From an optimization exercise on the open Yosys and OpenROAD flow, aimed at small area; shortcuts taken in it are not production practice.
RTL that was checked went through simulation tests only; none was proved equivalent to the original.
Some runs may be left out. An edit can pass the tests and still lose a function that they never use.
For runs 10 to 12, only the layout was checked, not whether the RTL still works.

Run 1, wiring heat map:
Scale: 1 px per um. 30 x 30 tiles, from white (low) to dark blue (high), scaled to the fullest tile. Values are wire area over tile area, all layers added.
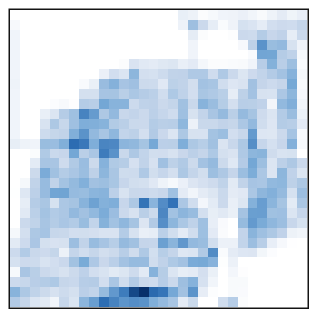
Run 1, cell density map:
Scale: 1 px per um. 30 x 30 tiles, from white (low) to dark blue (high), 0 to 100% covered.
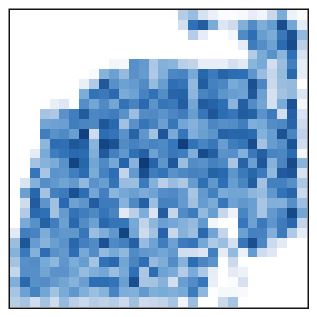
Run 1, the worst timing path:
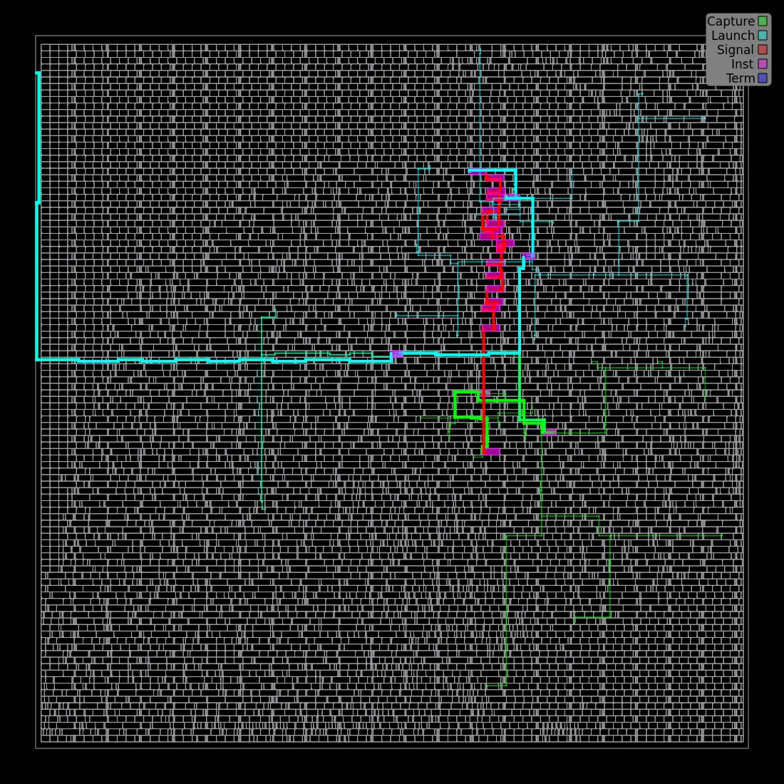
## flow/design.v in outline (module list and top-level ports)
// module chen_cordic: 4698 lines
// module cfa: 4 lines
// module cha: 4 lines
module chen_cordic #(
    parameter ROTATE_TYPE = "ROTATE",
    parameter DATABITS = 17,
    parameter ITERATIONS = 16
)(
    input clk,
    input rst_n,
    input Validin,
    input signed [DATABITS-1:0] Xin,
    input signed [DATABITS-1:0] Yin,
    input signed [17:0] Ain,
    output Validout,
    output signed [DATABITS-1:0] Xout,
    output signed [DATABITS-1:0] Yout,
    output signed [17:0] Aout
);
  // ...
==> flow/flow/run.sh <==
#!/bin/bash
# The standard layout (standard.sh, all steps), with one change: the buffer that
# placement puts on every input and output port is a plain sky130_fd_sc_hd__buf_1 instead of
# the cell buffer_ports picks by itself (a 10 um2 delay buffer). Every port still gets its buffer.
set -euo pipefail
export BUFFER_PORTS_ARGS="-buffer_cell sky130_fd_sc_hd__buf_1"
bash standard.sh > standard.log 2>&1
==> flow/standard.sh <==
#!/bin/bash
# synth_recipe.tcl (not shown) runs the flow's synth.tcl, then flattens the netlist and writes it again
# the make line also repeats each setting of config.mk as NAME=value (left out here)
make -C /OpenROAD-flow-scripts/flow DESIGN_CONFIG=/design/flow/config.mk WORK_HOME=/design/flow/orfs CLKGATE_MAP_FILE= SYNTH_SCRIPT=/design/flow/synth_recipe.tcl "${@:-finish}"
==> flow/config.mk <==
export PLATFORM = sky130hd
export DESIGN_NAME = chen_cordic
export DESIGN_NICKNAME = chen_cordic
export VERILOG_FILES = /design/flow/design.v
export SDC_FILE = /design/flow/constraint.sdc
export NUM_CORES = 4
export LEC_CHECK = 0
export CAP_MARGIN = 20
export CORE_MARGIN = 2
export CORE_UTILIZATION = 40
export CTS_BUF_LIST = sky130_fd_sc_hd__clkbuf_8
export CTS_CLUSTER_DIAMETER = 60
export CTS_CLUSTER_SIZE = 20
export SLEW_MARGIN = 20
export SYNTH_HIERARCHICAL = 1
export SYNTH_MINIMUM_KEEP_SIZE = 0
==> flow/constraint.sdc <==
create_clock -name core_clock -period 6.5 [get_ports {clk}]
set_input_delay 1.3000 -clock core_clock [delete_from_list [all_inputs] [get_ports {clk}]]
set_output_delay 1.3000 -clock core_clock [all_outputs]
set_load 0.01 [all_outputs]
==> results.sh, run 1 <==
export IMPL_ioPinCount=108
export IMPL_die_area_um2=88400
export IMPL_rr_worst_depth=15
export IMPL_yosysSeqAreaShare_pct=38.1
export IMPL_synth_adder_area_share_pct=43.2
export IMPL_crit_chain="fa_1, fa_1, fa_1, fa_1, fa_1, fa_1, fa_1, xnor2_1, fa_1, fa_1, fa_1, fa_1, fa_1, fa_1, fa_1"
export IMPL_finalHoldViolCount=0
export IMPL_syn_to_final_growth_pct=10.3
export IMPL_cp_start_kind="flop"
export IMPL_grt_pass1_wl_mm=98.1
export IMPL_drive_gt1_share_pct=10.6
export IMPL_worst_setup_path_end_kind="flop"
export IMPL_rsz0062_at_grt="yes"
export IMPL_synthSimpleGateAreaFrac_pct=1.69
export IMPL_worst_pin_slew_ns=0.873
export IMPL_remaining_drc_errors=0
export IMPL_largest_reg_flops=13
export IMPL_cts_hold_buf=0
export IMPL_syn_area_um2=34400
export IMPL_status="complete, no violations"
export IMPL_syn_inst=2351
export IMPL_final_common_cell="dfxtp_1"
export IMPL_drt_wl_total_mm=56.5
export IMPL_cp_max_fo=2
export IMPL_synth_top_family_by_area="adder cells"
export IMPL_fin_area_um2=38000
export IMPL_critPathSlowestCell="fa_1"
export IMPL_root_buffer="clkbuf_8"
export IMPL_htreeDepth=2
export IMPL_synth_nets=3200
export IMPL_dpl_cell_area_um2=36200
export IMPL_ys_flop_type="dfxtp_1"
export IMPL_dp_cells=3573
export IMPL_min_path_type="reg -> reg"
export IMPL_muxShareOfSynthArea_pct=0
export IMPL_die_w_um=297
export IMPL_clkTransAtPathRegs_ns=0.11
export IMPL_dp_slack_ns=-0.00346
export IMPL_hold_depth=0
export IMPL_gr_total_overflow=0
export IMPL_wl_per_cell_um=15.3
export IMPL_first_global_vias=19100
export IMPL_maxSlewHeadroom_pct=41.5
export IMPL_grt_max_degree=33
export IMPL_slowest_delay_ns=0.49
export IMPL_synth_xor_area_share_pct=11.7
export IMPL_dieHeight_um=297
export IMPL_cts_buffer_depth=3
export IMPL_synth_compound_gate_area_share_pct=2.53
export IMPL_cts_made_buffers=59
export IMPL_hold_slack_ns=0.294
export IMPL_port_buffers=107
export IMPL_postSynthAreaPerCell_um2=14.6
export IMPL_ant_nets=0
export IMPL_period_share_pct=97.5
export IMPL_cpMostUsedCell="fa_1"
export IMPL_maxCapViolCount=0
export IMPL_finalClockSkew_ns=0.0621
export IMPL_viasPerCell=4.35
export IMPL_ys_async_sr_fraction_pct=0
export IMPL_cts_sinks=655
export IMPL_hpwl_mm=48.0
export IMPL_cts_tree="done"
export IMPL_setup_viol=0
export IMPL_first_pass_iters=4
export IMPL_crit_required_ns=7.08
export IMPL_gp_congestion=0.837
export IMPL_r2r_slack_ns=0.17
Notes on 'wiring heat map' above:
The densest ninth of the die: bottom middle. The emptiest ninth of the die: top left. 22% of the tiles are nearly empty.

Notes on 'cell density map' above:
The fullest tile reaches 96%. 12% of the tiles are over 75% full. The emptiest ninth of the die: top left. 23% of the tiles are nearly empty. The mean over all tiles is 41%.
Initial Util: 40.4%
utilization after layout: 44.5%

Notes on 'the worst timing path' above:
setup TNS: 0 ns
Finished Layout Cells: 3693
final worst slack: 0.165 ns
Final Critical Period: 6.33 ns

[run 1: routing by layer]
metal | wire, um | up-vias | share of wire [%] | global-route usage (%)
li1 | - | 7563 | - | -
met5 | 0 | - | 0 | 0
met4 | 1240 | 0 | 2.2 | 3.43
met3 | 2130 | 79 | 3.8 | 2.32
met2 | 29400 | 192 | 52 | 24.8
met1 | 23700 | 8221 | 42 | 16.8
[run 1: cell families (layout without fill, tap and decap cells)]
group           count (synthesis)  after routing
other cells                     0              2
compound gates                125            125
fa+ha+maj                     794            794
buf+inv                       206            402
xor+xnor                      459            459
simple gates                  112            112
flops                         655            655
[run 1: layout make-up]
class | instances | area (um^2)
Inverter | 118 | 443
Antenna cell | 2 | 5.00
Sequential cell | 655 | 13100
Timing Repair Buffer | 173 | 897
Multi-Input combinational cell | 1490 | 20600
Tap cell | 1144 | 1430
Clock buffer | 62 | 853
Fill cell | 7751 | 47300
Clock inverter | 49 | 607
[run 1: cells in the mapped netlist, types with 5 or more instances]
| master | number | area share, % |
|---|---|---|
| clkbuf_1 | 25 | 0.27 |
| buf_4 | 51 | 1.1 |
| nand2_1 | 19 | 0.21 |
| and2_1 | 16 | 0.29 |
| fa_1 | 658 | 38 |
| o21ai_0 | 17 | 0.25 |
| a31oi_1 | 6 | 0.11 |
| buf_1 | 11 | 0.12 |
| nor2_1 | 30 | 0.33 |
| xor2_1 | 213 | 5.4 |
| o21bai_1 | 5 | 0.11 |
| ha_1 | 136 | 4.9 |
| o21a_1 | 18 | 0.39 |
| a21oi_1 | 34 | 0.49 |
| nor3_1 | 11 | 0.16 |
| nor2b_1 | 7 | 0.13 |
| xnor2_1 | 245 | 6.2 |
| a21o_1 | 17 | 0.37 |
| inv_1 | 118 | 1.3 |
| dfxtp_1 | 655 | 38 |
[run 1: critical path: cells and delay by family, from the launching register on]
kind	cells	cell delay [ns]
adder cells (fa/ha/maj)	14	5.70
XOR/XNOR	1	0.16
flip-flops	1	0.33
[run 1: what timing repair did]
item                                   4_1_cts  5_1_grt
setup endpoints to repair                    1       42
pin swaps                                    0       16
endpoints found under the hold margin        0        0
gates resized for setup                      1       82
setup buffers                                0        7
## Run 2: what changed since run 1
==> flow/config.mk (replaced) <==
export PLATFORM = sky130hd
export DESIGN_NAME = chen_cordic
export DESIGN_NICKNAME = chen_cordic
export VERILOG_FILES = /design/flow/design.v
export SDC_FILE = /design/flow/constraint.sdc
export NUM_CORES = 4
export LEC_CHECK = 0
export CAP_MARGIN = 20
export CORE_MARGIN = 2
export CORE_UTILIZATION = 55
export CTS_BUF_LIST = sky130_fd_sc_hd__clkbuf_16
export CTS_CLUSTER_DIAMETER = 80
export CTS_CLUSTER_SIZE = 32
export SLEW_MARGIN = 20
export SYNTH_HIERARCHICAL = 1
export SYNTH_MINIMUM_KEEP_SIZE = 0
Run 2, the worst timing path:
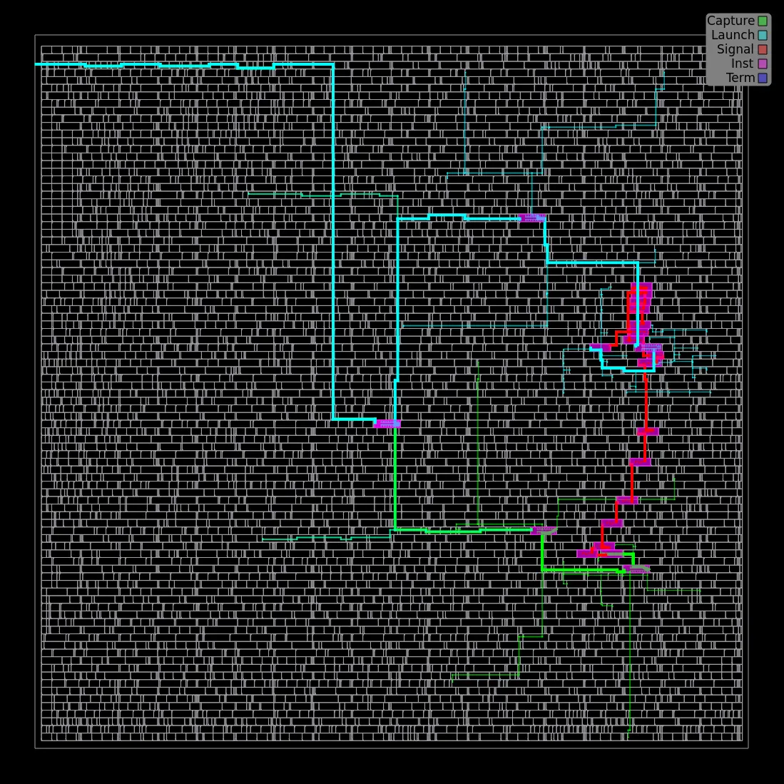
utilization after layout: 60.7%
Final Critical Period: 6.34 ns
final worst slack: 0.164 ns

Run 2, cell density map:
Scale: 1.5 px per um. 25 x 25 tiles, from white (low) to dark blue (high), 0 to 100% covered.
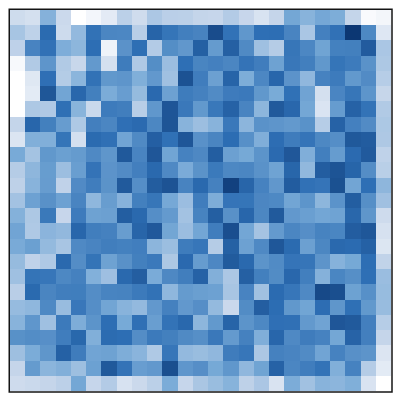
The emptiest ninth of the die: top left. The fullest tile reaches 97%. 15% of the tiles are over 75% full. The mean over all tiles is 56%.
core area: 61800 um^2
Initial Util: 55.7%

==> results.sh, run 2 <==
export IMPL_cts_buffer_depth=3
export IMPL_cts_tree="done"
export IMPL_ant_nets=0
export IMPL_status="complete, no violations"
export IMPL_wl_per_cell_um=17.4
export IMPL_grt_pass1_wl_mm=98.1
export IMPL_ys_flop_type="dfxtp_1"
export IMPL_cpMostUsedCell="fa_1"
export IMPL_gp_congestion=0.851
export IMPL_synth_edf_count=0
export IMPL_final_cell_mix="651 x dfxtp_1, 592 x fa_1, 240 x xnor2_1, 206 x xor2_1, 136 x ha_1"
export IMPL_path_delay_family="adder cells"
export IMPL_syn_inst=2351
export IMPL_worst_setup_path_end_kind="flop"
export IMPL_ys_async_sr_fraction_pct=0
export IMPL_cp_num_cells=15
export IMPL_hpwl_mm=49.3
export IMPL_cts_hold_buf=0
export IMPL_maxSlewViolCount=0
export IMPL_worst_pin_slew_ns=0.799
export IMPL_rr_worst_depth=15
export IMPL_first_pass_iters=6
export IMPL_synth_seq_cells=655
export IMPL_r2r_slack_ns=0.16
export IMPL_critPathSlowestCell="fa_1"
export IMPL_num_vias=16000
export IMPL_crit_chain="fa_1, fa_1, fa_1, fa_1, fa_1, fa_2, fa_1, xnor2_2, fa_2, fa_1, fa_1, fa_1, fa_1, fa_1, fa_1"
export IMPL_ys_top_cells_by_count="658 x fa_1, 655 x dfxtp_1, 245 x xnor2_1"
export IMPL_setup_viol=0
export IMPL_antenna_found_initial=0
export IMPL_cp_max_fo=2
export IMPL_cts_sinks=655
export IMPL_first_global_vias=18900
export IMPL_postSynthAreaPerCell_um2=14.6
export IMPL_rows=91
export IMPL_hold_slack_ns=0.327
export IMPL_synth_area_leaders="fa_1 38%, dfxtp_1 38%, xnor2_1 6.2%, xor2_1 5.4%, ha_1 4.9%"
export IMPL_grt_usage_pct=19.8
export IMPL_synth_largest_area_cell="fa_1"
export IMPL_htreeDepth=2
export IMPL_remaining_drc_errors=0
export IMPL_grt_max_degree=33
export IMPL_largest_reg_flops=13
export IMPL_die_w_um=254
export IMPL_dieHeight_um=254
export IMPL_syn_to_final_growth_pct=8.99
export IMPL_synth_nets=3200
export IMPL_die_area_um2=64600
export IMPL_crit_type="reg -> reg"
export IMPL_finalHoldViolCount=0
export IMPL_port_buffers=107
export IMPL_yosysSeqAreaShare_pct=38.1
export IMPL_final_common_cell="dfxtp_1"
export IMPL_hold_depth=0
export IMPL_finalClockSkew_ns=0.0381
export IMPL_rsz0062_at_grt="yes"
export IMPL_viasPerCell=4.77
export IMPL_min_path_type="reg -> reg"
export IMPL_nets=3336
export IMPL_maxSlewHeadroom_pct=45.4
export IMPL_cts_made_buffers=37
export IMPL_ioPinCount=108
export IMPL_insertedDiodeCount=0
export IMPL_setup_tns_ns=0
export IMPL_root_buffer="clkbuf_16"
export IMPL_crit_required_ns=6.96
export IMPL_maxCapViolCount=0
export IMPL_drt_wl_total_mm=58.2
export IMPL_drive_gt1_share_pct=9.36
export IMPL_gr_total_overflow=0
export IMPL_dpl_cell_area_um2=35900
export IMPL_fin_area_um2=37500
export IMPL_clock_latency_ns=0.58
export IMPL_synthDistinctLibCells=56
export IMPL_fmax_mhz=158
export IMPL_clkTransAtPathRegs_ns=0.11
export IMPL_cp_start_kind="flop"
export IMPL_cp_arrival_ns=6.80
export IMPL_yosysMostFrequentCell="fa_1"
export IMPL_slowest_delay_ns=0.54
export IMPL_period_share_pct=97.5
export IMPL_syn_area_um2=34400
export IMPL_synth_top_area_share_pct=38.3
export IMPL_drtIter0Drc=561
export IMPL_synth_warnings=7
export IMPL_worst_path_buf_inv=0
Run 2, wiring heat map:
Scale: 1.5 px per um. 25 x 25 tiles, from white (low) to dark blue (high), scaled to the fullest tile. Values are wire area over tile area, all layers added.
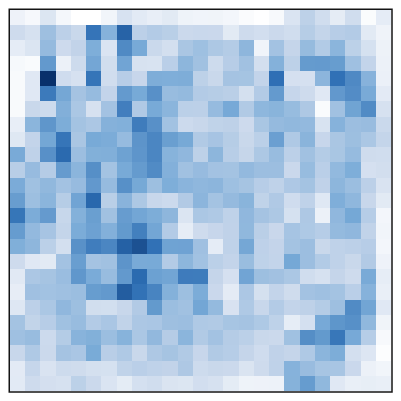
The densest ninth of the die: left middle. The fullest tile reaches 0.40. The mean over all tiles is 0.14.

Run 2, routing congestion map:
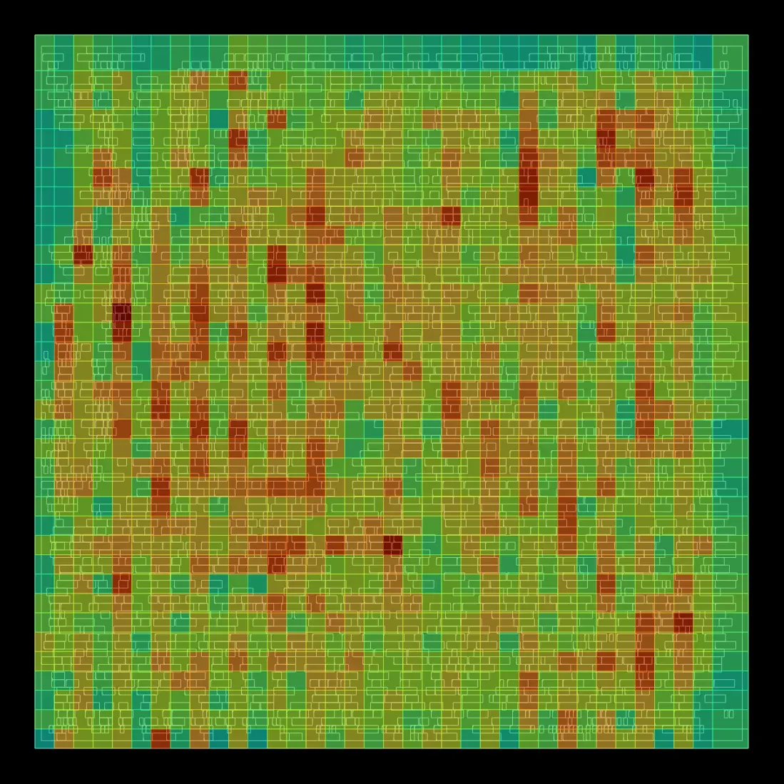
met1 Use GR: 24.3%
busiest grt layer: met2

==> run 2: changes by cell type in the layout (fill, tap and decap cells not counted), moves of 5 or more <==
cell       delta
clkbuf_16    +37
clkbuf_8     -62
buf_4        +12
clkinv_4      -5
inv_8         -8
==> run 2: layout make-up <==
class	instances	area [um^2]
multi-input cells	1490	20600
fillers	4827	24300
clock buffers	37	926
well taps	837	1050
flip-flops and latches	655	13100
repair buffers	185	987
inverters	118	443
clock inverters	26	392
==> run 2: per-layer routing <==
metal  part of all wire (%)  track usage [%]  vias to the layer above
met1                     40             24.3                     8198
met2                     54             36.7                      152
li1                       -                -                     7522
met3                    2.9             2.64                       83
met4                    2.6             5.33                        0
met5                      0                0                        -
==> run 2: cells by family (layout without fill, tap and decap cells) <==
kind of cell,after synthesis,in the layout,share of synthesized area (%)
adders and majority gates,794,794,43.2
DFF,655,655,38.1
xor gates and xnor gates,459,459,11.7
buffers and inverters,206,366,2.81
AOI/OAI and AO/OA,125,125,2.53
and+or+nand+nor,112,112,1.69
==> run 2: worst register-to-register path, cell delays in order (launching register included) <==
cell and delay (ns):
dfxtp_1 0.34, fa_1 0.44, fa_1 0.39, fa_1 0.40
fa_1 0.39, fa_1 0.40, fa_2 0.36, fa_1 0.54
xnor2_2 0.17, fa_2 0.39, fa_1 0.39, fa_1 0.40
fa_1 0.39, fa_1 0.39, fa_1 0.38, fa_1 0.43
==> run 2: repair_timing <==
item / 4_1_cts / 5_1_grt
resized for setup: 2 / 79
pin swaps: 0 / 15
buffers inserted: 0 / 9
endpoints found under the setup margin: 2 / 41
==> run 2: through the flow <==
stage / util [%] / setup WS, ns / std cells
CTS: 60.2 / 0.0148 / 3339
global placement: 58.1 / 0.0403 / 3276
detailed placement: 58.1 / -0.0156 / 3276
global route: 60.7 / -0.00252 / 3348
finish: 60.7 / 0.164 / 3348
floorplan: - / 0.0166 / 2351
==> run 3: too many edits to list; what changed since run 2 <==
flow/design.v: 4706 -> 4666 lines; modules unchanged: 2
  chen_cordic: edited, 4698 -> 4633 lines
  wm4: new, 4 lines
  wm6: new, 7 lines
  wm8: new, 4 lines
  wm11: new, 3 lines
  wm13: new, 4 lines
  wm16: new, 3 lines
==> module wm13 as of run 3 <==
module wm13(input [13:0] i, output [1:0] o);
    wire signed [13:0] v = i;
    assign o = {v >= -14'sd4075, v >= 14'sd4075};
endmodule
==> module wm6 as of run 3 <==
module wm6(input [20:0] i, output [15:0] o);
    wire [17:0] v = i[17:0];
    wire hi = i[18], lo = i[19], p0 = i[20];
    wire [17:0] c0 = hi ? (p0 ? -18'sd102943-18'sd25736 : -18'sd102943+18'sd25736) : lo ? (18'sd102943-18'sd25736) : v[17] ? 18'sd25736 : -18'sd25736;
    wire [17:0] sum = v + c0;
    assign o = sum[15:0];
endmodule
==> module wm4 as of run 3 <==
module wm4(input [17:0] i, output [3:0] o);
    wire signed [17:0] v = i;
    assign o = {1'b0, v >= 18'sd102943, v < -18'sd51471, v > 18'sd51471};
endmodule
==> module wm8 as of run 3 <==
module wm8(input [15:0] i, output [1:0] o);
    wire signed [15:0] v = i;
    assign o = {v >= -16'sd15192, v >= 16'sd15192};
endmodule
==> module wm11 as of run 3 <==
module wm11(input [27:0] i, output [13:0] o);
    assign o = i[13:0] + i[27:14];
endmodule
==> module wm16 as of run 3 <==
module wm16(input [23:0] i, output [11:0] o);
    assign o = i[11:0] + i[23:12];
endmodule
--- a/flow/config.mk
+++ b/flow/config.mk
@@ -8,8 +8,8 @@
 export CAP_MARGIN = 20
 export CORE_MARGIN = 2
-export CORE_UTILIZATION = 55
-export CTS_BUF_LIST = sky130_fd_sc_hd__clkbuf_16
-export CTS_CLUSTER_DIAMETER = 80
-export CTS_CLUSTER_SIZE = 32
+export CORE_UTILIZATION = 62
+export CTS_BUF_LIST = sky130_fd_sc_hd__clkbuf_8
+export CTS_CLUSTER_DIAMETER = 60
+export CTS_CLUSTER_SIZE = 20
 export SLEW_MARGIN = 20
 export SYNTH_HIERARCHICAL = 1
Run 3, routing congestion map:
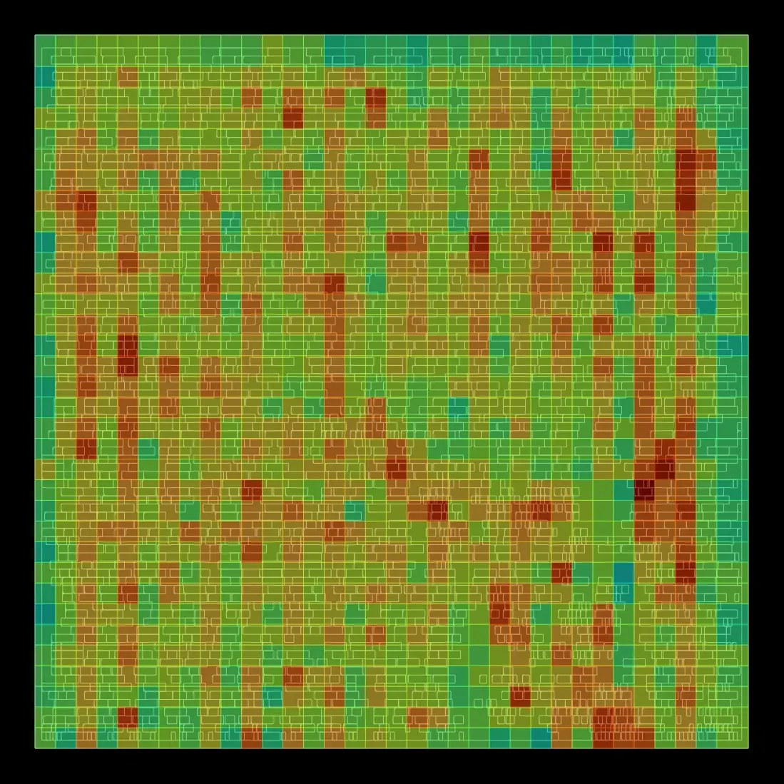
wire per inst: 17.0 um
utilization after layout: 67.2%
GR Layer Usage met3: 2.93%
met1 Use GR: 27.1%

Run 3, the worst timing path:
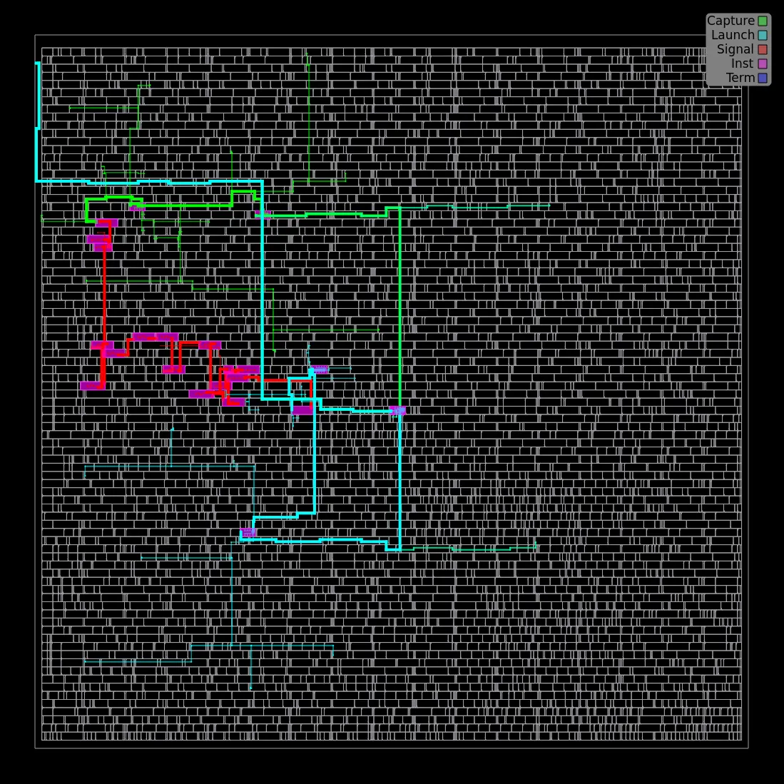
Final Critical Period: 6.35 ns
Finished Layout Cells: 3180

==> results.sh, run 3 <==
export IMPL_status="complete, no violations"
export IMPL_min_path_type="reg -> reg"
export IMPL_gp_congestion=0.853
export IMPL_cts_tree="done"
export IMPL_cts_hold_buf=0
export IMPL_dieHeight_um=238
export IMPL_die_area_um2=56800
export IMPL_grt_max_degree=33
export IMPL_worst_pin_slew_ns=1.02
export IMPL_viasPerCell=4.98
export IMPL_rr_worst_depth=15
export IMPL_die_w_um=238
export IMPL_cts_made_buffers=47
export IMPL_clock_latency_ns=0.68
export IMPL_num_vias=15800
export IMPL_first_global_vias=18500
export IMPL_cp_start_kind="flop"
export IMPL_syn_area_um2=34000
export IMPL_initial_core_util_pct=63.0
export IMPL_clkTransAtPathRegs_ns=0.11
export IMPL_postSynthAreaPerCell_um2=14.6
export IMPL_port_buffers=107
export IMPL_final_common_cell="dfxtp_1"
export IMPL_gr_total_overflow=0
export IMPL_layout_setup_ws_ns=0.151
export IMPL_rows=85
export IMPL_synth_warnings=7
export IMPL_finalClockSkew_ns=0.0413
export IMPL_dp_slack_ns=-0.0584
export IMPL_cp_arrival_ns=6.90
export IMPL_grt_usage_pct=20.9
export IMPL_syn_inst=2332
export IMPL_grt_most_used_layer="met2"
export IMPL_maxCapViolCount=0
export IMPL_period_share_pct=97.7
export IMPL_dpl_cell_area_um2=35200
export IMPL_cts_buffer_depth=3
export IMPL_first_pass_iters=5
export IMPL_maxSlewHeadroom_pct=32.2
export IMPL_fmax_mhz=158
export IMPL_crit_required_ns=7.05
export IMPL_setup_viol=0
export IMPL_r2r_slack_ns=0.15
export IMPL_rsz0062_at_grt="yes"
export IMPL_grt_pass1_wl_mm=93.4
export IMPL_crit_type="reg -> reg"
export IMPL_nets=3279
export IMPL_drtIter0Drc=525
export IMPL_syn_to_final_growth_pct=6.76
export IMPL_maxSlewViolCount=0
export IMPL_hpwl_mm=45.7
export IMPL_ant_nets=0
export IMPL_fin_area_um2=36300
export IMPL_worst_setup_path_end_kind="flop"
export IMPL_antenna_found_initial=1
export IMPL_core_um2=54000
export IMPL_remaining_drc_errors=0
export IMPL_drive_gt1_share_pct=8.78
export IMPL_hold_depth=0
export IMPL_htreeDepth=2
export IMPL_cp_max_fo=2
export IMPL_synth_nets=3157
export IMPL_ioPinCount=108
export IMPL_dp_cells=3096
export IMPL_grtUsageMet2_pct=37.5
export IMPL_largest_reg_flops=13
export IMPL_cts_sinks=637
export IMPL_finalHoldViolCount=0
export IMPL_root_buffer="clkbuf_8"
export IMPL_final_cell_mix="633 x dfxtp_1, 616 x fa_1, 214 x xor2_1, 208 x xnor2_1, 118 x inv_1"
export IMPL_drt_wl_total_mm=54.1
Run 3, wiring heat map:
Scale: 1.5 px per um. 24 x 24 tiles, from white (low) to dark blue (high), scaled to the fullest tile. Values are wire area over tile area, all layers added.
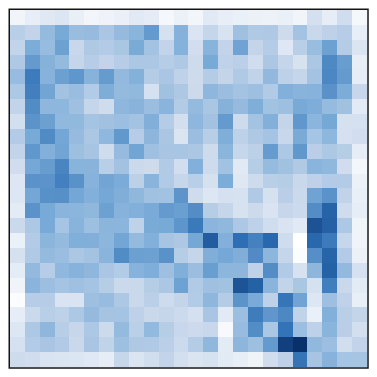
The mean over all tiles is 0.15. 17% of the tiles are over half the peak. 0.20% of the tiles are nearly empty.

Run 3, M2 wires:
Scale: 1.5 px per um.
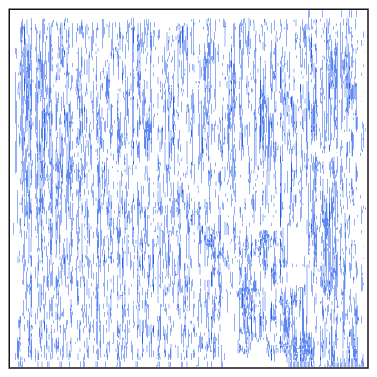
The wires run mostly vertical. The longest straight run is 76.3 um.

==> run 3: layer usage <==
metal	part of all wire (%)	routed length [um]
met5	0	0
met4	2.3	1260
met3	2.6	1430
met2	52	28300
met1	43	23100
==> run 3: per-stage QoR <==
step           TNS [ns]  hold slack (ns)
6_report              0            0.323
5_1_grt         -0.0221            0.333
4_1_cts               0            0.309
3_5_place_dp    -0.0813            0.312
3_3_place_gp          0            0.310
2_1_floorplan         0            0.310
==> run 3: repair_timing <==
| action | 4_1_cts | 5_1_grt |
|---|---|---|
| pin swaps | 3 | 5 |
| buffers inserted | 2 | 3 |
| setup endpoints to repair | 2 | 21 |
| gates resized for setup | 5 | 48 |
==> run 3: critical path, stage by stage (launching register included) <==
cell	delay, ns
dfxtp_1	0.35
fa_1	0.44
fa_1	0.40
fa_2	0.60
xor2_1	0.10
fa_1	0.42
fa_1	0.40
fa_1	0.40
fa_1	0.40
fa_1	0.39
fa_1	0.39
fa_1	0.39
fa_1	0.41
fa_2	0.60
xnor2_2	0.13
fa_1	0.43
==> run 3: cell type report <==
cell class | instances | area (um^2)
Antenna cell | 1 | 2.50
Tap cell | 696 | 871
Sequential cell | 637 | 12800
Multi-Input combinational cell | 1483 | 20400
Clock inverter | 29 | 275
Fill cell | 3895 | 17700
Inverter | 116 | 438
Clock buffer | 49 | 674
Timing Repair Buffer | 169 | 867
## Run 4: what changed since run 3
--- a/flow/config.mk
+++ b/flow/config.mk
@@ -7,7 +7,7 @@
 export LEC_CHECK = 0
 export CAP_MARGIN = 20
 export CORE_MARGIN = 2
-export CORE_UTILIZATION = 62
+export CORE_UTILIZATION = 76
 export CTS_BUF_LIST = sky130_fd_sc_hd__clkbuf_8
 export CTS_CLUSTER_DIAMETER = 60
 export CTS_CLUSTER_SIZE = 20
Run 4, the worst timing path:
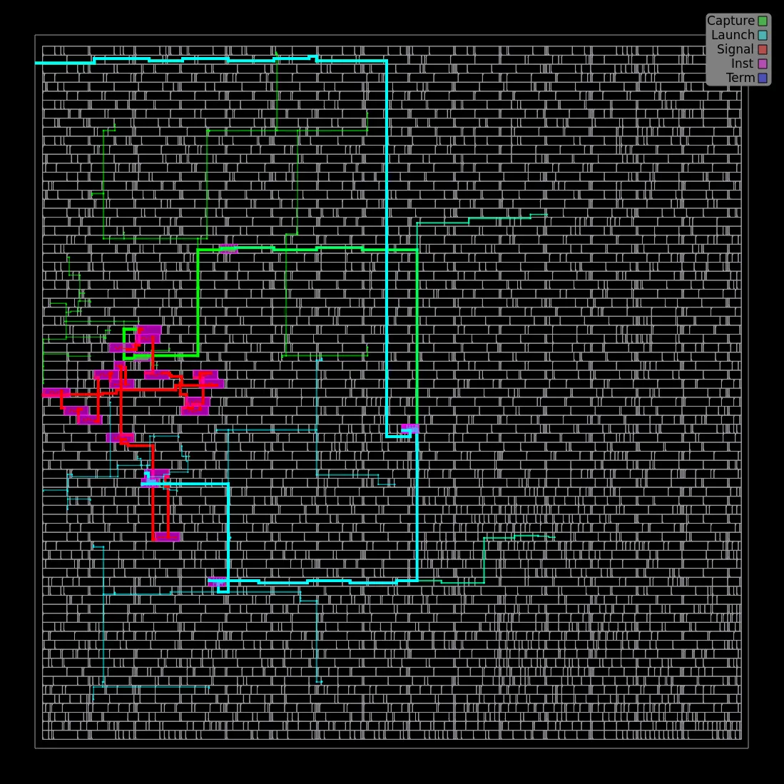
final worst slack: 0.102 ns
utilization after layout: 81.9%
Final Critical Period: 6.40 ns
Finished Layout Cells: 3067

Run 4, wiring heat map:
Scale: 1.5 px per um. 22 x 22 tiles, from white (low) to dark blue (high), scaled to the fullest tile. Values are wire area over tile area, all layers added.
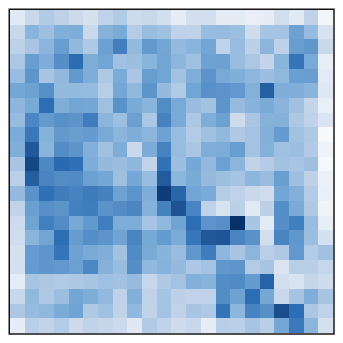
34% of the tiles are over half the peak. The mean over all tiles is 0.20. The fullest tile reaches 0.45. The densest ninth of the die: left middle.

==> results.sh, run 4 <==
export IMPL_hold_depth=0
export IMPL_maxSlewViolCount=0
export IMPL_clock_latency_ns=0.69
export IMPL_antenna_found_initial=1
export IMPL_cp_start_kind="flop"
export IMPL_nets=3276
export IMPL_cp_arrival_ns=6.97
export IMPL_drive_gt1_share_pct=9.46
export IMPL_rr_worst_depth=15
export IMPL_grt_met3_usage_pct=4.00
export IMPL_finalClockSkew_ns=0.0508
export IMPL_fmax_mhz=156
export IMPL_postSynthAreaPerCell_um2=14.6
export IMPL_syn_inst=2332
export IMPL_die_area_um2=46500
export IMPL_cts_made_buffers=46
export IMPL_syn_area_um2=34000
export IMPL_grt_max_degree=33
export IMPL_gp_congestion=0.890
export IMPL_dieHeight_um=216
export IMPL_root_buffer="clkbuf_8"
export IMPL_cp_max_fo=2
export IMPL_remaining_drc_errors=0
export IMPL_synth_warnings=7
export IMPL_die_w_um=216
export IMPL_ioPinCount=108
export IMPL_final_cell_mix="632 x dfxtp_1, 601 x fa_1, 210 x xor2_1, 206 x xnor2_1, 115 x inv_1"
export IMPL_grt_usage_pct=27.3
export IMPL_cts_tree="done"
export IMPL_setup_viol=0
export IMPL_synth_nets=3157
export IMPL_htreeDepth=2
export IMPL_crit_required_ns=7.07
export IMPL_first_pass_iters=5
export IMPL_cts_hold_buf=0
export IMPL_cts_sinks=637
export IMPL_r2r_slack_ns=0.10
export IMPL_grt_most_used_layer="met2"
export IMPL_viasPerCell=5.33
export IMPL_finalHoldViolCount=0
export IMPL_worst_setup_path_end_kind="flop"
export IMPL_ant_nets=0
export IMPL_final_common_cell="dfxtp_1"
export IMPL_clkTransAtPathRegs_ns=0.12
export IMPL_first_global_vias=19300
export IMPL_period_share_pct=98.4
export IMPL_crit_type="reg -> reg"
export IMPL_grt_pass1_wl_mm=98.4
export IMPL_min_path_type="reg -> reg"
export IMPL_maxSlewHeadroom_pct=28.1
export IMPL_worst_pin_slew_ns=1.08
export IMPL_largest_reg_flops=13
export IMPL_rows=77
export IMPL_gr_total_overflow=0
export IMPL_syn_to_final_growth_pct=6.45
export IMPL_cts_buffer_depth=3
export IMPL_port_buffers=107
export IMPL_maxCapViolCount=0
export IMPL_drtIter0Drc=710
export IMPL_wl_per_cell_um=19.2
export IMPL_hpwl_mm=47.8
export IMPL_grtUsageMet2_pct=49.2
export IMPL_status="complete, no violations"
Run 4, cell density map:
Scale: 1.5 px per um. 22 x 22 tiles, from white (low) to dark blue (high), 0 to 100% covered.
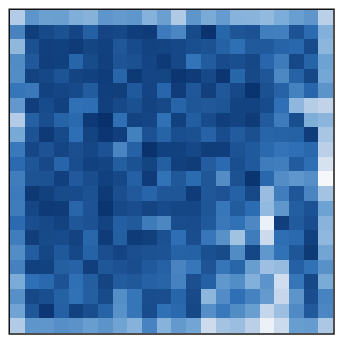
65% of the tiles are over 75% full. The emptiest ninth of the die: bottom right. The fullest tile reaches 100%. The mean over all tiles is 76%.
core area: 44200 um^2
Initial Util: 76.9%

Run 4, met1 routing:
Scale: 3 px per um. Supply wires on this layer in grey.
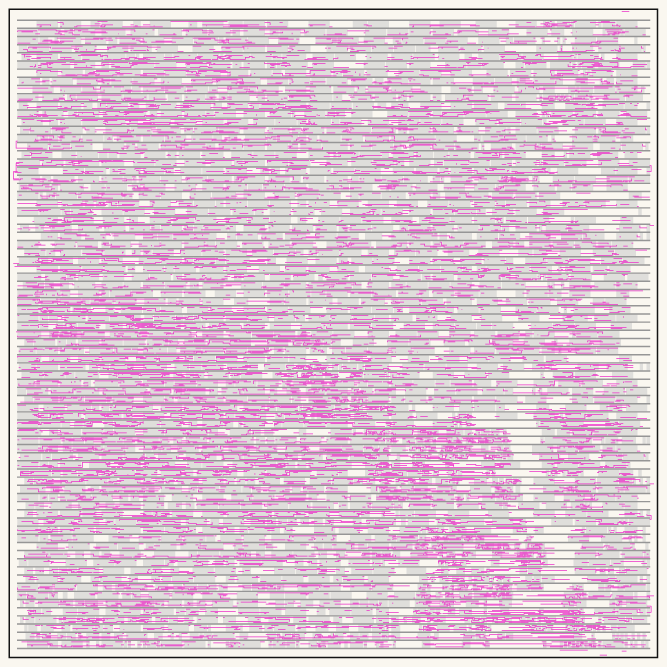
The wires run mostly horizontal. The layer holds 40% of the routed length. The layer carries 23.5 mm of wire.
DR vias: 16300
WL final: 58.9 mm
met1 Use GR: 34.8%

==> run 4: cell type report <==
class	instances	area [um^2]
Multi-Input combinational cell	1483	20500
Sequential cell	637	12800
Fill cell	2256	8010
Timing Repair Buffer	167	852
Tap cell	592	741
Clock buffer	48	661
Inverter	116	438
Clock inverter	23	239
Antenna cell	1	2.50
==> run 4: what timing repair did <==
action | CTS | global route
gates resized for setup | 10 | 67
buffers inserted | 0 | 6
pin swaps | 1 | 11
setup endpoints to repair | 6 | 23
==> run 4: worst max-delay path: stages, from the launching register on <==
cell	delay (ns)
dfxtp_1	0.35
fa_1	0.48
fa_2	0.60
xnor2_1	0.10
fa_1	0.41
fa_1	0.40
fa_1	0.39
fa_1	0.39
fa_2	0.39
fa_1	0.39
fa_1	0.40
fa_1	0.40
fa_2	0.36
fa_1	0.40
fa_1	0.39
fa_1	0.43
==> run 4: stage by stage <==
step,instances,hold WS (ns),worst slack (ns),cell area (um^2),TNS [ns]
final,3067,0.327,0.102,36200,0
after detailed placement,2989,0.312,-0.228,35000,-0.449
after global routing,3067,0.323,-0.0459,36200,-0.135
after global placement,2989,0.312,0.112,35000,0
after floorplan,2332,0.310,0.0164,34000,0
after CTS,3060,0.327,0.00123,35900,0
==> run 4: metal layers <==
metal	up-vias	share of wire, %
met3	111	3.1
li1	7435	-
met5	-	0
met4	0	2.7
met2	280	54
met1	8512	40
## Run 5: what changed since run 4
--- a/flow/config.mk
+++ b/flow/config.mk
@@ -7,7 +7,7 @@
 export LEC_CHECK = 0
 export CAP_MARGIN = 20
 export CORE_MARGIN = 2
-export CORE_UTILIZATION = 76
+export CORE_UTILIZATION = 70
 export CTS_BUF_LIST = sky130_fd_sc_hd__clkbuf_8
 export CTS_CLUSTER_DIAMETER = 60
 export CTS_CLUSTER_SIZE = 20
Run 5, wiring heat map:
Scale: 1.5 px per um. 22 x 22 tiles, from white (low) to dark blue (high), scaled to the fullest tile. Values are wire area over tile area, all layers added.
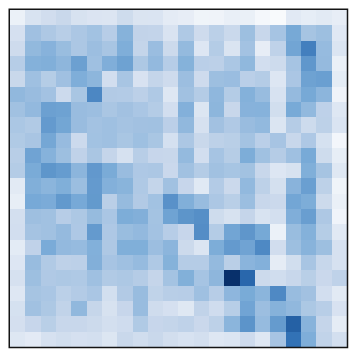
10% of the tiles are over half the peak. The mean over all tiles is 0.17. The fullest tile reaches 0.50.

Run 5, the worst timing path:
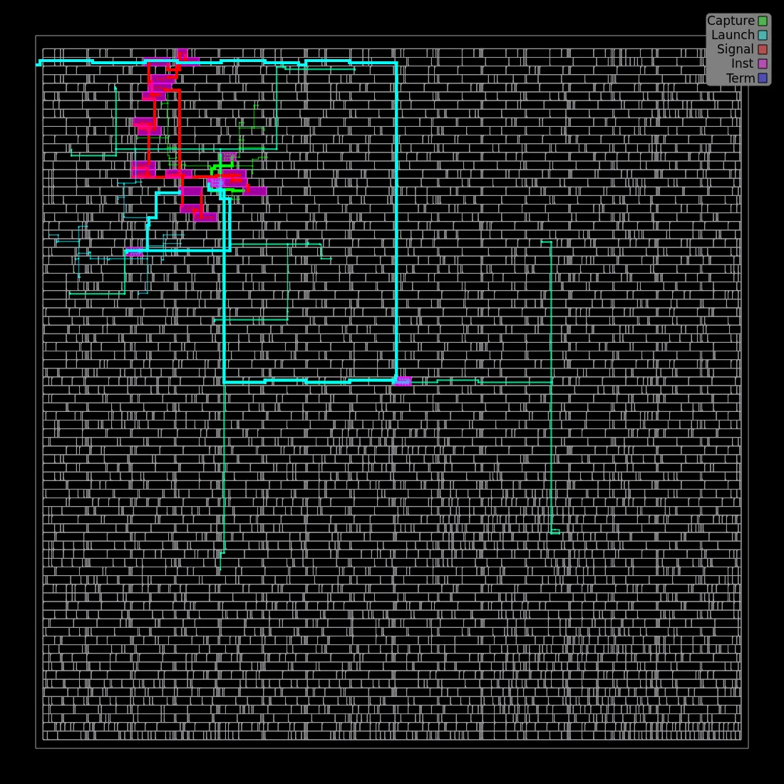
utilization after layout: 75.9%
final worst slack: 0.159 ns
Finished Layout Cells: 3095

==> results.sh, run 5 <==
export IMPL_r2r_slack_ns=0.16
export IMPL_cts_made_buffers=47
export IMPL_crit_required_ns=7.06
export IMPL_cts_tree="done"
export IMPL_cp_start_kind="flop"
export IMPL_crit_type="reg -> reg"
export IMPL_num_vias=16000
export IMPL_dieHeight_um=224
export IMPL_finalClockSkew_ns=0.0261
export IMPL_cp_arrival_ns=6.90
export IMPL_first_global_vias=18900
export IMPL_largest_reg_flops=13
export IMPL_final_cell_mix="631 x dfxtp_1, 616 x fa_1, 214 x xor2_1, 204 x xnor2_1, 118 x inv_1"
export IMPL_drt_wl_total_mm=54.5
export IMPL_cts_hold_buf=0
export IMPL_clkTransAtPathRegs_ns=0.12
export IMPL_setup_viol=0
export IMPL_maxCapViolCount=0
export IMPL_antenna_found_initial=0
export IMPL_grt_max_degree=33
export IMPL_min_path_type="reg -> reg"
export IMPL_ant_nets=0
export IMPL_root_buffer="clkbuf_8"
export IMPL_cts_buffer_depth=3
export IMPL_port_buffers=107
export IMPL_insertedDiodeCount=0
export IMPL_viasPerCell=5.18
export IMPL_gr_total_overflow=0
export IMPL_clock_latency_ns=0.66
export IMPL_fmax_mhz=158
export IMPL_nets=3279
export IMPL_syn_to_final_growth_pct=6.70
export IMPL_postSynthAreaPerCell_um2=14.6
export IMPL_maxSlewViolCount=0
export IMPL_finalHoldViolCount=0
export IMPL_die_w_um=224
export IMPL_rr_worst_depth=15
export IMPL_hold_depth=0
export IMPL_hold_slack_ns=0.332
export IMPL_status="complete, no violations"
export IMPL_final_common_cell="dfxtp_1"
export IMPL_maxSlewHeadroom_pct=38.8
export IMPL_fin_area_um2=36300
export IMPL_hpwl_mm=45.6
export IMPL_synth_warnings=7
export IMPL_htreeDepth=2
export IMPL_dp_cells=3016
export IMPL_worst_setup_path_end_kind="flop"
export IMPL_grt_pass1_wl_mm=94.6
export IMPL_fin_crit_ns=6.34
export IMPL_drtIter0Drc=635
export IMPL_remaining_drc_errors=0
export IMPL_die_area_um2=50400
export IMPL_period_share_pct=97.6
export IMPL_dpl_cell_area_um2=35100
export IMPL_cp_max_fo=2
export IMPL_gp_congestion=0.884
export IMPL_drive_gt1_share_pct=8.91
export IMPL_ioPinCount=108
export IMPL_worst_pin_slew_ns=0.917
export IMPL_cts_sinks=637
Run 5, cell density map:
Scale: 1.5 px per um. 22 x 22 tiles, from white (low) to dark blue (high), 0 to 100% covered.
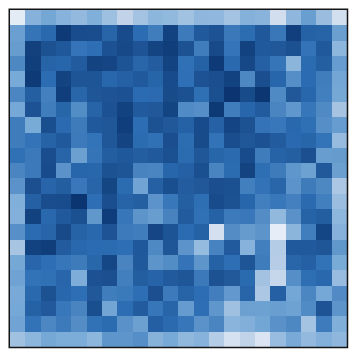
The fullest tile reaches 98%. 51% of the tiles are over 75% full. The emptiest ninth of the die: bottom right. The mean over all tiles is 71%.
Initial Util: 71.1%
core area: 47800 um^2

Run 5, routing congestion map:
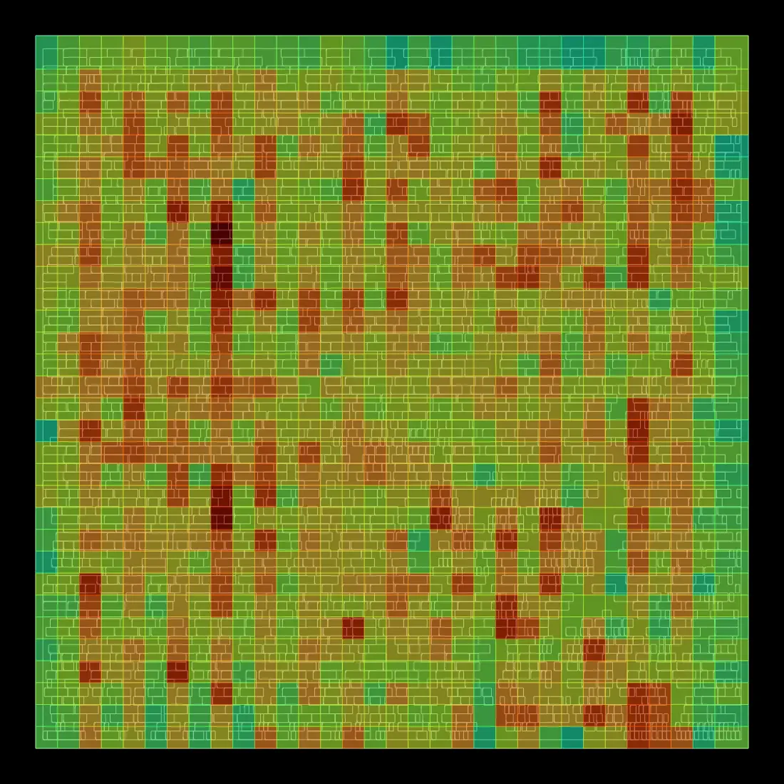
gr usage total: 24.0%
routing usage on met2: 43.0%
met1 Use GR: 31.5%
wire per inst: 17.6 um

-- run 5: routing by layer --
| layer | track usage [%] | up-vias | share of wire [%] |
|---|---|---|---|
| met5 | 0 | - | 0 |
| met4 | 5.64 | 0 | 1.7 |
| met3 | 2.91 | 69 | 2.8 |
| met2 | 43.0 | 191 | 53 |
| met1 | 31.5 | 8306 | 42 |
| li1 | - | 7456 | - |
-- run 5: per-stage QoR --
step	utilization, %	worst slack, ns	setup TNS (ns)
floorplan	-	0.0164	0
global placement	73.3	0.0825	0
detailed placement	73.3	-0.0164	-0.0164
CTS	75.4	0.00516	0
global route	75.9	-0.00831	-0.0148
finish	75.9	0.159	0
-- run 5: area by class of cell --
cell class | count | area [um^2]
Clock buffer | 50 | 688
Multi-Input combinational cell | 1483 | 20500
Clock inverter | 25 | 308
Fill cell | 3055 | 11600
Sequential cell | 637 | 12800
Inverter | 116 | 438
Timing Repair Buffer | 169 | 867
Tap cell | 615 | 769
-- run 5: critical path, stage by stage (launching register included) --
cell	delay, ns
dfxtp_1	0.34
fa_1	0.43
fa_1	0.40
fa_2	0.37
fa_1	0.40
fa_2	0.57
xnor2_1	0.09
fa_1	0.42
fa_1	0.39
fa_1	0.39
fa_1	0.39
fa_1	0.40
fa_1	0.39
fa_1	0.43
fa_1	0.40
fa_1	0.42
-- run 5: timing repair --
| action | CTS | global route |
|---|---|---|
| pin swaps | 0 | 8 |
| gates resized for setup | 1 | 60 |
| setup endpoints to repair | 1 | 22 |
| buffers inserted | 0 | 4 |
## Run 6: large edit since run 5, in outline
flow/design.v: 4666 -> 4664 lines; modules unchanged: 2
  chen_cordic: edited, 4633 -> 4656 lines
  removed: wm4, wm6, wm8, wm11, wm13, wm16
--- a/flow/config.mk
+++ b/flow/config.mk
@@ -6,5 +6,5 @@
 export NUM_CORES = 4
 export LEC_CHECK = 0
-export CAP_MARGIN = 20
+export CAP_MARGIN = 0
 export CORE_MARGIN = 2
 export CORE_UTILIZATION = 70
@@ -12,5 +12,5 @@
 export CTS_CLUSTER_DIAMETER = 60
 export CTS_CLUSTER_SIZE = 20
-export SLEW_MARGIN = 20
+export SLEW_MARGIN = 0
 export SYNTH_HIERARCHICAL = 1
 export SYNTH_MINIMUM_KEEP_SIZE = 0
Run 6, the worst timing path:
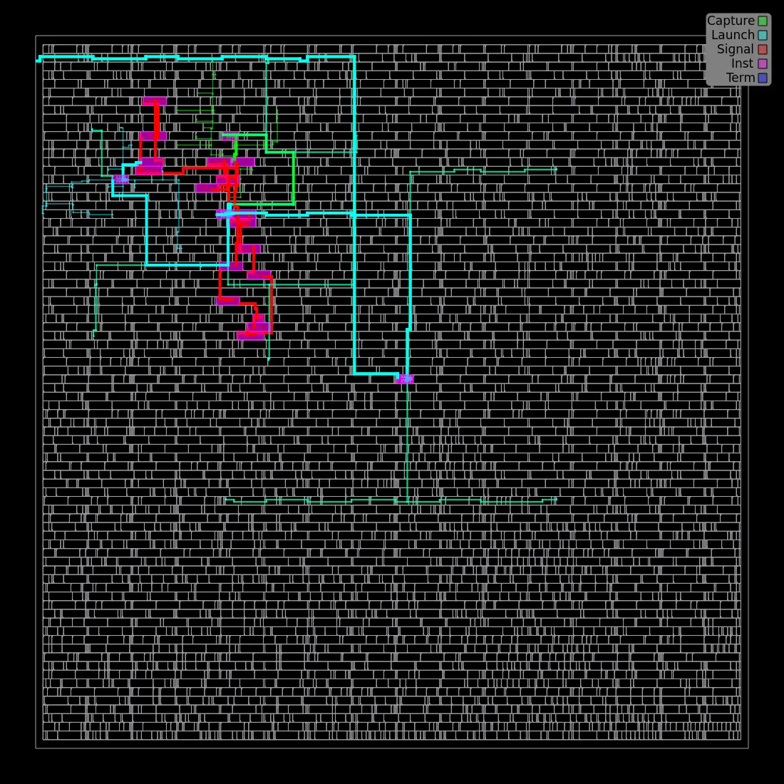
Finished Layout Cells: 3032
final worst slack: 0.134 ns
Final Critical Period: 6.37 ns
utilization after layout: 75.6%

Run 6, wiring heat map:
Scale: 1.5 px per um. 22 x 22 tiles, from white (low) to dark blue (high), scaled to the fullest tile. Values are wire area over tile area, all layers added.
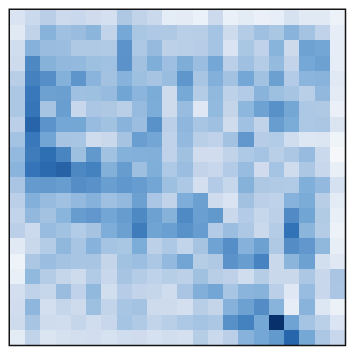
The emptiest ninth of the die: bottom left. 20% of the tiles are over half the peak. The fullest tile reaches 0.45. The mean over all tiles is 0.17. The densest ninth of the die: left middle.

==> results.sh, run 6 <==
export IMPL_worst_setup_path_end_kind="flop"
export IMPL_synth_top_area_share_pct=39.1
export IMPL_synthDistinctLibCells=59
export IMPL_htreeDepth=2
export IMPL_synth_seq_cells=644
export IMPL_final_cell_mix="638 x dfxtp_1, 613 x fa_1, 223 x xor2_1, 202 x xnor2_1, 128 x inv_1"
export IMPL_top_layer_used="met4"
export IMPL_wl_met1_mm=21.8
export IMPL_fmax_mhz=157
export IMPL_drt_wl_total_mm=52.9
export IMPL_setup_viol=0
export IMPL_dieHeight_um=223
export IMPL_cp_start_kind="flop"
export IMPL_finalHoldViolCount=0
export IMPL_grt_usage_pct=23.4
export IMPL_synth_area_leaders="fa_1 39%, dfxtp_1 38%, xor2_1 5.9%, xnor2_1 5.5%, ha_1 4.5%"
export IMPL_grt_max_degree=33
export IMPL_drtIter0Drc=509
export IMPL_largest_reg_flops=13
export IMPL_gp_congestion=0.898
export IMPL_period_share_pct=97.9
export IMPL_critPathSlowestCell="fa_1"
export IMPL_die_area_um2=49800
export IMPL_root_buffer="clkbuf_8"
export IMPL_maxSlewHeadroom_pct=53.5
export IMPL_wl_met3_mm=1.87
export IMPL_nFillCells=3044
export IMPL_path_delay_family="adder cells"
export IMPL_cts_sinks=644
export IMPL_viasPerCell=5.08
export IMPL_yosysSeqAreaShare_pct=38.3
export IMPL_synth_largest_area_cell="fa_1"
export IMPL_insertedDiodeCount=0
export IMPL_multiInputGateArea_um2=19900
export IMPL_min_path_type="reg -> reg"
export IMPL_syn_to_final_growth_pct=6.84
export IMPL_yosysMostFrequentCell="fa_1"
export IMPL_cts_tree="done"
export IMPL_maxCapViolCount=0
export IMPL_finalClockSkew_ns=0.0296
export IMPL_crit_required_ns=7.05
export IMPL_worst_path_buf_inv=0
export IMPL_synth_nets=3099
export IMPL_synth_warnings=7
export IMPL_hpwl_mm=44.7
export IMPL_first_pass_iters=5
export IMPL_synth_edf_count=0
export IMPL_syn_area_um2=33600
export IMPL_crit_chain="fa_1, fa_2, fa_2, fa_1, fa_1, xor2_1, fa_1, fa_2, fa_1, fa_1, fa_2, fa_1, fa_1, fa_1, fa_1"
export IMPL_status="complete, no violations"
export IMPL_clkTransAtPathRegs_ns=0.11
export IMPL_cp_num_cells=15
export IMPL_maxSlewViolCount=0
export IMPL_cpMostUsedCell="fa_1"
export IMPL_crit_type="reg -> reg"
export IMPL_cts_made_buffers=46
export IMPL_postSynthAreaPerCell_um2=14.8
export IMPL_port_buffers=107
export IMPL_syn_inst=2267
export IMPL_ys_async_sr_fraction_pct=0
export IMPL_nets=3223
export IMPL_num_vias=15400
export IMPL_cts_buffer_depth=3
export IMPL_drive_gt1_share_pct=8.90
export IMPL_cts_hold_buf=0
export IMPL_worst_pin_slew_ns=0.697
export IMPL_slowest_delay_ns=0.47
export IMPL_seqCellArea_um2=12900
export IMPL_cp_arrival_ns=6.91
export IMPL_ioPinCount=108
export IMPL_rows=80
export IMPL_antenna_found_initial=0
export IMPL_ys_flop_type="dfxtp_1"
export IMPL_clock_latency_ns=0.66
export IMPL_wl_met2_mm=27.9
export IMPL_hold_depth=0
export IMPL_grt_pass1_wl_mm=90.8
export IMPL_rr_worst_depth=15
export IMPL_ys_top_cells_by_count="657 x fa_1, 644 x dfxtp_1, 228 x xor2_1"
export IMPL_first_global_vias=18100
export IMPL_gr_total_overflow=0
export IMPL_remaining_drc_errors=0
export IMPL_die_w_um=223
export IMPL_cp_max_fo=2
export IMPL_final_common_cell="dfxtp_1"
export IMPL_r2r_slack_ns=0.13
export IMPL_ant_nets=0
Run 6, routing congestion map:
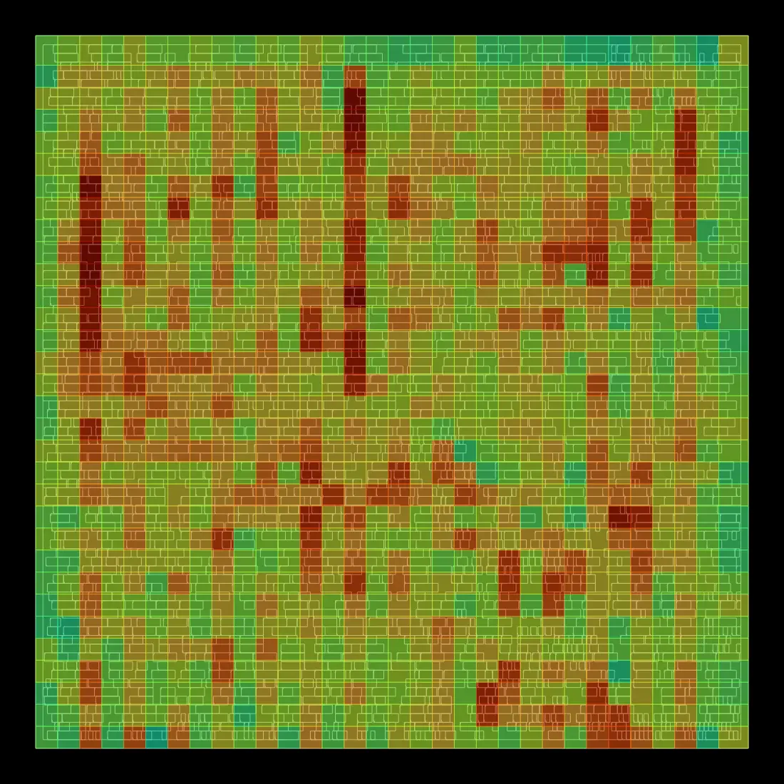
routing usage on met2: 41.7%
wire per inst: 17.4 um
met1 Use GR: 30.2%

Run 6, cell density map:
Scale: 1.5 px per um. 22 x 22 tiles, from white (low) to dark blue (high), 0 to 100% covered.
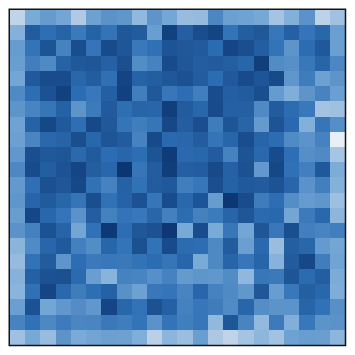
46% of the tiles are over 75% full. The mean over all tiles is 71%. The fullest tile reaches 98%.
core area: 47500 um^2
Initial Util: 70.7%

==> run 6: repair_timing <==
item,4_1_cts,5_1_grt
pin swaps,0,11
endpoints found under the setup margin,4,31
gates cloned,0,0
setup buffers,0,4
resized for setup,4,62
==> run 6: layer usage <==
layer  track usage [%]  vias up
met5                 0        -
met4              6.00        0
met3              3.82       71
met2              41.7      192
met1              30.2     7965
li1                  -     7164
==> run 6: layout make-up <==
class | instances | area share [%]
multi-input cells | 1405 | 55.5
flip-flops and latches | 644 | 35.9
repair buffers | 166 | 2.35
well taps | 615 | 2.14
clock buffers | 49 | 1.88
inverters | 128 | 1.34
clock inverters | 25 | 0.843
==> run 6: kinds of logic (layout without fill, tap and decap cells) <==
logic type      Yosys count  in the layout  synth area share, %
buf+inv                 218            368                 3.03
xor+xnor                441            441                 11.6
compound gates          101            101                 2.06
fa+ha+maj               777            777                 43.6
flops                   644            644                 38.3
simple gates             84             84                 1.36
mux                       2              2               0.0595
==> run 6: stage by stage <==
stage	setup slack [ns]	hold WS, ns	std cells	area (um^2)	setup TNS (ns)
final	0.134	0.325	3032	35900	0
after global routing	-0.0105	0.333	3032	35900	-0.0189
after CTS	0.00872	0.324	3028	35700	0
after detailed placement	-0.0241	0.312	2954	34700	-0.0318
after global placement	0.110	0.311	2954	34700	0
after floorplan	0.0323	0.310	2267	33600	0
## Run 7: what changed since run 6
--- a/flow/config.mk
+++ b/flow/config.mk
@@ -5,12 +5,12 @@
 export SDC_FILE = /design/flow/constraint.sdc
 export NUM_CORES = 4
 export LEC_CHECK = 0
-export CAP_MARGIN = 0
+export CAP_MARGIN = 8
 export CORE_MARGIN = 2
 export CORE_UTILIZATION = 70
 export CTS_BUF_LIST = sky130_fd_sc_hd__clkbuf_8
 export CTS_CLUSTER_DIAMETER = 60
 export CTS_CLUSTER_SIZE = 20
-export SLEW_MARGIN = 0
+export SLEW_MARGIN = 8
 export SYNTH_HIERARCHICAL = 1
 export SYNTH_MINIMUM_KEEP_SIZE = 0
Run 7, met1 routing:
Scale: 3 px per um. Supply wires on this layer in grey.
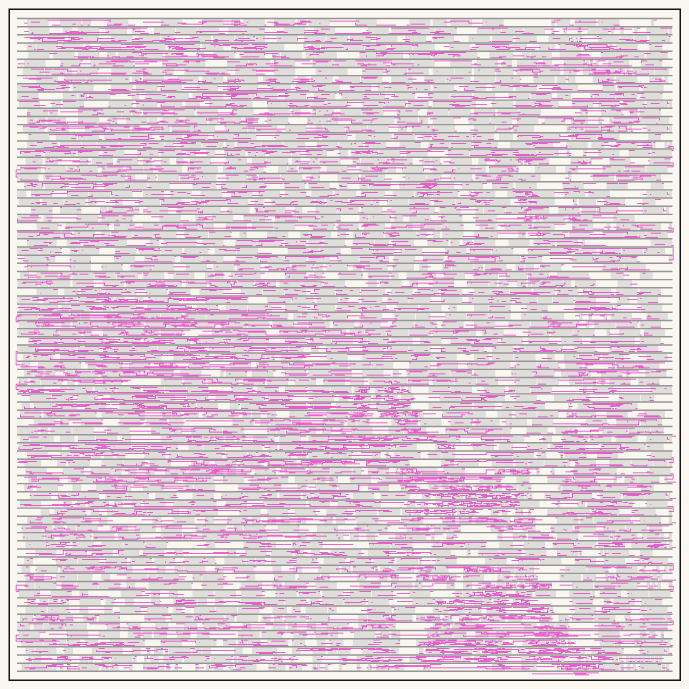
The longest straight run is 93.0 um. The layer holds 41% of the routed length.

==> results.sh, run 7 <==
export IMPL_status="complete, no violations"
export IMPL_grt_usage_pct=23.4
export IMPL_finalClockSkew_ns=0.0296
export IMPL_grt_max_degree=33
export IMPL_drive_gt1_share_pct=8.90
export IMPL_insertedDiodeCount=0
export IMPL_ys_top_cells_by_count="657 x fa_1, 644 x dfxtp_1, 228 x xor2_1"
export IMPL_antenna_found_initial=0
export IMPL_dp_cells=2954
export IMPL_core_um2=47500
export IMPL_fin_area_um2=35900
export IMPL_final_common_cell="dfxtp_1"
export IMPL_worst_setup_path_end_kind="flop"
export IMPL_fin_util_pct=75.6
export IMPL_yosysSeqAreaShare_pct=38.3
export IMPL_wl_per_cell_um=17.4
export IMPL_cpMostUsedCell="fa_1"
export IMPL_dp_slack_ns=-0.0241
export IMPL_synth_warnings=7
export IMPL_grt_pass1_wl_mm=90.8
export IMPL_die_area_um2=49800
export IMPL_period_share_pct=97.9
export IMPL_crit_chain="fa_1, fa_2, fa_2, fa_1, fa_1, xor2_1, fa_1, fa_2, fa_1, fa_1, fa_2, fa_1, fa_1, fa_1, fa_1"
export IMPL_ys_async_sr_fraction_pct=0
export IMPL_slowest_delay_ns=0.47
export IMPL_root_buffer="clkbuf_8"
export IMPL_min_path_type="reg -> reg"
export IMPL_synth_edf_count=0
export IMPL_dpl_cell_area_um2=34700
export IMPL_drtIter0Drc=509
export IMPL_clkTransAtPathRegs_ns=0.11
export IMPL_syn_area_um2=33600
export IMPL_gp_congestion=0.898
export IMPL_maxSlewViolCount=0
export IMPL_hpwl_mm=44.7
export IMPL_cts_hold_buf=0
export IMPL_largest_reg_flops=13
export IMPL_dieHeight_um=223
export IMPL_synth_nets=3099
export IMPL_initial_core_util_pct=70.7
export IMPL_cp_max_fo=2
export IMPL_syn_to_final_growth_pct=6.84
export IMPL_fin_crit_ns=6.37
export IMPL_final_cell_mix="638 x dfxtp_1, 613 x fa_1, 223 x xor2_1, 202 x xnor2_1, 128 x inv_1"
export IMPL_remaining_drc_errors=0
export IMPL_crit_required_ns=7.05
export IMPL_rr_worst_depth=15
export IMPL_port_buffers=107
export IMPL_ioPinCount=108
export IMPL_synth_area_leaders="fa_1 39%, dfxtp_1 38%, xor2_1 5.9%, xnor2_1 5.5%, ha_1 4.5%"
export IMPL_cts_tree="done"
export IMPL_worst_pin_slew_ns=0.697
export IMPL_fmax_mhz=157
export IMPL_synth_seq_cells=644
export IMPL_yosysMostFrequentCell="fa_1"
export IMPL_rows=80
export IMPL_maxSlewHeadroom_pct=53.5
export IMPL_synthDistinctLibCells=59
export IMPL_r2r_slack_ns=0.13
export IMPL_first_pass_iters=5
export IMPL_ant_nets=0
export IMPL_synth_top_area_share_pct=39.1
export IMPL_setup_viol=0
export IMPL_synth_largest_area_cell="fa_1"
export IMPL_gr_total_overflow=0
export IMPL_nets=3223
export IMPL_die_w_um=223
export IMPL_finalHoldViolCount=0
export IMPL_cts_buffer_depth=3
export IMPL_cts_sinks=644
export IMPL_ys_flop_type="dfxtp_1"
export IMPL_fin_cells=3032
export IMPL_layout_setup_ws_ns=0.134
export IMPL_postSynthAreaPerCell_um2=14.8
export IMPL_cp_start_kind="flop"
export IMPL_htreeDepth=2
export IMPL_hold_depth=0
export IMPL_cp_arrival_ns=6.91
export IMPL_clock_latency_ns=0.66
export IMPL_first_global_vias=18100
export IMPL_viasPerCell=5.08
export IMPL_maxCapViolCount=0
export IMPL_crit_type="reg -> reg"
export IMPL_syn_inst=2267
export IMPL_critPathSlowestCell="fa_1"
export IMPL_cts_made_buffers=46
Run 7, M2 wires:
Scale: 1.5 px per um.
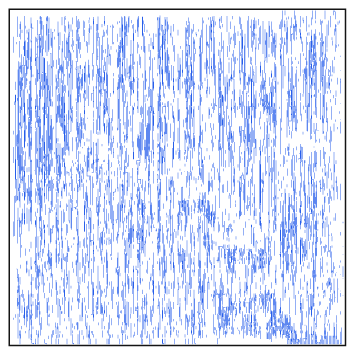
The longest straight run is 73.3 um. The layer holds 53% of the routed length.
DR vias: 15400
WL final: 52.9 mm

==> run 7: cell counts in the layout (fill, tap and decap cells not counted) <==
Identical to the previous run, type by type.
==> run 7: repair_timing <==
| item | CTS | global route |
|---|---|---|
| gates resized for setup | 4 | 62 |
| endpoints found under the setup margin | 4 | 31 |
| pin swaps | 0 | 11 |
| setup buffers | 0 | 4 |
==> run 7: worst max-delay path: cells and delay by family, from the launching register on <==
family / cells / cell delay (ns)
adder cells (fa/ha/maj): 14 / 5.69
flip-flops: 1 / 0.34
XOR/XNOR: 1 / 0.19
==> run 7: cell families (layout without fill, tap and decap cells) <==
kind of cell	count (synthesis)	after routing	synth area share, %
adders and majority gates	777	777	43.6
DFF	644	644	38.3
xor gates and xnor gates	441	441	11.6
buffers and inverters	218	368	3.03
AOI/OAI and AO/OA	101	101	2.06
and+or+nand+nor	84	84	1.36
muxes	2	2	0.0595
==> run 7: per-stage QoR <==
step / TNS, ns / hold slack [ns]
2_1_floorplan: 0 / 0.310
3_3_place_gp: 0 / 0.311
3_5_place_dp: -0.0318 / 0.312
4_1_cts: 0 / 0.324
5_1_grt: -0.0189 / 0.333
6_report: 0 / 0.325
==> run 7: area by class of cell <==
type                    instances  area (um^2)
fillers                      3044        11600
well taps                     615          769
clock inverters                25          303
clock buffers                  49          674
flip-flops and latches        644        12900
repair buffers                166          845
inverters                     128          480
multi-input cells            1405        19900
==> run 7: metal layers <==
layer | wire [um] | global-route usage, %
met5 | 0 | 0
met1 | 21800 | 30.2
met4 | 1250 | 6.00
met2 | 27900 | 41.7
met3 | 1870 | 3.82
## Run 8: what changed since run 7
--- a/flow/config.mk
+++ b/flow/config.mk
@@ -5,12 +5,13 @@
 export SDC_FILE = /design/flow/constraint.sdc
 export NUM_CORES = 4
 export LEC_CHECK = 0
-export CAP_MARGIN = 8
+export CAP_MARGIN = 20
 export CORE_MARGIN = 2
 export CORE_UTILIZATION = 70
 export CTS_BUF_LIST = sky130_fd_sc_hd__clkbuf_8
 export CTS_CLUSTER_DIAMETER = 60
 export CTS_CLUSTER_SIZE = 20
-export SLEW_MARGIN = 8
+export GPL_TIMING_DRIVEN = 0
+export SLEW_MARGIN = 20
 export SYNTH_HIERARCHICAL = 1
 export SYNTH_MINIMUM_KEEP_SIZE = 0
Run 8, the worst timing path:
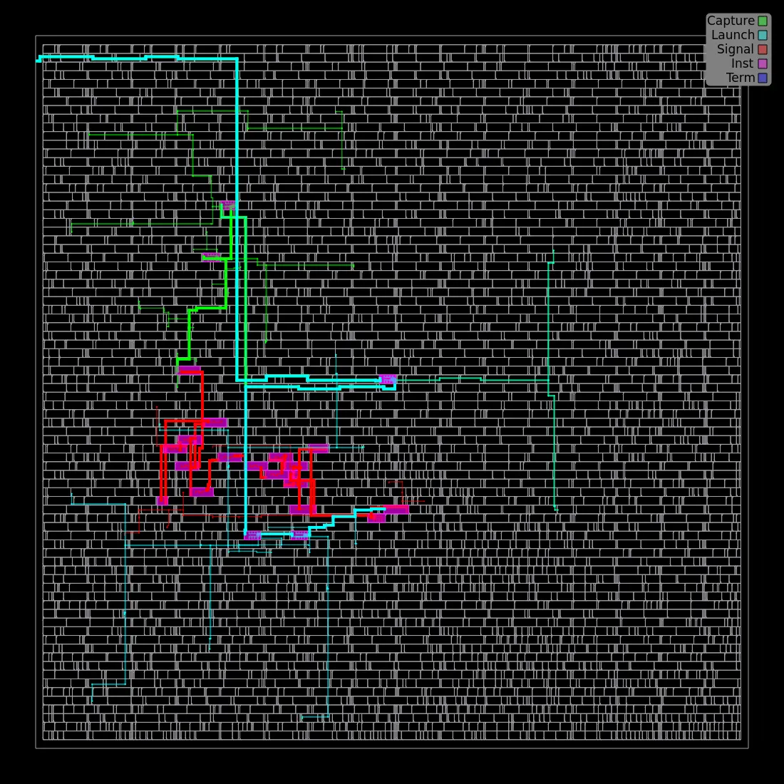
Finished Layout Cells: 3098
Final Critical Period: 6.40 ns
utilization after layout: 77.4%
final worst slack: 0.0962 ns

Run 8, routing congestion map:
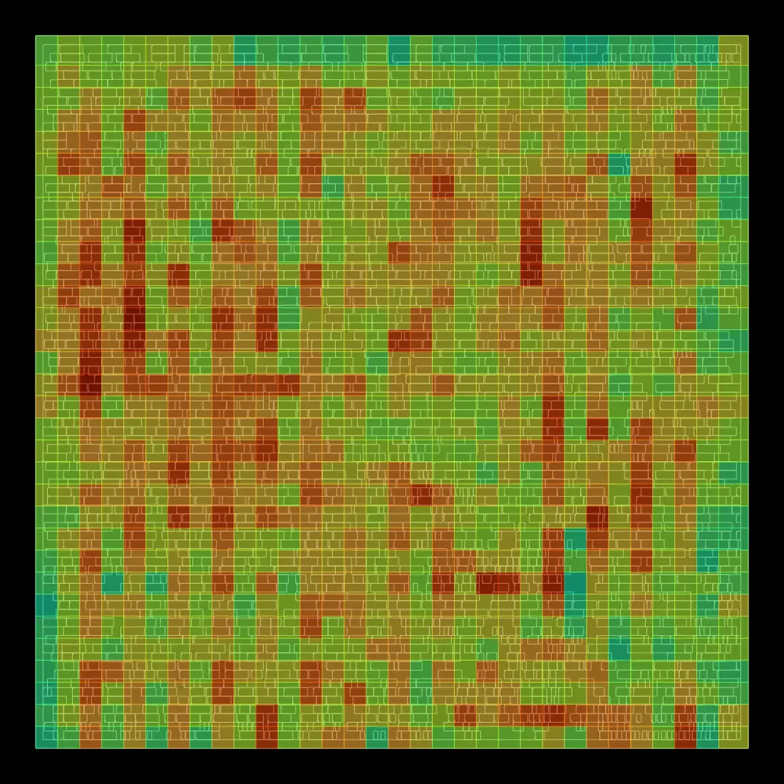
routing usage on met2: 43.2%
met1 Use GR: 30.8%

==> results.sh, run 8 <==
export IMPL_cts_sinks=644
export IMPL_drive_gt1_share_pct=13.5
export IMPL_min_path_type="reg -> reg"
export IMPL_clkTransAtPathRegs_ns=0.11
export IMPL_viasPerCell=5.10
export IMPL_ant_nets=0
export IMPL_dieHeight_um=223
export IMPL_nets=3286
export IMPL_syn_inst=2267
export IMPL_port_buffers=107
export IMPL_synth_area_leaders="fa_1 39%, dfxtp_1 38%, xor2_1 5.9%, xnor2_1 5.5%, ha_1 4.5%"
export IMPL_ys_async_sr_fraction_pct=0
export IMPL_cp_start_kind="flop"
export IMPL_die_area_um2=49800
export IMPL_setup_tns_ns=0
export IMPL_wl_met1_mm=22.7
export IMPL_synth_edf_count=0
export IMPL_finalHoldViolCount=0
export IMPL_syn_area_um2=33600
export IMPL_wl_met2_mm=29.5
export IMPL_insertedDiodeCount=0
export IMPL_finalClockSkew_ns=0.0480
export IMPL_wl_met3_mm=1.50
export IMPL_clock_latency_ns=0.68
export IMPL_ioPinCount=108
export IMPL_yosysSeqAreaShare_pct=38.3
export IMPL_gr_total_overflow=0
export IMPL_postSynthAreaPerCell_um2=14.8
export IMPL_die_w_um=223
export IMPL_dp_slack_ns=-0.638
export IMPL_dp_cells=2992
export IMPL_dpl_cell_area_um2=34900
export IMPL_first_pass_iters=5
export IMPL_hold_slack_ns=0.313
export IMPL_cp_max_fo=10
export IMPL_grt_usage_pct=23.9
export IMPL_nFillCells=2821
export IMPL_maxSlewHeadroom_pct=44.6
export IMPL_crit_required_ns=7.02
export IMPL_hpwl_mm=44.4
export IMPL_ys_top_cells_by_count="657 x fa_1, 644 x dfxtp_1, 228 x xor2_1"
export IMPL_top_layer_used="met5"
export IMPL_final_cell_mix="623 x dfxtp_1, 588 x fa_1, 214 x xor2_1, 174 x xnor2_1, 133 x inv_1"
export IMPL_synth_top_area_share_pct=39.1
export IMPL_final_common_cell="dfxtp_1"
export IMPL_core_um2=47500
export IMPL_drt_wl_total_mm=55.0
export IMPL_wl_per_cell_um=17.7
export IMPL_synth_warnings=7
export IMPL_crit_type="reg -> reg"
export IMPL_synthDistinctLibCells=59
export IMPL_num_vias=15800
export IMPL_maxCapViolCount=0
export IMPL_synth_largest_area_cell="fa_1"
export IMPL_largest_reg_flops=13
export IMPL_rows=80
export IMPL_fmax_mhz=156
export IMPL_synth_nets=3099
export IMPL_grt_max_degree=21
export IMPL_synth_seq_cells=644
export IMPL_cts_buffer_depth=3
export IMPL_syn_to_final_growth_pct=9.46
export IMPL_gp_congestion=0.872
export IMPL_status="complete, no violations"
export IMPL_initial_core_util_pct=70.7
export IMPL_yosysMostFrequentCell="fa_1"
export IMPL_worst_setup_path_end_kind="flop"
export IMPL_rr_worst_depth=16
export IMPL_first_global_vias=18300
export IMPL_cts_made_buffers=47
export IMPL_remaining_drc_errors=0
export IMPL_period_share_pct=98.5
export IMPL_htreeDepth=2
export IMPL_antenna_found_initial=0
export IMPL_grt_pass1_wl_mm=92.3
export IMPL_maxSlewViolCount=0
export IMPL_cp_arrival_ns=6.93
export IMPL_hold_depth=0
export IMPL_setup_viol=0
export IMPL_r2r_slack_ns=0.1
export IMPL_cts_hold_buf=0
export IMPL_drtIter0Drc=571
export IMPL_fin_area_um2=36800
export IMPL_worst_pin_slew_ns=0.832
export IMPL_root_buffer="clkbuf_8"
export IMPL_cts_tree="done"
export IMPL_ys_flop_type="dfxtp_1"
Run 8, cell density map:
Scale: 1.5 px per um. 22 x 22 tiles, from white (low) to dark blue (high), 0 to 100% covered.
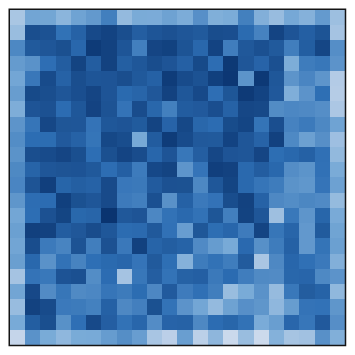
52% of the tiles are over 75% full. The fullest tile reaches 98%. The mean over all tiles is 72%.

Run 8, wiring heat map:
Scale: 1.5 px per um. 22 x 22 tiles, from white (low) to dark blue (high), scaled to the fullest tile. Values are wire area over tile area, all layers added.
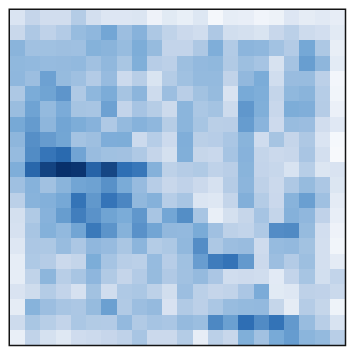
13% of the tiles are over half the peak. The mean over all tiles is 0.17. The densest ninth of the die: left middle. The fullest tile reaches 0.48.

[run 8: cell counts after synthesis]
Identical to the previous run, type by type.
[run 8: worst max-delay path, stage by stage (launching register included)]
cell and delay (ns):
dfxtp_2 0.40, buf_8 0.18, xor2_2 0.19, fa_2 0.52, xnor2_1 0.17, fa_1 0.42
fa_1 0.39, fa_1 0.39, fa_1 0.39, fa_1 0.39, fa_1 0.40, fa_1 0.41
fa_1 0.39, fa_1 0.50, xnor2_1 0.20, fa_1 0.44, fa_1 0.48
[run 8: cell families after synthesis]
kind of cell               Yosys count  share of synthesized area (%)
xor gates and xnor gates           441                           11.6
adders and majority gates          777                           43.6
muxes                                2                         0.0595
and+or+nand+nor                     84                           1.36
DFF                                644                           38.3
buffers and inverters              218                           3.03
AOI/OAI and AO/OA                  101                           2.06
[run 8: area by class of cell]
type                    instances  area (um^2)  area share (%)
plain buffers                  85          572            1.55
flip-flops and latches        644        12900            35.2
clock inverters                29          295           0.802
well taps                     615          769            2.09
inverters                     128          480            1.31
multi-input cells            1405        20400            55.4
clock buffers                  49          674            1.83
repair buffers                143          683            1.86
[run 8: metal layers]
layer	track usage, %	vias up
met5	1.08	-
li1	-	7292
met2	43.2	185
met4	6.28	2
met3	2.99	77
met1	30.8	8234
[run 8: what timing repair did]
action | 4_1_cts | 5_1_grt
buffers inserted | 10 | 23
endpoints found under the setup margin | 58 | 59
pin swaps | 9 | 24
resized for setup | 72 | 106
## Run 9: what changed since run 8
--- a/flow/config.mk
+++ b/flow/config.mk
@@ -11,7 +11,6 @@
 export CTS_BUF_LIST = sky130_fd_sc_hd__clkbuf_8
 export CTS_CLUSTER_DIAMETER = 60
 export CTS_CLUSTER_SIZE = 20
-export GPL_TIMING_DRIVEN = 0
 export SLEW_MARGIN = 20
 export SYNTH_HIERARCHICAL = 1
 export SYNTH_MINIMUM_KEEP_SIZE = 0
==> results.sh, run 9 <==
export IMPL_initial_core_util_pct=70.7
export IMPL_maxSlewHeadroom_pct=53.5
export IMPL_synth_edf_count=0
export IMPL_drt_wl_total_mm=52.9
export IMPL_fin_cells=3032
export IMPL_finalHoldViolCount=0
export IMPL_htreeDepth=2
export IMPL_yosysSeqAreaShare_pct=38.3
export IMPL_crit_chain="fa_1, fa_2, fa_2, fa_1, fa_1, xor2_1, fa_1, fa_2, fa_1, fa_1, fa_2, fa_1, fa_1, fa_1, fa_1"
export IMPL_finalClockSkew_ns=0.0296
export IMPL_critPathSlowestCell="fa_1"
export IMPL_insertedDiodeCount=0
export IMPL_synthDistinctLibCells=59
export IMPL_gr_total_overflow=0
export IMPL_slowest_delay_ns=0.47
export IMPL_syn_area_um2=33600
export IMPL_synth_area_leaders="fa_1 39%, dfxtp_1 38%, xor2_1 5.9%, xnor2_1 5.5%, ha_1 4.5%"
export IMPL_dpl_cell_area_um2=34700
export IMPL_cp_arrival_ns=6.91
export IMPL_ys_top_cells_by_count="657 x fa_1, 644 x dfxtp_1, 228 x xor2_1"
export IMPL_synth_nets=3099
export IMPL_dieHeight_um=223
export IMPL_core_um2=47500
export IMPL_syn_to_final_growth_pct=6.84
export IMPL_cp_max_fo=2
export IMPL_syn_inst=2267
export IMPL_cts_tree="done"
export IMPL_period_share_pct=97.9
export IMPL_first_pass_iters=5
export IMPL_nets=3223
export IMPL_cts_sinks=644
export IMPL_fin_area_um2=35900
export IMPL_ys_async_sr_fraction_pct=0
export IMPL_synth_warnings=7
export IMPL_largest_reg_flops=13
export IMPL_die_area_um2=49800
export IMPL_viasPerCell=5.08
export IMPL_drive_gt1_share_pct=8.90
export IMPL_hpwl_mm=44.7
export IMPL_yosysMostFrequentCell="fa_1"
export IMPL_grt_max_degree=33
export IMPL_nFillCells=3044
export IMPL_worst_setup_path_end_kind="flop"
export IMPL_wl_per_cell_um=17.4
export IMPL_rr_worst_depth=15
export IMPL_r2r_slack_ns=0.13
export IMPL_grt_pass1_wl_mm=90.8
export IMPL_cpMostUsedCell="fa_1"
export IMPL_synth_top_area_share_pct=39.1
export IMPL_ys_flop_type="dfxtp_1"
export IMPL_ioPinCount=108
export IMPL_maxSlewViolCount=0
export IMPL_hold_depth=0
export IMPL_port_buffers=107
export IMPL_postSynthAreaPerCell_um2=14.8
export IMPL_dp_cells=2954
export IMPL_antenna_found_initial=0
export IMPL_cts_buffer_depth=3
export IMPL_remaining_drc_errors=0
export IMPL_die_w_um=223
export IMPL_worst_pin_slew_ns=0.697
export IMPL_final_common_cell="dfxtp_1"
export IMPL_cp_start_kind="flop"
export IMPL_cts_made_buffers=46
export IMPL_ant_nets=0
export IMPL_fin_crit_ns=6.37
export IMPL_setup_viol=0
export IMPL_grt_usage_pct=23.4
export IMPL_rows=80
export IMPL_cts_hold_buf=0
export IMPL_synth_seq_cells=644
export IMPL_first_global_vias=18100
export IMPL_drtIter0Drc=509
export IMPL_clkTransAtPathRegs_ns=0.11
export IMPL_final_cell_mix="638 x dfxtp_1, 613 x fa_1, 223 x xor2_1, 202 x xnor2_1, 128 x inv_1"
export IMPL_gp_congestion=0.898
export IMPL_min_path_type="reg -> reg"
export IMPL_clock_latency_ns=0.66
export IMPL_crit_type="reg -> reg"
export IMPL_crit_required_ns=7.05
export IMPL_num_vias=15400
export IMPL_status="complete, no violations"
export IMPL_fmax_mhz=157
export IMPL_maxCapViolCount=0
export IMPL_synth_largest_area_cell="fa_1"
export IMPL_root_buffer="clkbuf_8"
[run 9: cell counts after synthesis]
Identical to the previous run, type by type.
[run 9: routing by layer]
layer / track usage [%] / part of all wire, % / up-vias
met5: 0 / 0 / -
met4: 6.00 / 2.4 / 0
met3: 3.82 / 3.5 / 71
met2: 41.7 / 53 / 192
met1: 30.2 / 41 / 7965
li1: - / - / 7164
[run 9: final cells by class]
type / instances / area, um^2 / share of cell area (%)
clock buffer: 49 / 674 / 1.88
clock inverter: 25 / 303 / 0.843
inverter: 128 / 480 / 1.34
multi-input combinational: 1405 / 19900 / 55.5
sequential: 644 / 12900 / 35.9
tap: 615 / 769 / 2.14
timing repair buffer: 166 / 845 / 2.35
[run 9: logic make-up after synthesis]
logic type	synth area share, %
buffers and inverters	3.03
adders and majority gates	43.6
xor gates and xnor gates	11.6
AOI/OAI and AO/OA	2.06
DFF	38.3
and+or+nand+nor	1.36
muxes	0.0595
[run 9: metrics by stage]
step                hold slack (ns)  setup TNS (ns)  setup WS, ns  utilization, %
global placement              0.311               0         0.110            73.0
CTS                           0.324               0       0.00872            75.0
detailed placement            0.312         -0.0318       -0.0241            73.0
global route                  0.333         -0.0189       -0.0105            75.6
floorplan                     0.310               0        0.0323               -
finish                        0.325               0         0.134            75.6
[run 9: worst max-delay path: cells and delay by family, from the launching register on]
kind	cells	cell delay (ns)
DFF	1	0.34
xor gates and xnor gates	1	0.19
adders and majority gates	14	5.69
[run 9: repair_timing]
action	in CTS	in global routing
gates resized for setup	4	62
setup buffers	0	4
pin swaps	0	11
endpoints found under the setup margin	4	31
==> run 10: too many edits to list; what changed since run 9 <==
flow/design.v: 4664 -> 4533 lines; modules unchanged: 2
  chen_cordic: edited, 4656 -> 4491 lines
  wm4: new, 4 lines
  wm6: new, 7 lines
  wm8: new, 4 lines
  wm11: new, 3 lines
  wm13: new, 4 lines
  wm16: new, 3 lines
  cao: new, 3 lines
  hbit: new, 6 lines
==> module wm6 as of run 10 <==
module wm6(input [20:0] i, output [15:0] o);
    wire [17:0] v = i[17:0];
    wire hi = i[18], lo = i[19], p0 = i[20];
    wire [17:0] c0 = hi ? (p0 ? -18'sd102943-18'sd25736 : -18'sd102943+18'sd25736) : lo ? (18'sd102943-18'sd25736) : v[17] ? 18'sd25736 : -18'sd25736;
    wire [17:0] sum = v + c0;
    assign o = sum[15:0];
endmodule
==> module wm16 as of run 10 <==
module wm16(input [23:0] i, output [11:0] o);
    assign o = i[11:0] + i[23:12];
endmodule
==> module wm11 as of run 10 <==
module wm11(input [27:0] i, output [13:0] o);
    assign o = i[13:0] + i[27:14];
endmodule
==> module wm13 as of run 10 <==
module wm13(input [13:0] i, output [1:0] o);
    wire signed [13:0] v = i;
    assign o = {v >= -14'sd4075, v >= 14'sd4075};
endmodule
==> module cao as of run 10 <==
module cao(input g, input p, input c, output co);
    assign co = g | (p & c);
endmodule
==> module hbit as of run 10 <==
module hbit(input a, input b, input c, output s, output co);
    wire p, g;
    cha u (.a(a), .b(b), .s(p), .co(g));
    cao v (.g(g), .p(p), .c(c), .co(co));
    assign s = p ^ c;
endmodule
==> module wm4 as of run 10 <==
module wm4(input [17:0] i, output [3:0] o);
    wire signed [17:0] v = i;
    assign o = {1'b0, v >= 18'sd102943, v < -18'sd51471, v > 18'sd51471};
endmodule
==> module wm8 as of run 10 <==
module wm8(input [15:0] i, output [1:0] o);
    wire signed [15:0] v = i;
    assign o = {v >= -16'sd15192, v >= 16'sd15192};
endmodule
Run 10, the worst timing path:
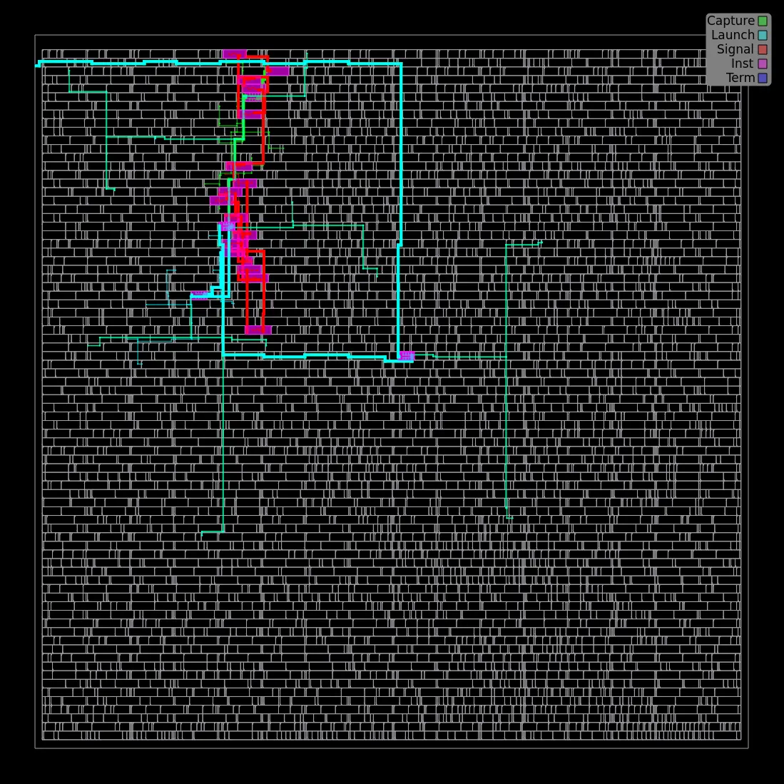
Finished Layout Cells: 3396
final worst slack: 0.165 ns

Run 10, routing congestion map:
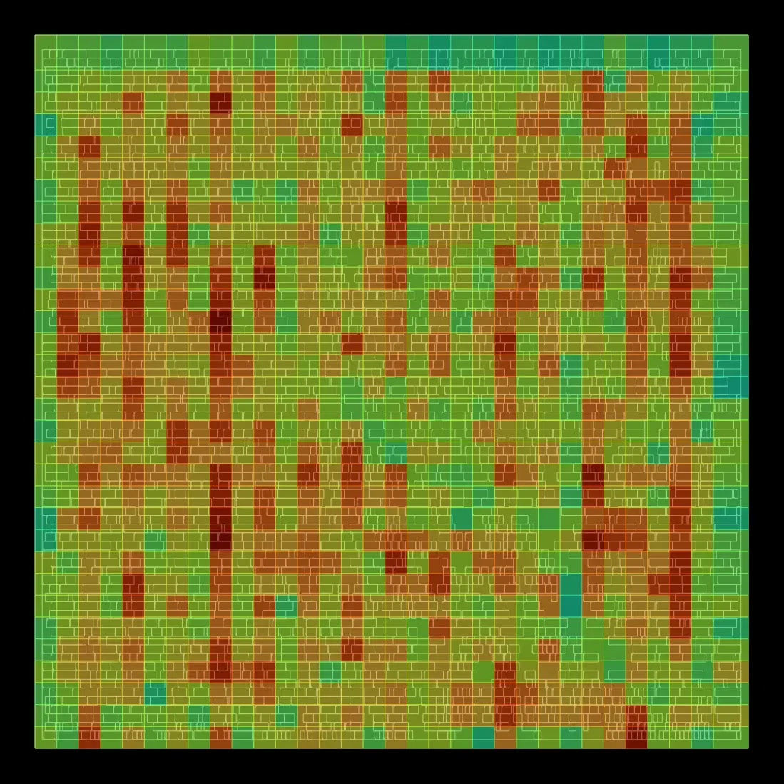
GR Layer Usage met3: 3.21%
gr usage total: 24.9%
utilization after layout: 75.7%
met1 Use GR: 30.9%

==> results.sh, run 10 <==
export IMPL_dieHeight_um=225
export IMPL_syn_to_final_growth_pct=6.18
export IMPL_first_global_vias=20200
export IMPL_die_area_um2=50600
export IMPL_crit_required_ns=7.04
export IMPL_setup_viol=0
export IMPL_drive_gt1_share_pct=7.16
export IMPL_synth_warnings=7
export IMPL_maxCapViolCount=0
export IMPL_clkTransAtPathRegs_ns=0.11
export IMPL_syn_area_um2=34200
export IMPL_hold_depth=0
export IMPL_final_common_cell="dfxtp_1"
export IMPL_syn_inst=2637
export IMPL_min_path_type="reg -> reg"
export IMPL_largest_reg_flops=11
export IMPL_clock_latency_ns=0.66
export IMPL_remaining_drc_errors=0
export IMPL_rows=80
export IMPL_cts_made_buffers=42
export IMPL_synth_nets=3460
export IMPL_hold_slack_ns=0.335
export IMPL_gr_total_overflow=0
export IMPL_root_buffer="clkbuf_8"
export IMPL_first_pass_iters=5
export IMPL_cp_arrival_ns=6.88
export IMPL_maxSlewViolCount=0
export IMPL_nets=3579
export IMPL_maxSlewHeadroom_pct=54.2
export IMPL_fin_area_um2=36300
export IMPL_cp_start_kind="flop"
export IMPL_die_w_um=225
export IMPL_rr_worst_depth=15
export IMPL_slowest_delay_ns=0.49
export IMPL_cts_tree="done"
export IMPL_period_share_pct=97.5
export IMPL_finalHoldViolCount=0
export IMPL_hpwl_mm=48.9
export IMPL_htreeDepth=2
export IMPL_dp_cells=3326
export IMPL_critPathSlowestCell="fa_1"
export IMPL_cpMostUsedCell="fa_1"
export IMPL_worst_setup_path_end_kind="flop"
export IMPL_grt_max_degree=32
export IMPL_ant_nets=0
export IMPL_cts_sinks=555
export IMPL_crit_chain="fa_2, fa_2, fa_1, fa_2, fa_1, fa_1, fa_1, fa_1, xor2_1, fa_1, fa_2, fa_1, fa_1, fa_1, fa_1"
export IMPL_dpl_cell_area_um2=35300
export IMPL_fin_crit_ns=6.34
export IMPL_antenna_found_initial=0
export IMPL_worst_pin_slew_ns=0.686
export IMPL_finalClockSkew_ns=0.0372
export IMPL_postSynthAreaPerCell_um2=13.0
export IMPL_cp_max_fo=2
export IMPL_gp_congestion=0.917
export IMPL_status="complete, no violations"
export IMPL_final_cell_mix="554 x dfxtp_1, 445 x fa_1, 398 x xor2_1, 304 x ha_1, 208 x a21o_1"
export IMPL_rsz0062_at_grt="no"
export IMPL_grt_pass1_wl_mm=100
export IMPL_dp_slack_ns=-0.00182
export IMPL_insertedDiodeCount=0
export IMPL_fmax_mhz=158
export IMPL_drtIter0Drc=649
export IMPL_r2r_slack_ns=0.16
export IMPL_crit_type="reg -> reg"
export IMPL_ioPinCount=108
export IMPL_cts_buffer_depth=3
export IMPL_port_buffers=107
export IMPL_viasPerCell=5.31
Run 10, wiring heat map:
Scale: 1.5 px per um. 22 x 22 tiles, from white (low) to dark blue (high), scaled to the fullest tile. Values are wire area over tile area, all layers added.
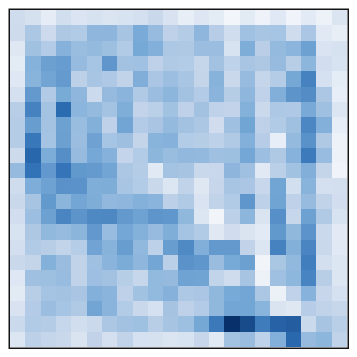
18% of the tiles are over half the peak. The mean over all tiles is 0.18. The fullest tile reaches 0.49. The densest ninth of the die: left middle.
WL final: 58.3 mm
DR vias: 18000
wire per inst: 17.2 um

Run 10, cell density map:
Scale: 1.5 px per um. 22 x 22 tiles, from white (low) to dark blue (high), 0 to 100% covered.
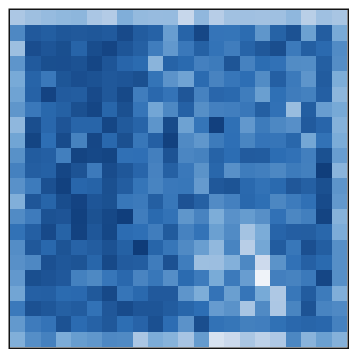
46% of the tiles are over 75% full. The mean over all tiles is 70%. The fullest tile reaches 95%.
Initial Util: 71.3%
core area: 47900 um^2

## run 10: cell type report
type	instances	area [um^2]
multi-input combinational	1862	22100
fill	3166	11700
sequential	555	11100
timing repair buffer	176	920
tap	615	769
clock buffer	43	592
inverter	119	449
clock inverter	26	295
## run 10: layer usage
metal  track usage (%)  up-vias  wire length, um
li1                  -     8738                -
met1              30.9     8994            24200
met2              45.9      211            30800
met3              3.21       98             1770
met4              6.62        0             1440
met5                 0        -                0
## run 10: metrics by stage
stage | utilization [%] | setup TNS, ns
2_1_floorplan | - | 0
3_3_place_gp | 73.5 | 0
3_5_place_dp | 73.5 | -0.00182
4_1_cts | 75.4 | 0
5_1_grt | 75.7 | 0
6_report | 75.7 | 0
## run 10: repair_timing
item | CTS | global route
pin swaps | 2 | 5
buffers inserted | 1 | 0
resized for setup | 4 | 28
hold buffers | 0 | 0
setup endpoints to repair | 2 | 26
## run 10: worst max-delay path, delay by kind of cell (launching register included)
kind / cells / cell delay [ns]
XOR/XNOR: 1 / 0.19
adder cells (fa/ha/maj): 14 / 5.70
flip-flops: 1 / 0.34
--- run 11: outline of the changes from run 10 ---
flow/design.v: 4533 -> 4499 lines; modules unchanged: 10
  chen_cordic: edited, 4491 -> 4457 lines
Run 11, the worst timing path:
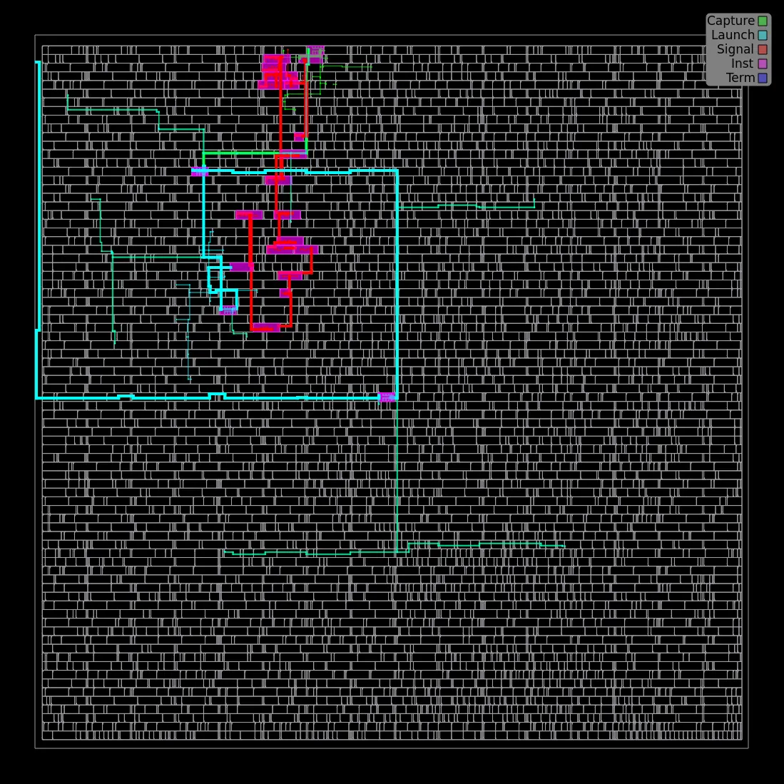
Finished Layout Cells: 3393
final worst slack: 0.141 ns
Final Critical Period: 6.36 ns
utilization after layout: 76.0%

Run 11, routing congestion map:
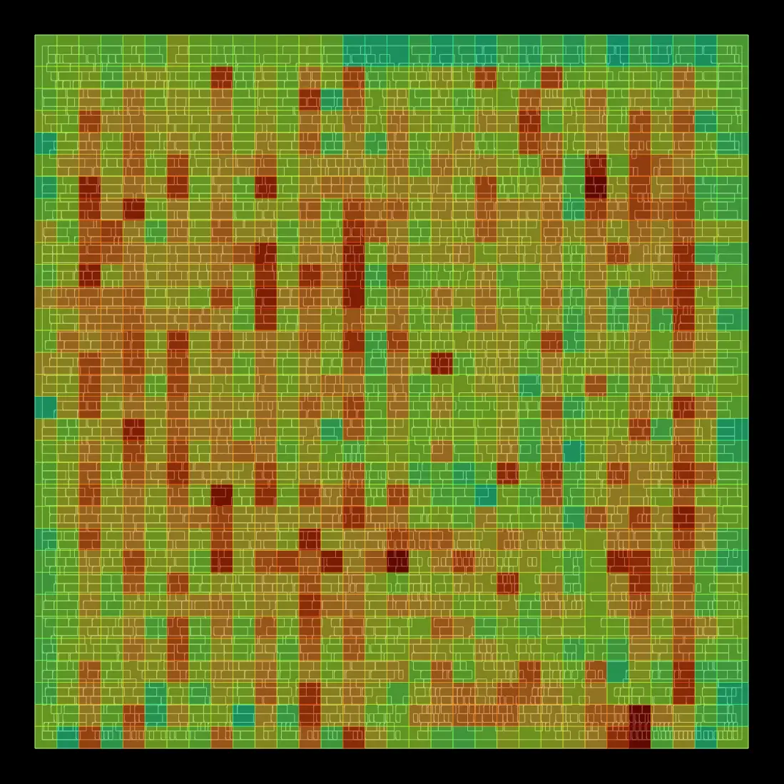
gr usage total: 25.2%
GR Layer Usage met3: 3.23%
wire per inst: 17.1 um
routing usage on met2: 46.2%

==> results.sh, run 11 <==
export IMPL_status="complete, no violations"
export IMPL_synth_warnings=7
export IMPL_rr_worst_depth=17
export IMPL_antenna_found_initial=1
export IMPL_critPathSlowestCell="fa_2"
export IMPL_cp_arrival_ns=6.91
export IMPL_period_share_pct=97.8
export IMPL_core_um2=47700
export IMPL_synth_nets=3440
export IMPL_initial_core_util_pct=70.8
export IMPL_ioPinCount=108
export IMPL_syn_inst=2617
export IMPL_cpMostUsedCell="fa_2"
export IMPL_syn_to_final_growth_pct=7.43
export IMPL_final_common_cell="dfxtp_1"
export IMPL_cp_num_cells=17
export IMPL_path_delay_family="adder cells"
export IMPL_gp_congestion=0.920
export IMPL_multiInputGateArea_um2=22300
export IMPL_root_buffer="clkbuf_8"
export IMPL_drtIter0Drc=679
export IMPL_fin_area_um2=36300
export IMPL_maxSlewHeadroom_pct=46.2
export IMPL_die_w_um=224
export IMPL_fmax_mhz=157
export IMPL_viasPerCell=5.27
export IMPL_min_path_type="reg -> reg"
export IMPL_cp_start_kind="flop"
export IMPL_crit_required_ns=7.05
export IMPL_worst_path_buf_inv=0
export IMPL_dpl_cell_area_um2=34900
export IMPL_final_cell_mix="532 x dfxtp_1, 405 x xor2_1, 400 x fa_1, 304 x ha_1, 208 x a21o_1"
export IMPL_rows=80
export IMPL_dieHeight_um=224
export IMPL_clkTransAtPathRegs_ns=0.11
export IMPL_cts_made_buffers=44
export IMPL_ant_nets=0
export IMPL_first_pass_iters=5
export IMPL_hold_depth=0
export IMPL_nFillCells=3096
export IMPL_crit_type="reg -> reg"
export IMPL_dp_cells=3305
export IMPL_maxSlewViolCount=0
export IMPL_finalHoldViolCount=0
export IMPL_grt_pass1_wl_mm=100
export IMPL_r2r_slack_ns=0.14
export IMPL_nets=3567
export IMPL_grt_max_degree=32
export IMPL_first_global_vias=20300
export IMPL_slowest_delay_ns=0.56
export IMPL_hold_slack_ns=0.335
export IMPL_drive_gt1_share_pct=9.94
export IMPL_cts_buffer_depth=3
export IMPL_port_buffers=107
export IMPL_worst_pin_slew_ns=0.801
export IMPL_cp_max_fo=2
export IMPL_syn_area_um2=33800
export IMPL_htreeDepth=2
export IMPL_finalClockSkew_ns=0.0438
export IMPL_postSynthAreaPerCell_um2=12.9
export IMPL_die_area_um2=50100
export IMPL_setup_viol=0
export IMPL_cts_tree="done"
export IMPL_cts_sinks=538
export IMPL_largest_reg_flops=11
export IMPL_gr_total_overflow=0
export IMPL_cts_hold_buf=0
export IMPL_maxCapViolCount=0
export IMPL_worst_setup_path_end_kind="flop"
export IMPL_clock_latency_ns=0.67
export IMPL_crit_chain="fa_2, fa_2, xor2_1, fa_1, fa_1, fa_2, fa_2, fa_2, fa_2, fa_2, fa_2, fa_1, fa_2, fa_1, xnor2_1, ha_1, a21o_1"
export IMPL_hpwl_mm=48.0
export IMPL_remaining_drc_errors=0
export IMPL_seqCellArea_um2=10800
Run 11, wiring heat map:
Scale: 1.5 px per um. 22 x 22 tiles, from white (low) to dark blue (high), scaled to the fullest tile. Values are wire area over tile area, all layers added.
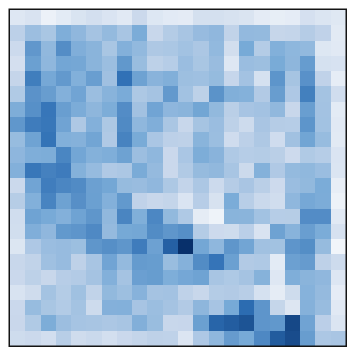
24% of the tiles are over half the peak. The densest ninth of the die: left middle. The fullest tile reaches 0.45. The mean over all tiles is 0.18.
DR vias: 17900
WL final: 58.1 mm

Run 11, M2 wires:
Scale: 1.5 px per um.
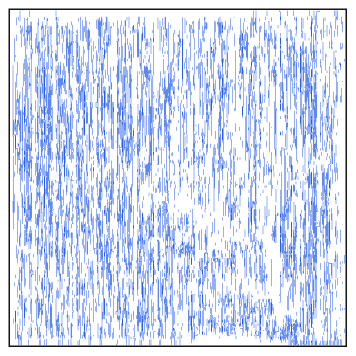
The layer holds 54% of the routed length. The longest straight run is 64.6 um. 3107 nets have wire on it. The wires run mostly vertical. The layer carries 31.2 mm of wire.

-- run 11: repair_timing --
| item | CTS | global route |
|---|---|---|
| gates resized for setup | 23 | 65 |
| pin swaps | 3 | 18 |
| setup buffers | 1 | 7 |
| endpoints found under the setup margin | 9 | 29 |
-- run 11: metrics by stage --
| step | setup TNS, ns | setup WS (ns) |
|---|---|---|
| after floorplan | 0 | 0.00619 |
| after global placement | -0.279 | -0.0956 |
| after detailed placement | -1.10 | -0.316 |
| after CTS | 0 | 0.00331 |
| after global routing | -0.0515 | -0.0264 |
| final | 0 | 0.141 |
-- run 11: cell type report --
type / count / area share [%]
inverters: 113 / 1.18
well taps: 615 / 2.12
multi-input cells: 1863 / 61.4
clock inverters: 31 / 1.08
repair buffers: 184 / 2.70
clock buffers: 48 / 1.82
diodes: 1 / 0.00689
flip-flops and latches: 538 / 29.7
-- run 11: routing by layer --
metal / global-route usage, % / wire length (um) / share of wire (%) / vias up
met5: 0 / 0 / 0 / -
met2: 46.2 / 31200 / 54 / 213
li1: - / - / - / 8712
met4: 6.24 / 1200 / 2.1 / 0
met3: 3.23 / 1540 / 2.7 / 77
met1: 31.6 / 24100 / 41 / 8868
--- run 12: outline of the changes from run 11 ---
flow/design.v: 4499 -> 4417 lines; modules unchanged: 4
  chen_cordic: edited, 4457 -> 4400 lines
  removed: wm4, wm6, wm8, wm11, wm13, wm16
Run 12, cell density map:
Scale: 1.5 px per um. 22 x 22 tiles, from white (low) to dark blue (high), 0 to 100% covered.
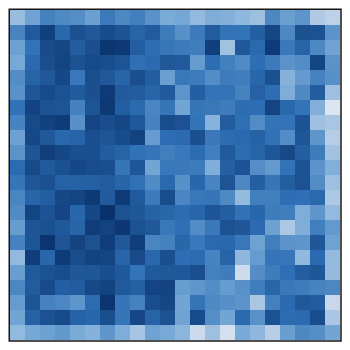
51% of the tiles are over 75% full. The fullest tile reaches 100%. The mean over all tiles is 72%.

Run 12, wiring heat map:
Scale: 1.5 px per um. 22 x 22 tiles, from white (low) to dark blue (high), scaled to the fullest tile. Values are wire area over tile area, all layers added.
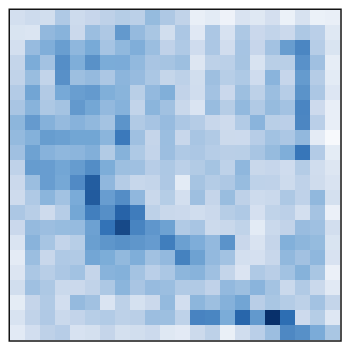
15% of the tiles are over half the peak. The mean over all tiles is 0.19. The densest ninth of the die: left middle. The fullest tile reaches 0.54.
DR vias: 17900
gr usage total: 25.8%
WL final: 59.1 mm

==> results.sh, run 12 <==
export IMPL_maxCapViolCount=0
export IMPL_maxSlewHeadroom_pct=33.1
export IMPL_antenna_found_initial=1
export IMPL_min_path_type="reg -> reg"
export IMPL_synthDistinctLibCells=66
export IMPL_hold_depth=0
export IMPL_drive_gt1_share_pct=12.9
export IMPL_maxSlewViolCount=0
export IMPL_synth_warnings=7
export IMPL_synth_top_area_share_pct=30.6
export IMPL_cts_hold_buf=0
export IMPL_nets=3559
export IMPL_yosysMostFrequentCell="dfxtp_1"
export IMPL_gp_congestion=0.894
export IMPL_htreeDepth=2
export IMPL_status="failed layout checks"
export IMPL_setup_viol=2
export IMPL_period_share_pct=101
export IMPL_synth_top_family_by_area="adder cells"
export IMPL_ioPinCount=108
export IMPL_clkTransAtPathRegs_ns=0.11
export IMPL_crit_type="reg -> reg"
export IMPL_rows=79
export IMPL_rr_worst_depth=17
export IMPL_initial_core_util_pct=70.6
export IMPL_die_area_um2=48500
export IMPL_finalHoldViolCount=0
export IMPL_first_pass_iters=5
export IMPL_cts_buffer_depth=3
export IMPL_core_um2=46400
export IMPL_cts_sinks=500
export IMPL_layout_setup_ws_ns=-0.0777
export IMPL_dpl_cell_area_um2=34500
export IMPL_remaining_drc_errors=0
export IMPL_cp_max_fo=4
export IMPL_muxShareOfSynthArea_pct=0.0956
export IMPL_dieHeight_um=220
export IMPL_cts_tree="done"
export IMPL_rsz0062_at_grt="yes"
export IMPL_synth_largest_area_cell="dfxtp_1"
export IMPL_synth_seq_cells=500
export IMPL_synth_area_leaders="dfxtp_1 31%, fa_1 28%, ha_1 12%, xor2_1 11%, xnor2_1 5.4%"
export IMPL_cts_made_buffers=42
export IMPL_ant_nets=0
export IMPL_drtIter0Drc=680
export IMPL_grt_max_degree=31
export IMPL_cp_start_kind="flop"
export IMPL_synth_nets=3379
export IMPL_syn_inst=2548
export IMPL_failed_checks="negative setup slack"
export IMPL_die_w_um=220
export IMPL_gr_total_overflow=0
export IMPL_synth_adder_area_share_pct=40.3
export IMPL_crit_required_ns=7.05
export IMPL_yosysSeqAreaShare_pct=30.6
export IMPL_first_global_vias=20000
export IMPL_root_buffer="clkbuf_8"
export IMPL_clock_latency_ns=0.68
export IMPL_syn_area_um2=32700
export IMPL_fin_area_um2=35800
export IMPL_worst_pin_slew_ns=0.994
export IMPL_synth_compound_gate_area_share_pct=7.48
export IMPL_syn_to_final_growth_pct=9.55
export IMPL_synth_edf_count=0
export IMPL_largest_reg_flops=10
export IMPL_final_cell_mix="489 x dfxtp_1, 401 x xor2_1, 380 x fa_1, 307 x ha_1, 209 x a21o_1"
export IMPL_ys_async_sr_fraction_pct=0
export IMPL_hpwl_mm=48.4
export IMPL_grt_pass1_wl_mm=98.6
export IMPL_port_buffers=107
export IMPL_final_common_cell="dfxtp_1"
export IMPL_fmax_mhz=152
export IMPL_cp_arrival_ns=7.13
export IMPL_viasPerCell=5.32
export IMPL_ys_top_cells_by_count="500 x dfxtp_1, 465 x fa_1, 420 x xor2_1"
export IMPL_ys_flop_type="dfxtp_1"
export IMPL_hold_slack_ns=0.321
export IMPL_finalClockSkew_ns=0.0501
export IMPL_r2r_slack_ns=-0.08
export IMPL_insertedDiodeCount=0
export IMPL_worst_setup_path_end_kind="flop"
export IMPL_synth_xor_area_share_pct=16.8
export IMPL_fin_crit_ns=6.58
export IMPL_synthSimpleGateAreaFrac_pct=1.56
export IMPL_dp_cells=3281
export IMPL_postSynthAreaPerCell_um2=12.8
Run 12, routing congestion map:
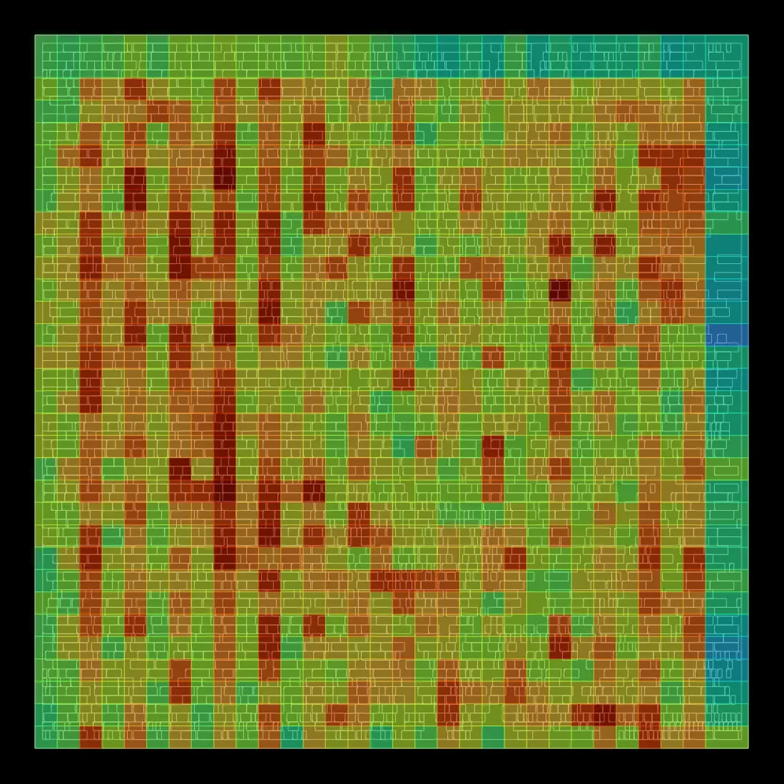
GR Layer Usage met3: 3.26%
met1 Use GR: 32.2%
routing usage on met2: 47.0%
utilization after layout: 77.3%
wire per inst: 17.6 um

Run 12, the worst timing path:
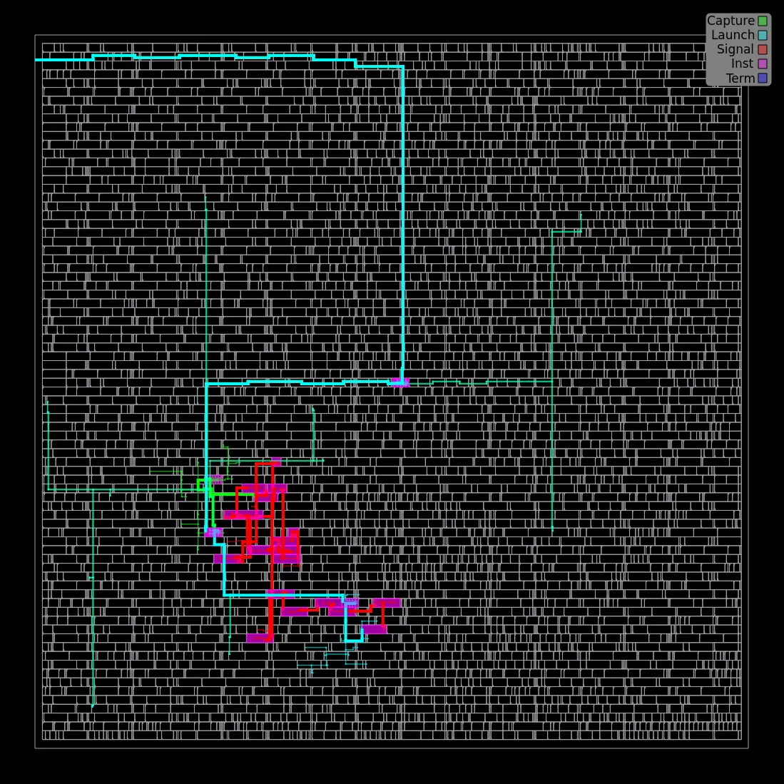
Finished Layout Cells: 3365
setup TNS: -0.117 ns

run 12: cell types whose count changed in the layout (fill, tap and decap cells not counted), moves of 9 or more:
cell	delta
dfxtp_1	-43
nor2_1	-18
o211ai_1	+9
inv_1	+10
xnor3_1	-11
o21bai_1	+14
buf_4	+47
fa_1	-20
fa_2	+21
nand2_1	-17
run 12: what timing repair did:
item,CTS,global route
pin swaps,17,26
endpoints found under the setup margin,12,35
setup buffers,1,9
gates resized for setup,13,58
run 12: metal layers:
metal  track usage [%]  vias up  wire [um]  part of all wire, %
li1                  -     8591          -                    -
met1              32.2     8947      24100                   41
met2              47.0      236      31500                   53
met3              3.26      111       1710                  2.9
met4              7.72        2       1700                  2.9
met5                 0        -         13                0.022
run 12: cell type report:
type / count / area [um^2]
fill: 2920 / 10500
inverter: 125 / 469
tap: 607 / 759
clock buffer: 44 / 606
timing repair buffer: 231 / 1330
multi-input combinational: 1828 / 22300
clock inverter: 30 / 382
sequential: 500 / 10000
run 12: cells by family (layout without fill, tap and decap cells):
kind of cell               Yosys count  after routing
adders and majority gates          776            776
muxes                                3              3
buffers and inverters              220            430
xor gates and xnor gates           623            623
DFF                                500            500
AOI/OAI and AO/OA                  331            331
and+or+nand+nor                     95             95
run 12: stage by stage:
step           TNS, ns  utilization, %  setup WS (ns)
2_1_floorplan   -0.462               -         -0.198
3_3_place_gp    -0.589            74.3         -0.252
3_5_place_dp     -1.94            74.3         -0.431
4_1_cts         -0.367            76.6         -0.155
5_1_grt         -0.718            77.3         -0.223
6_report        -0.117            77.3        -0.0777
run 12: worst max-delay path, stage by stage, from the launching register on:
cell	delay, ns
dfxtp_2	0.34
fa_2	0.39
fa_2	0.36
fa_2	0.34
fa_2	0.34
fa_2	0.35
fa_2	0.60
xor2_2	0.20
fa_2	0.49
xnor2_1	0.17
fa_2	0.37
fa_2	0.35
fa_2	0.38
fa_2	0.39
fa_2	0.60
o211ai_1	0.14
o211a_1	0.21
fa_1	0.44

==> gallery <==
Met1 routing.
shot_01.png
Scale: 3 px per um. Supply wires on this layer in grey.
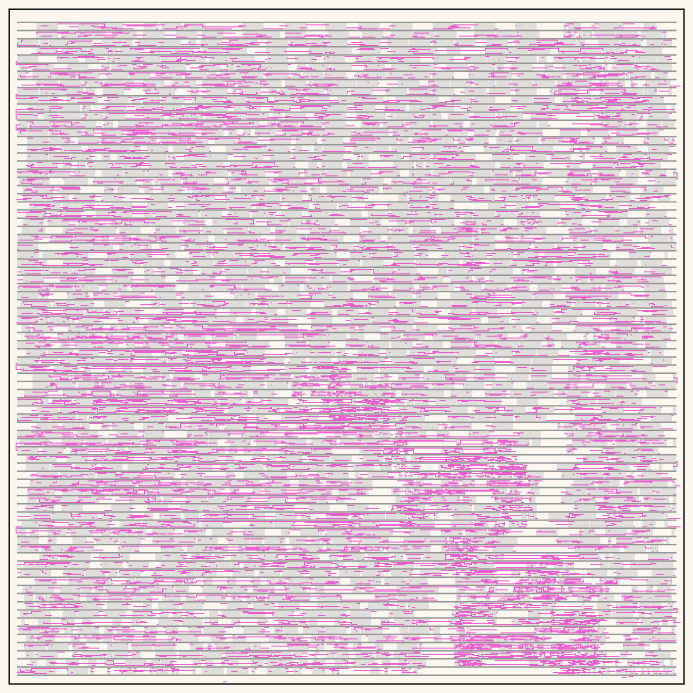
shot_02.png
Scale: 3 px per um. Supply wires on this layer in grey.
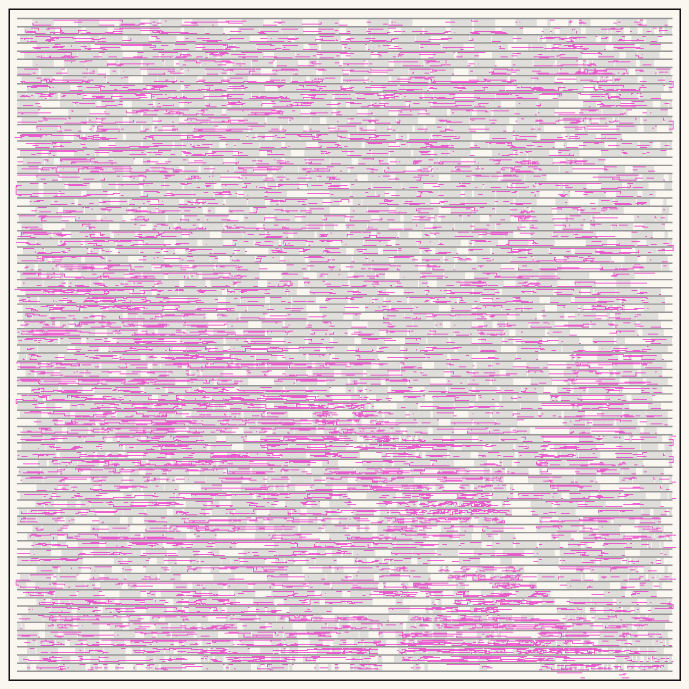
shot_03.png
Scale: 3 px per um. Supply wires on this layer in grey.
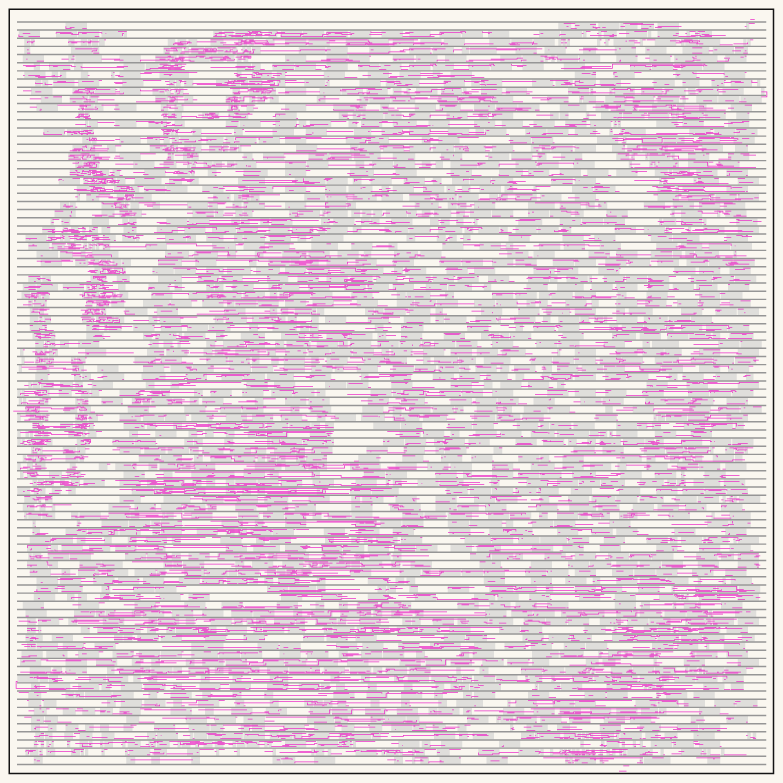
shot_04.png
Scale: 2 px per um. Supply wires on this layer in grey.
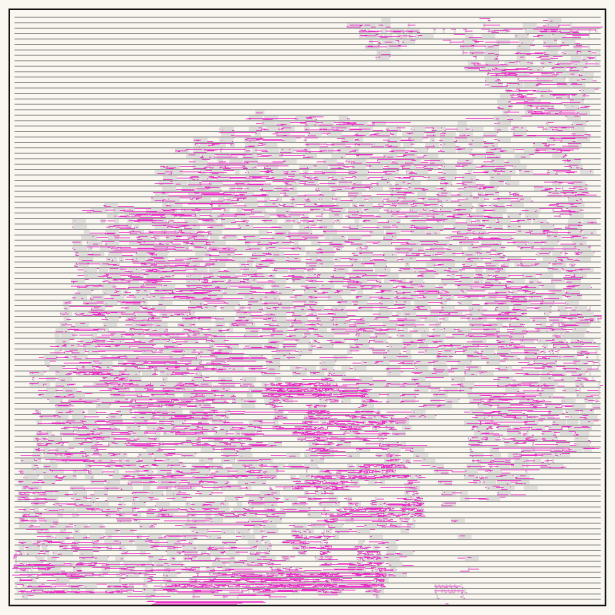
- largest die: shot_04.png
Run 2 is shot_03.png.
Run 5 is shot_01.png.
Run 8 is shot_02.png.
Run 1 is shot_04.png.

Key to shot_04.png:
The longest straight run is 65.8 um. The layer carries 23.7 mm of wire. 3088 nets have wire on it. The wires run mostly horizontal.


==> layout pictures side by side <==
M2 wires.
image #1
Scale: 1.5 px per um.
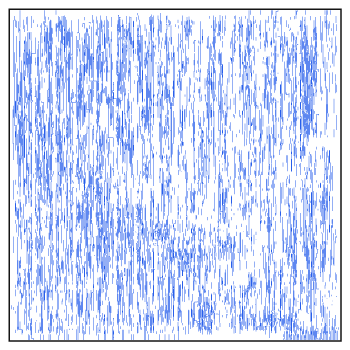
image #2
Scale: 1 px per um.
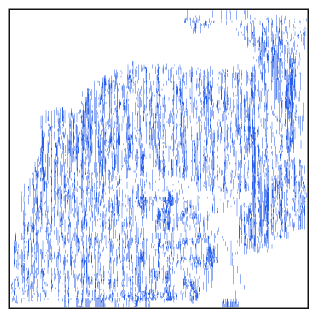
image #3
Scale: 1.5 px per um.
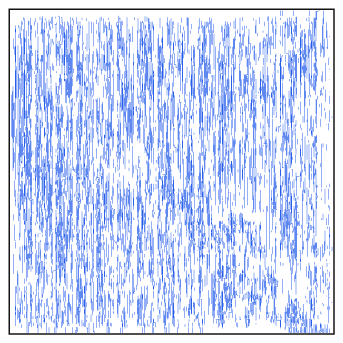
image #4
Scale: 1.5 px per um.
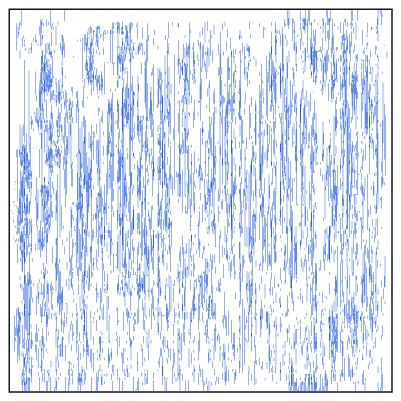
image #5
Scale: 1.5 px per um.
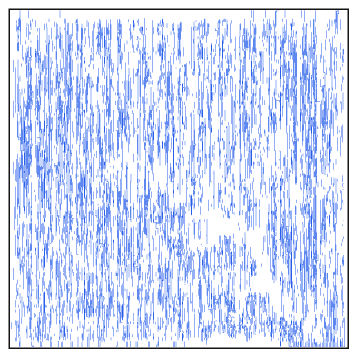
Of these, largest die: image #2
- run 12 = image #1
- run 2 = image #4
- run 10 = image #5
- run 1 = image #2
- run 4 = image #3

Key to image #1:
The layer carries 31.5 mm of wire. The layer holds 53% of the routed length.

==> separate check: timing with driven ports <==
In the flow no input, the clock included, has a driving cell. The finished layouts below were timed again as built, in two steps. Step 1 assumes that a clkbuf_16 drives the clock port and a buf_2 every other input. Step 2 moves the port delays by t, midway between the first and last clock arrival at a register: inputs arrive t later, outputs are due t later. That takes back most of the time a late clock gives input paths. Slacks: ideal / step 1 / step 2; pairs: ideal / step 1.
run	shift t [ns]	slack for setup (ns)	slew at the worst register clock pin (ns)	pins driven straight from the clock port
run 1	0.744	0.165 / 0.165 / 0.165	0.11 / 0.11	1
run 2	0.630	0.164 / 0.164 / 0.164	0.11 / 0.11	1
run 3	0.716	0.151 / 0.151 / 0.151	0.12 / 0.12	1
run 4	0.725	0.102 / 0.102 / 0.102	0.12 / 0.12	1
run 5	0.706	0.159 / 0.159 / 0.159	0.12 / 0.12	1
run 6	0.706	0.134 / 0.134 / 0.134	0.12 / 0.12	1
run 7	0.706	0.134 / 0.134 / 0.134	0.12 / 0.12	1
run 8	0.708	0.096 / 0.096 / -0.305	0.12 / 0.12	1
run 9	0.706	0.134 / 0.134 / 0.134	0.12 / 0.12	1
run 10	0.693	0.165 / 0.165 / 0.165	0.12 / 0.12	1
run 11	0.700	0.141 / 0.141 / -0.019	0.12 / 0.12	1
run 12	0.704	-0.078 / -0.078 / -0.078	0.12 / 0.12	1
Met with ideal ports but missed after step 2: setup timing in run 8 and run 11. The setup slack of run 8, which loses most, moves by 0.000 ns with the drivers and by -0.401 ns with both steps.
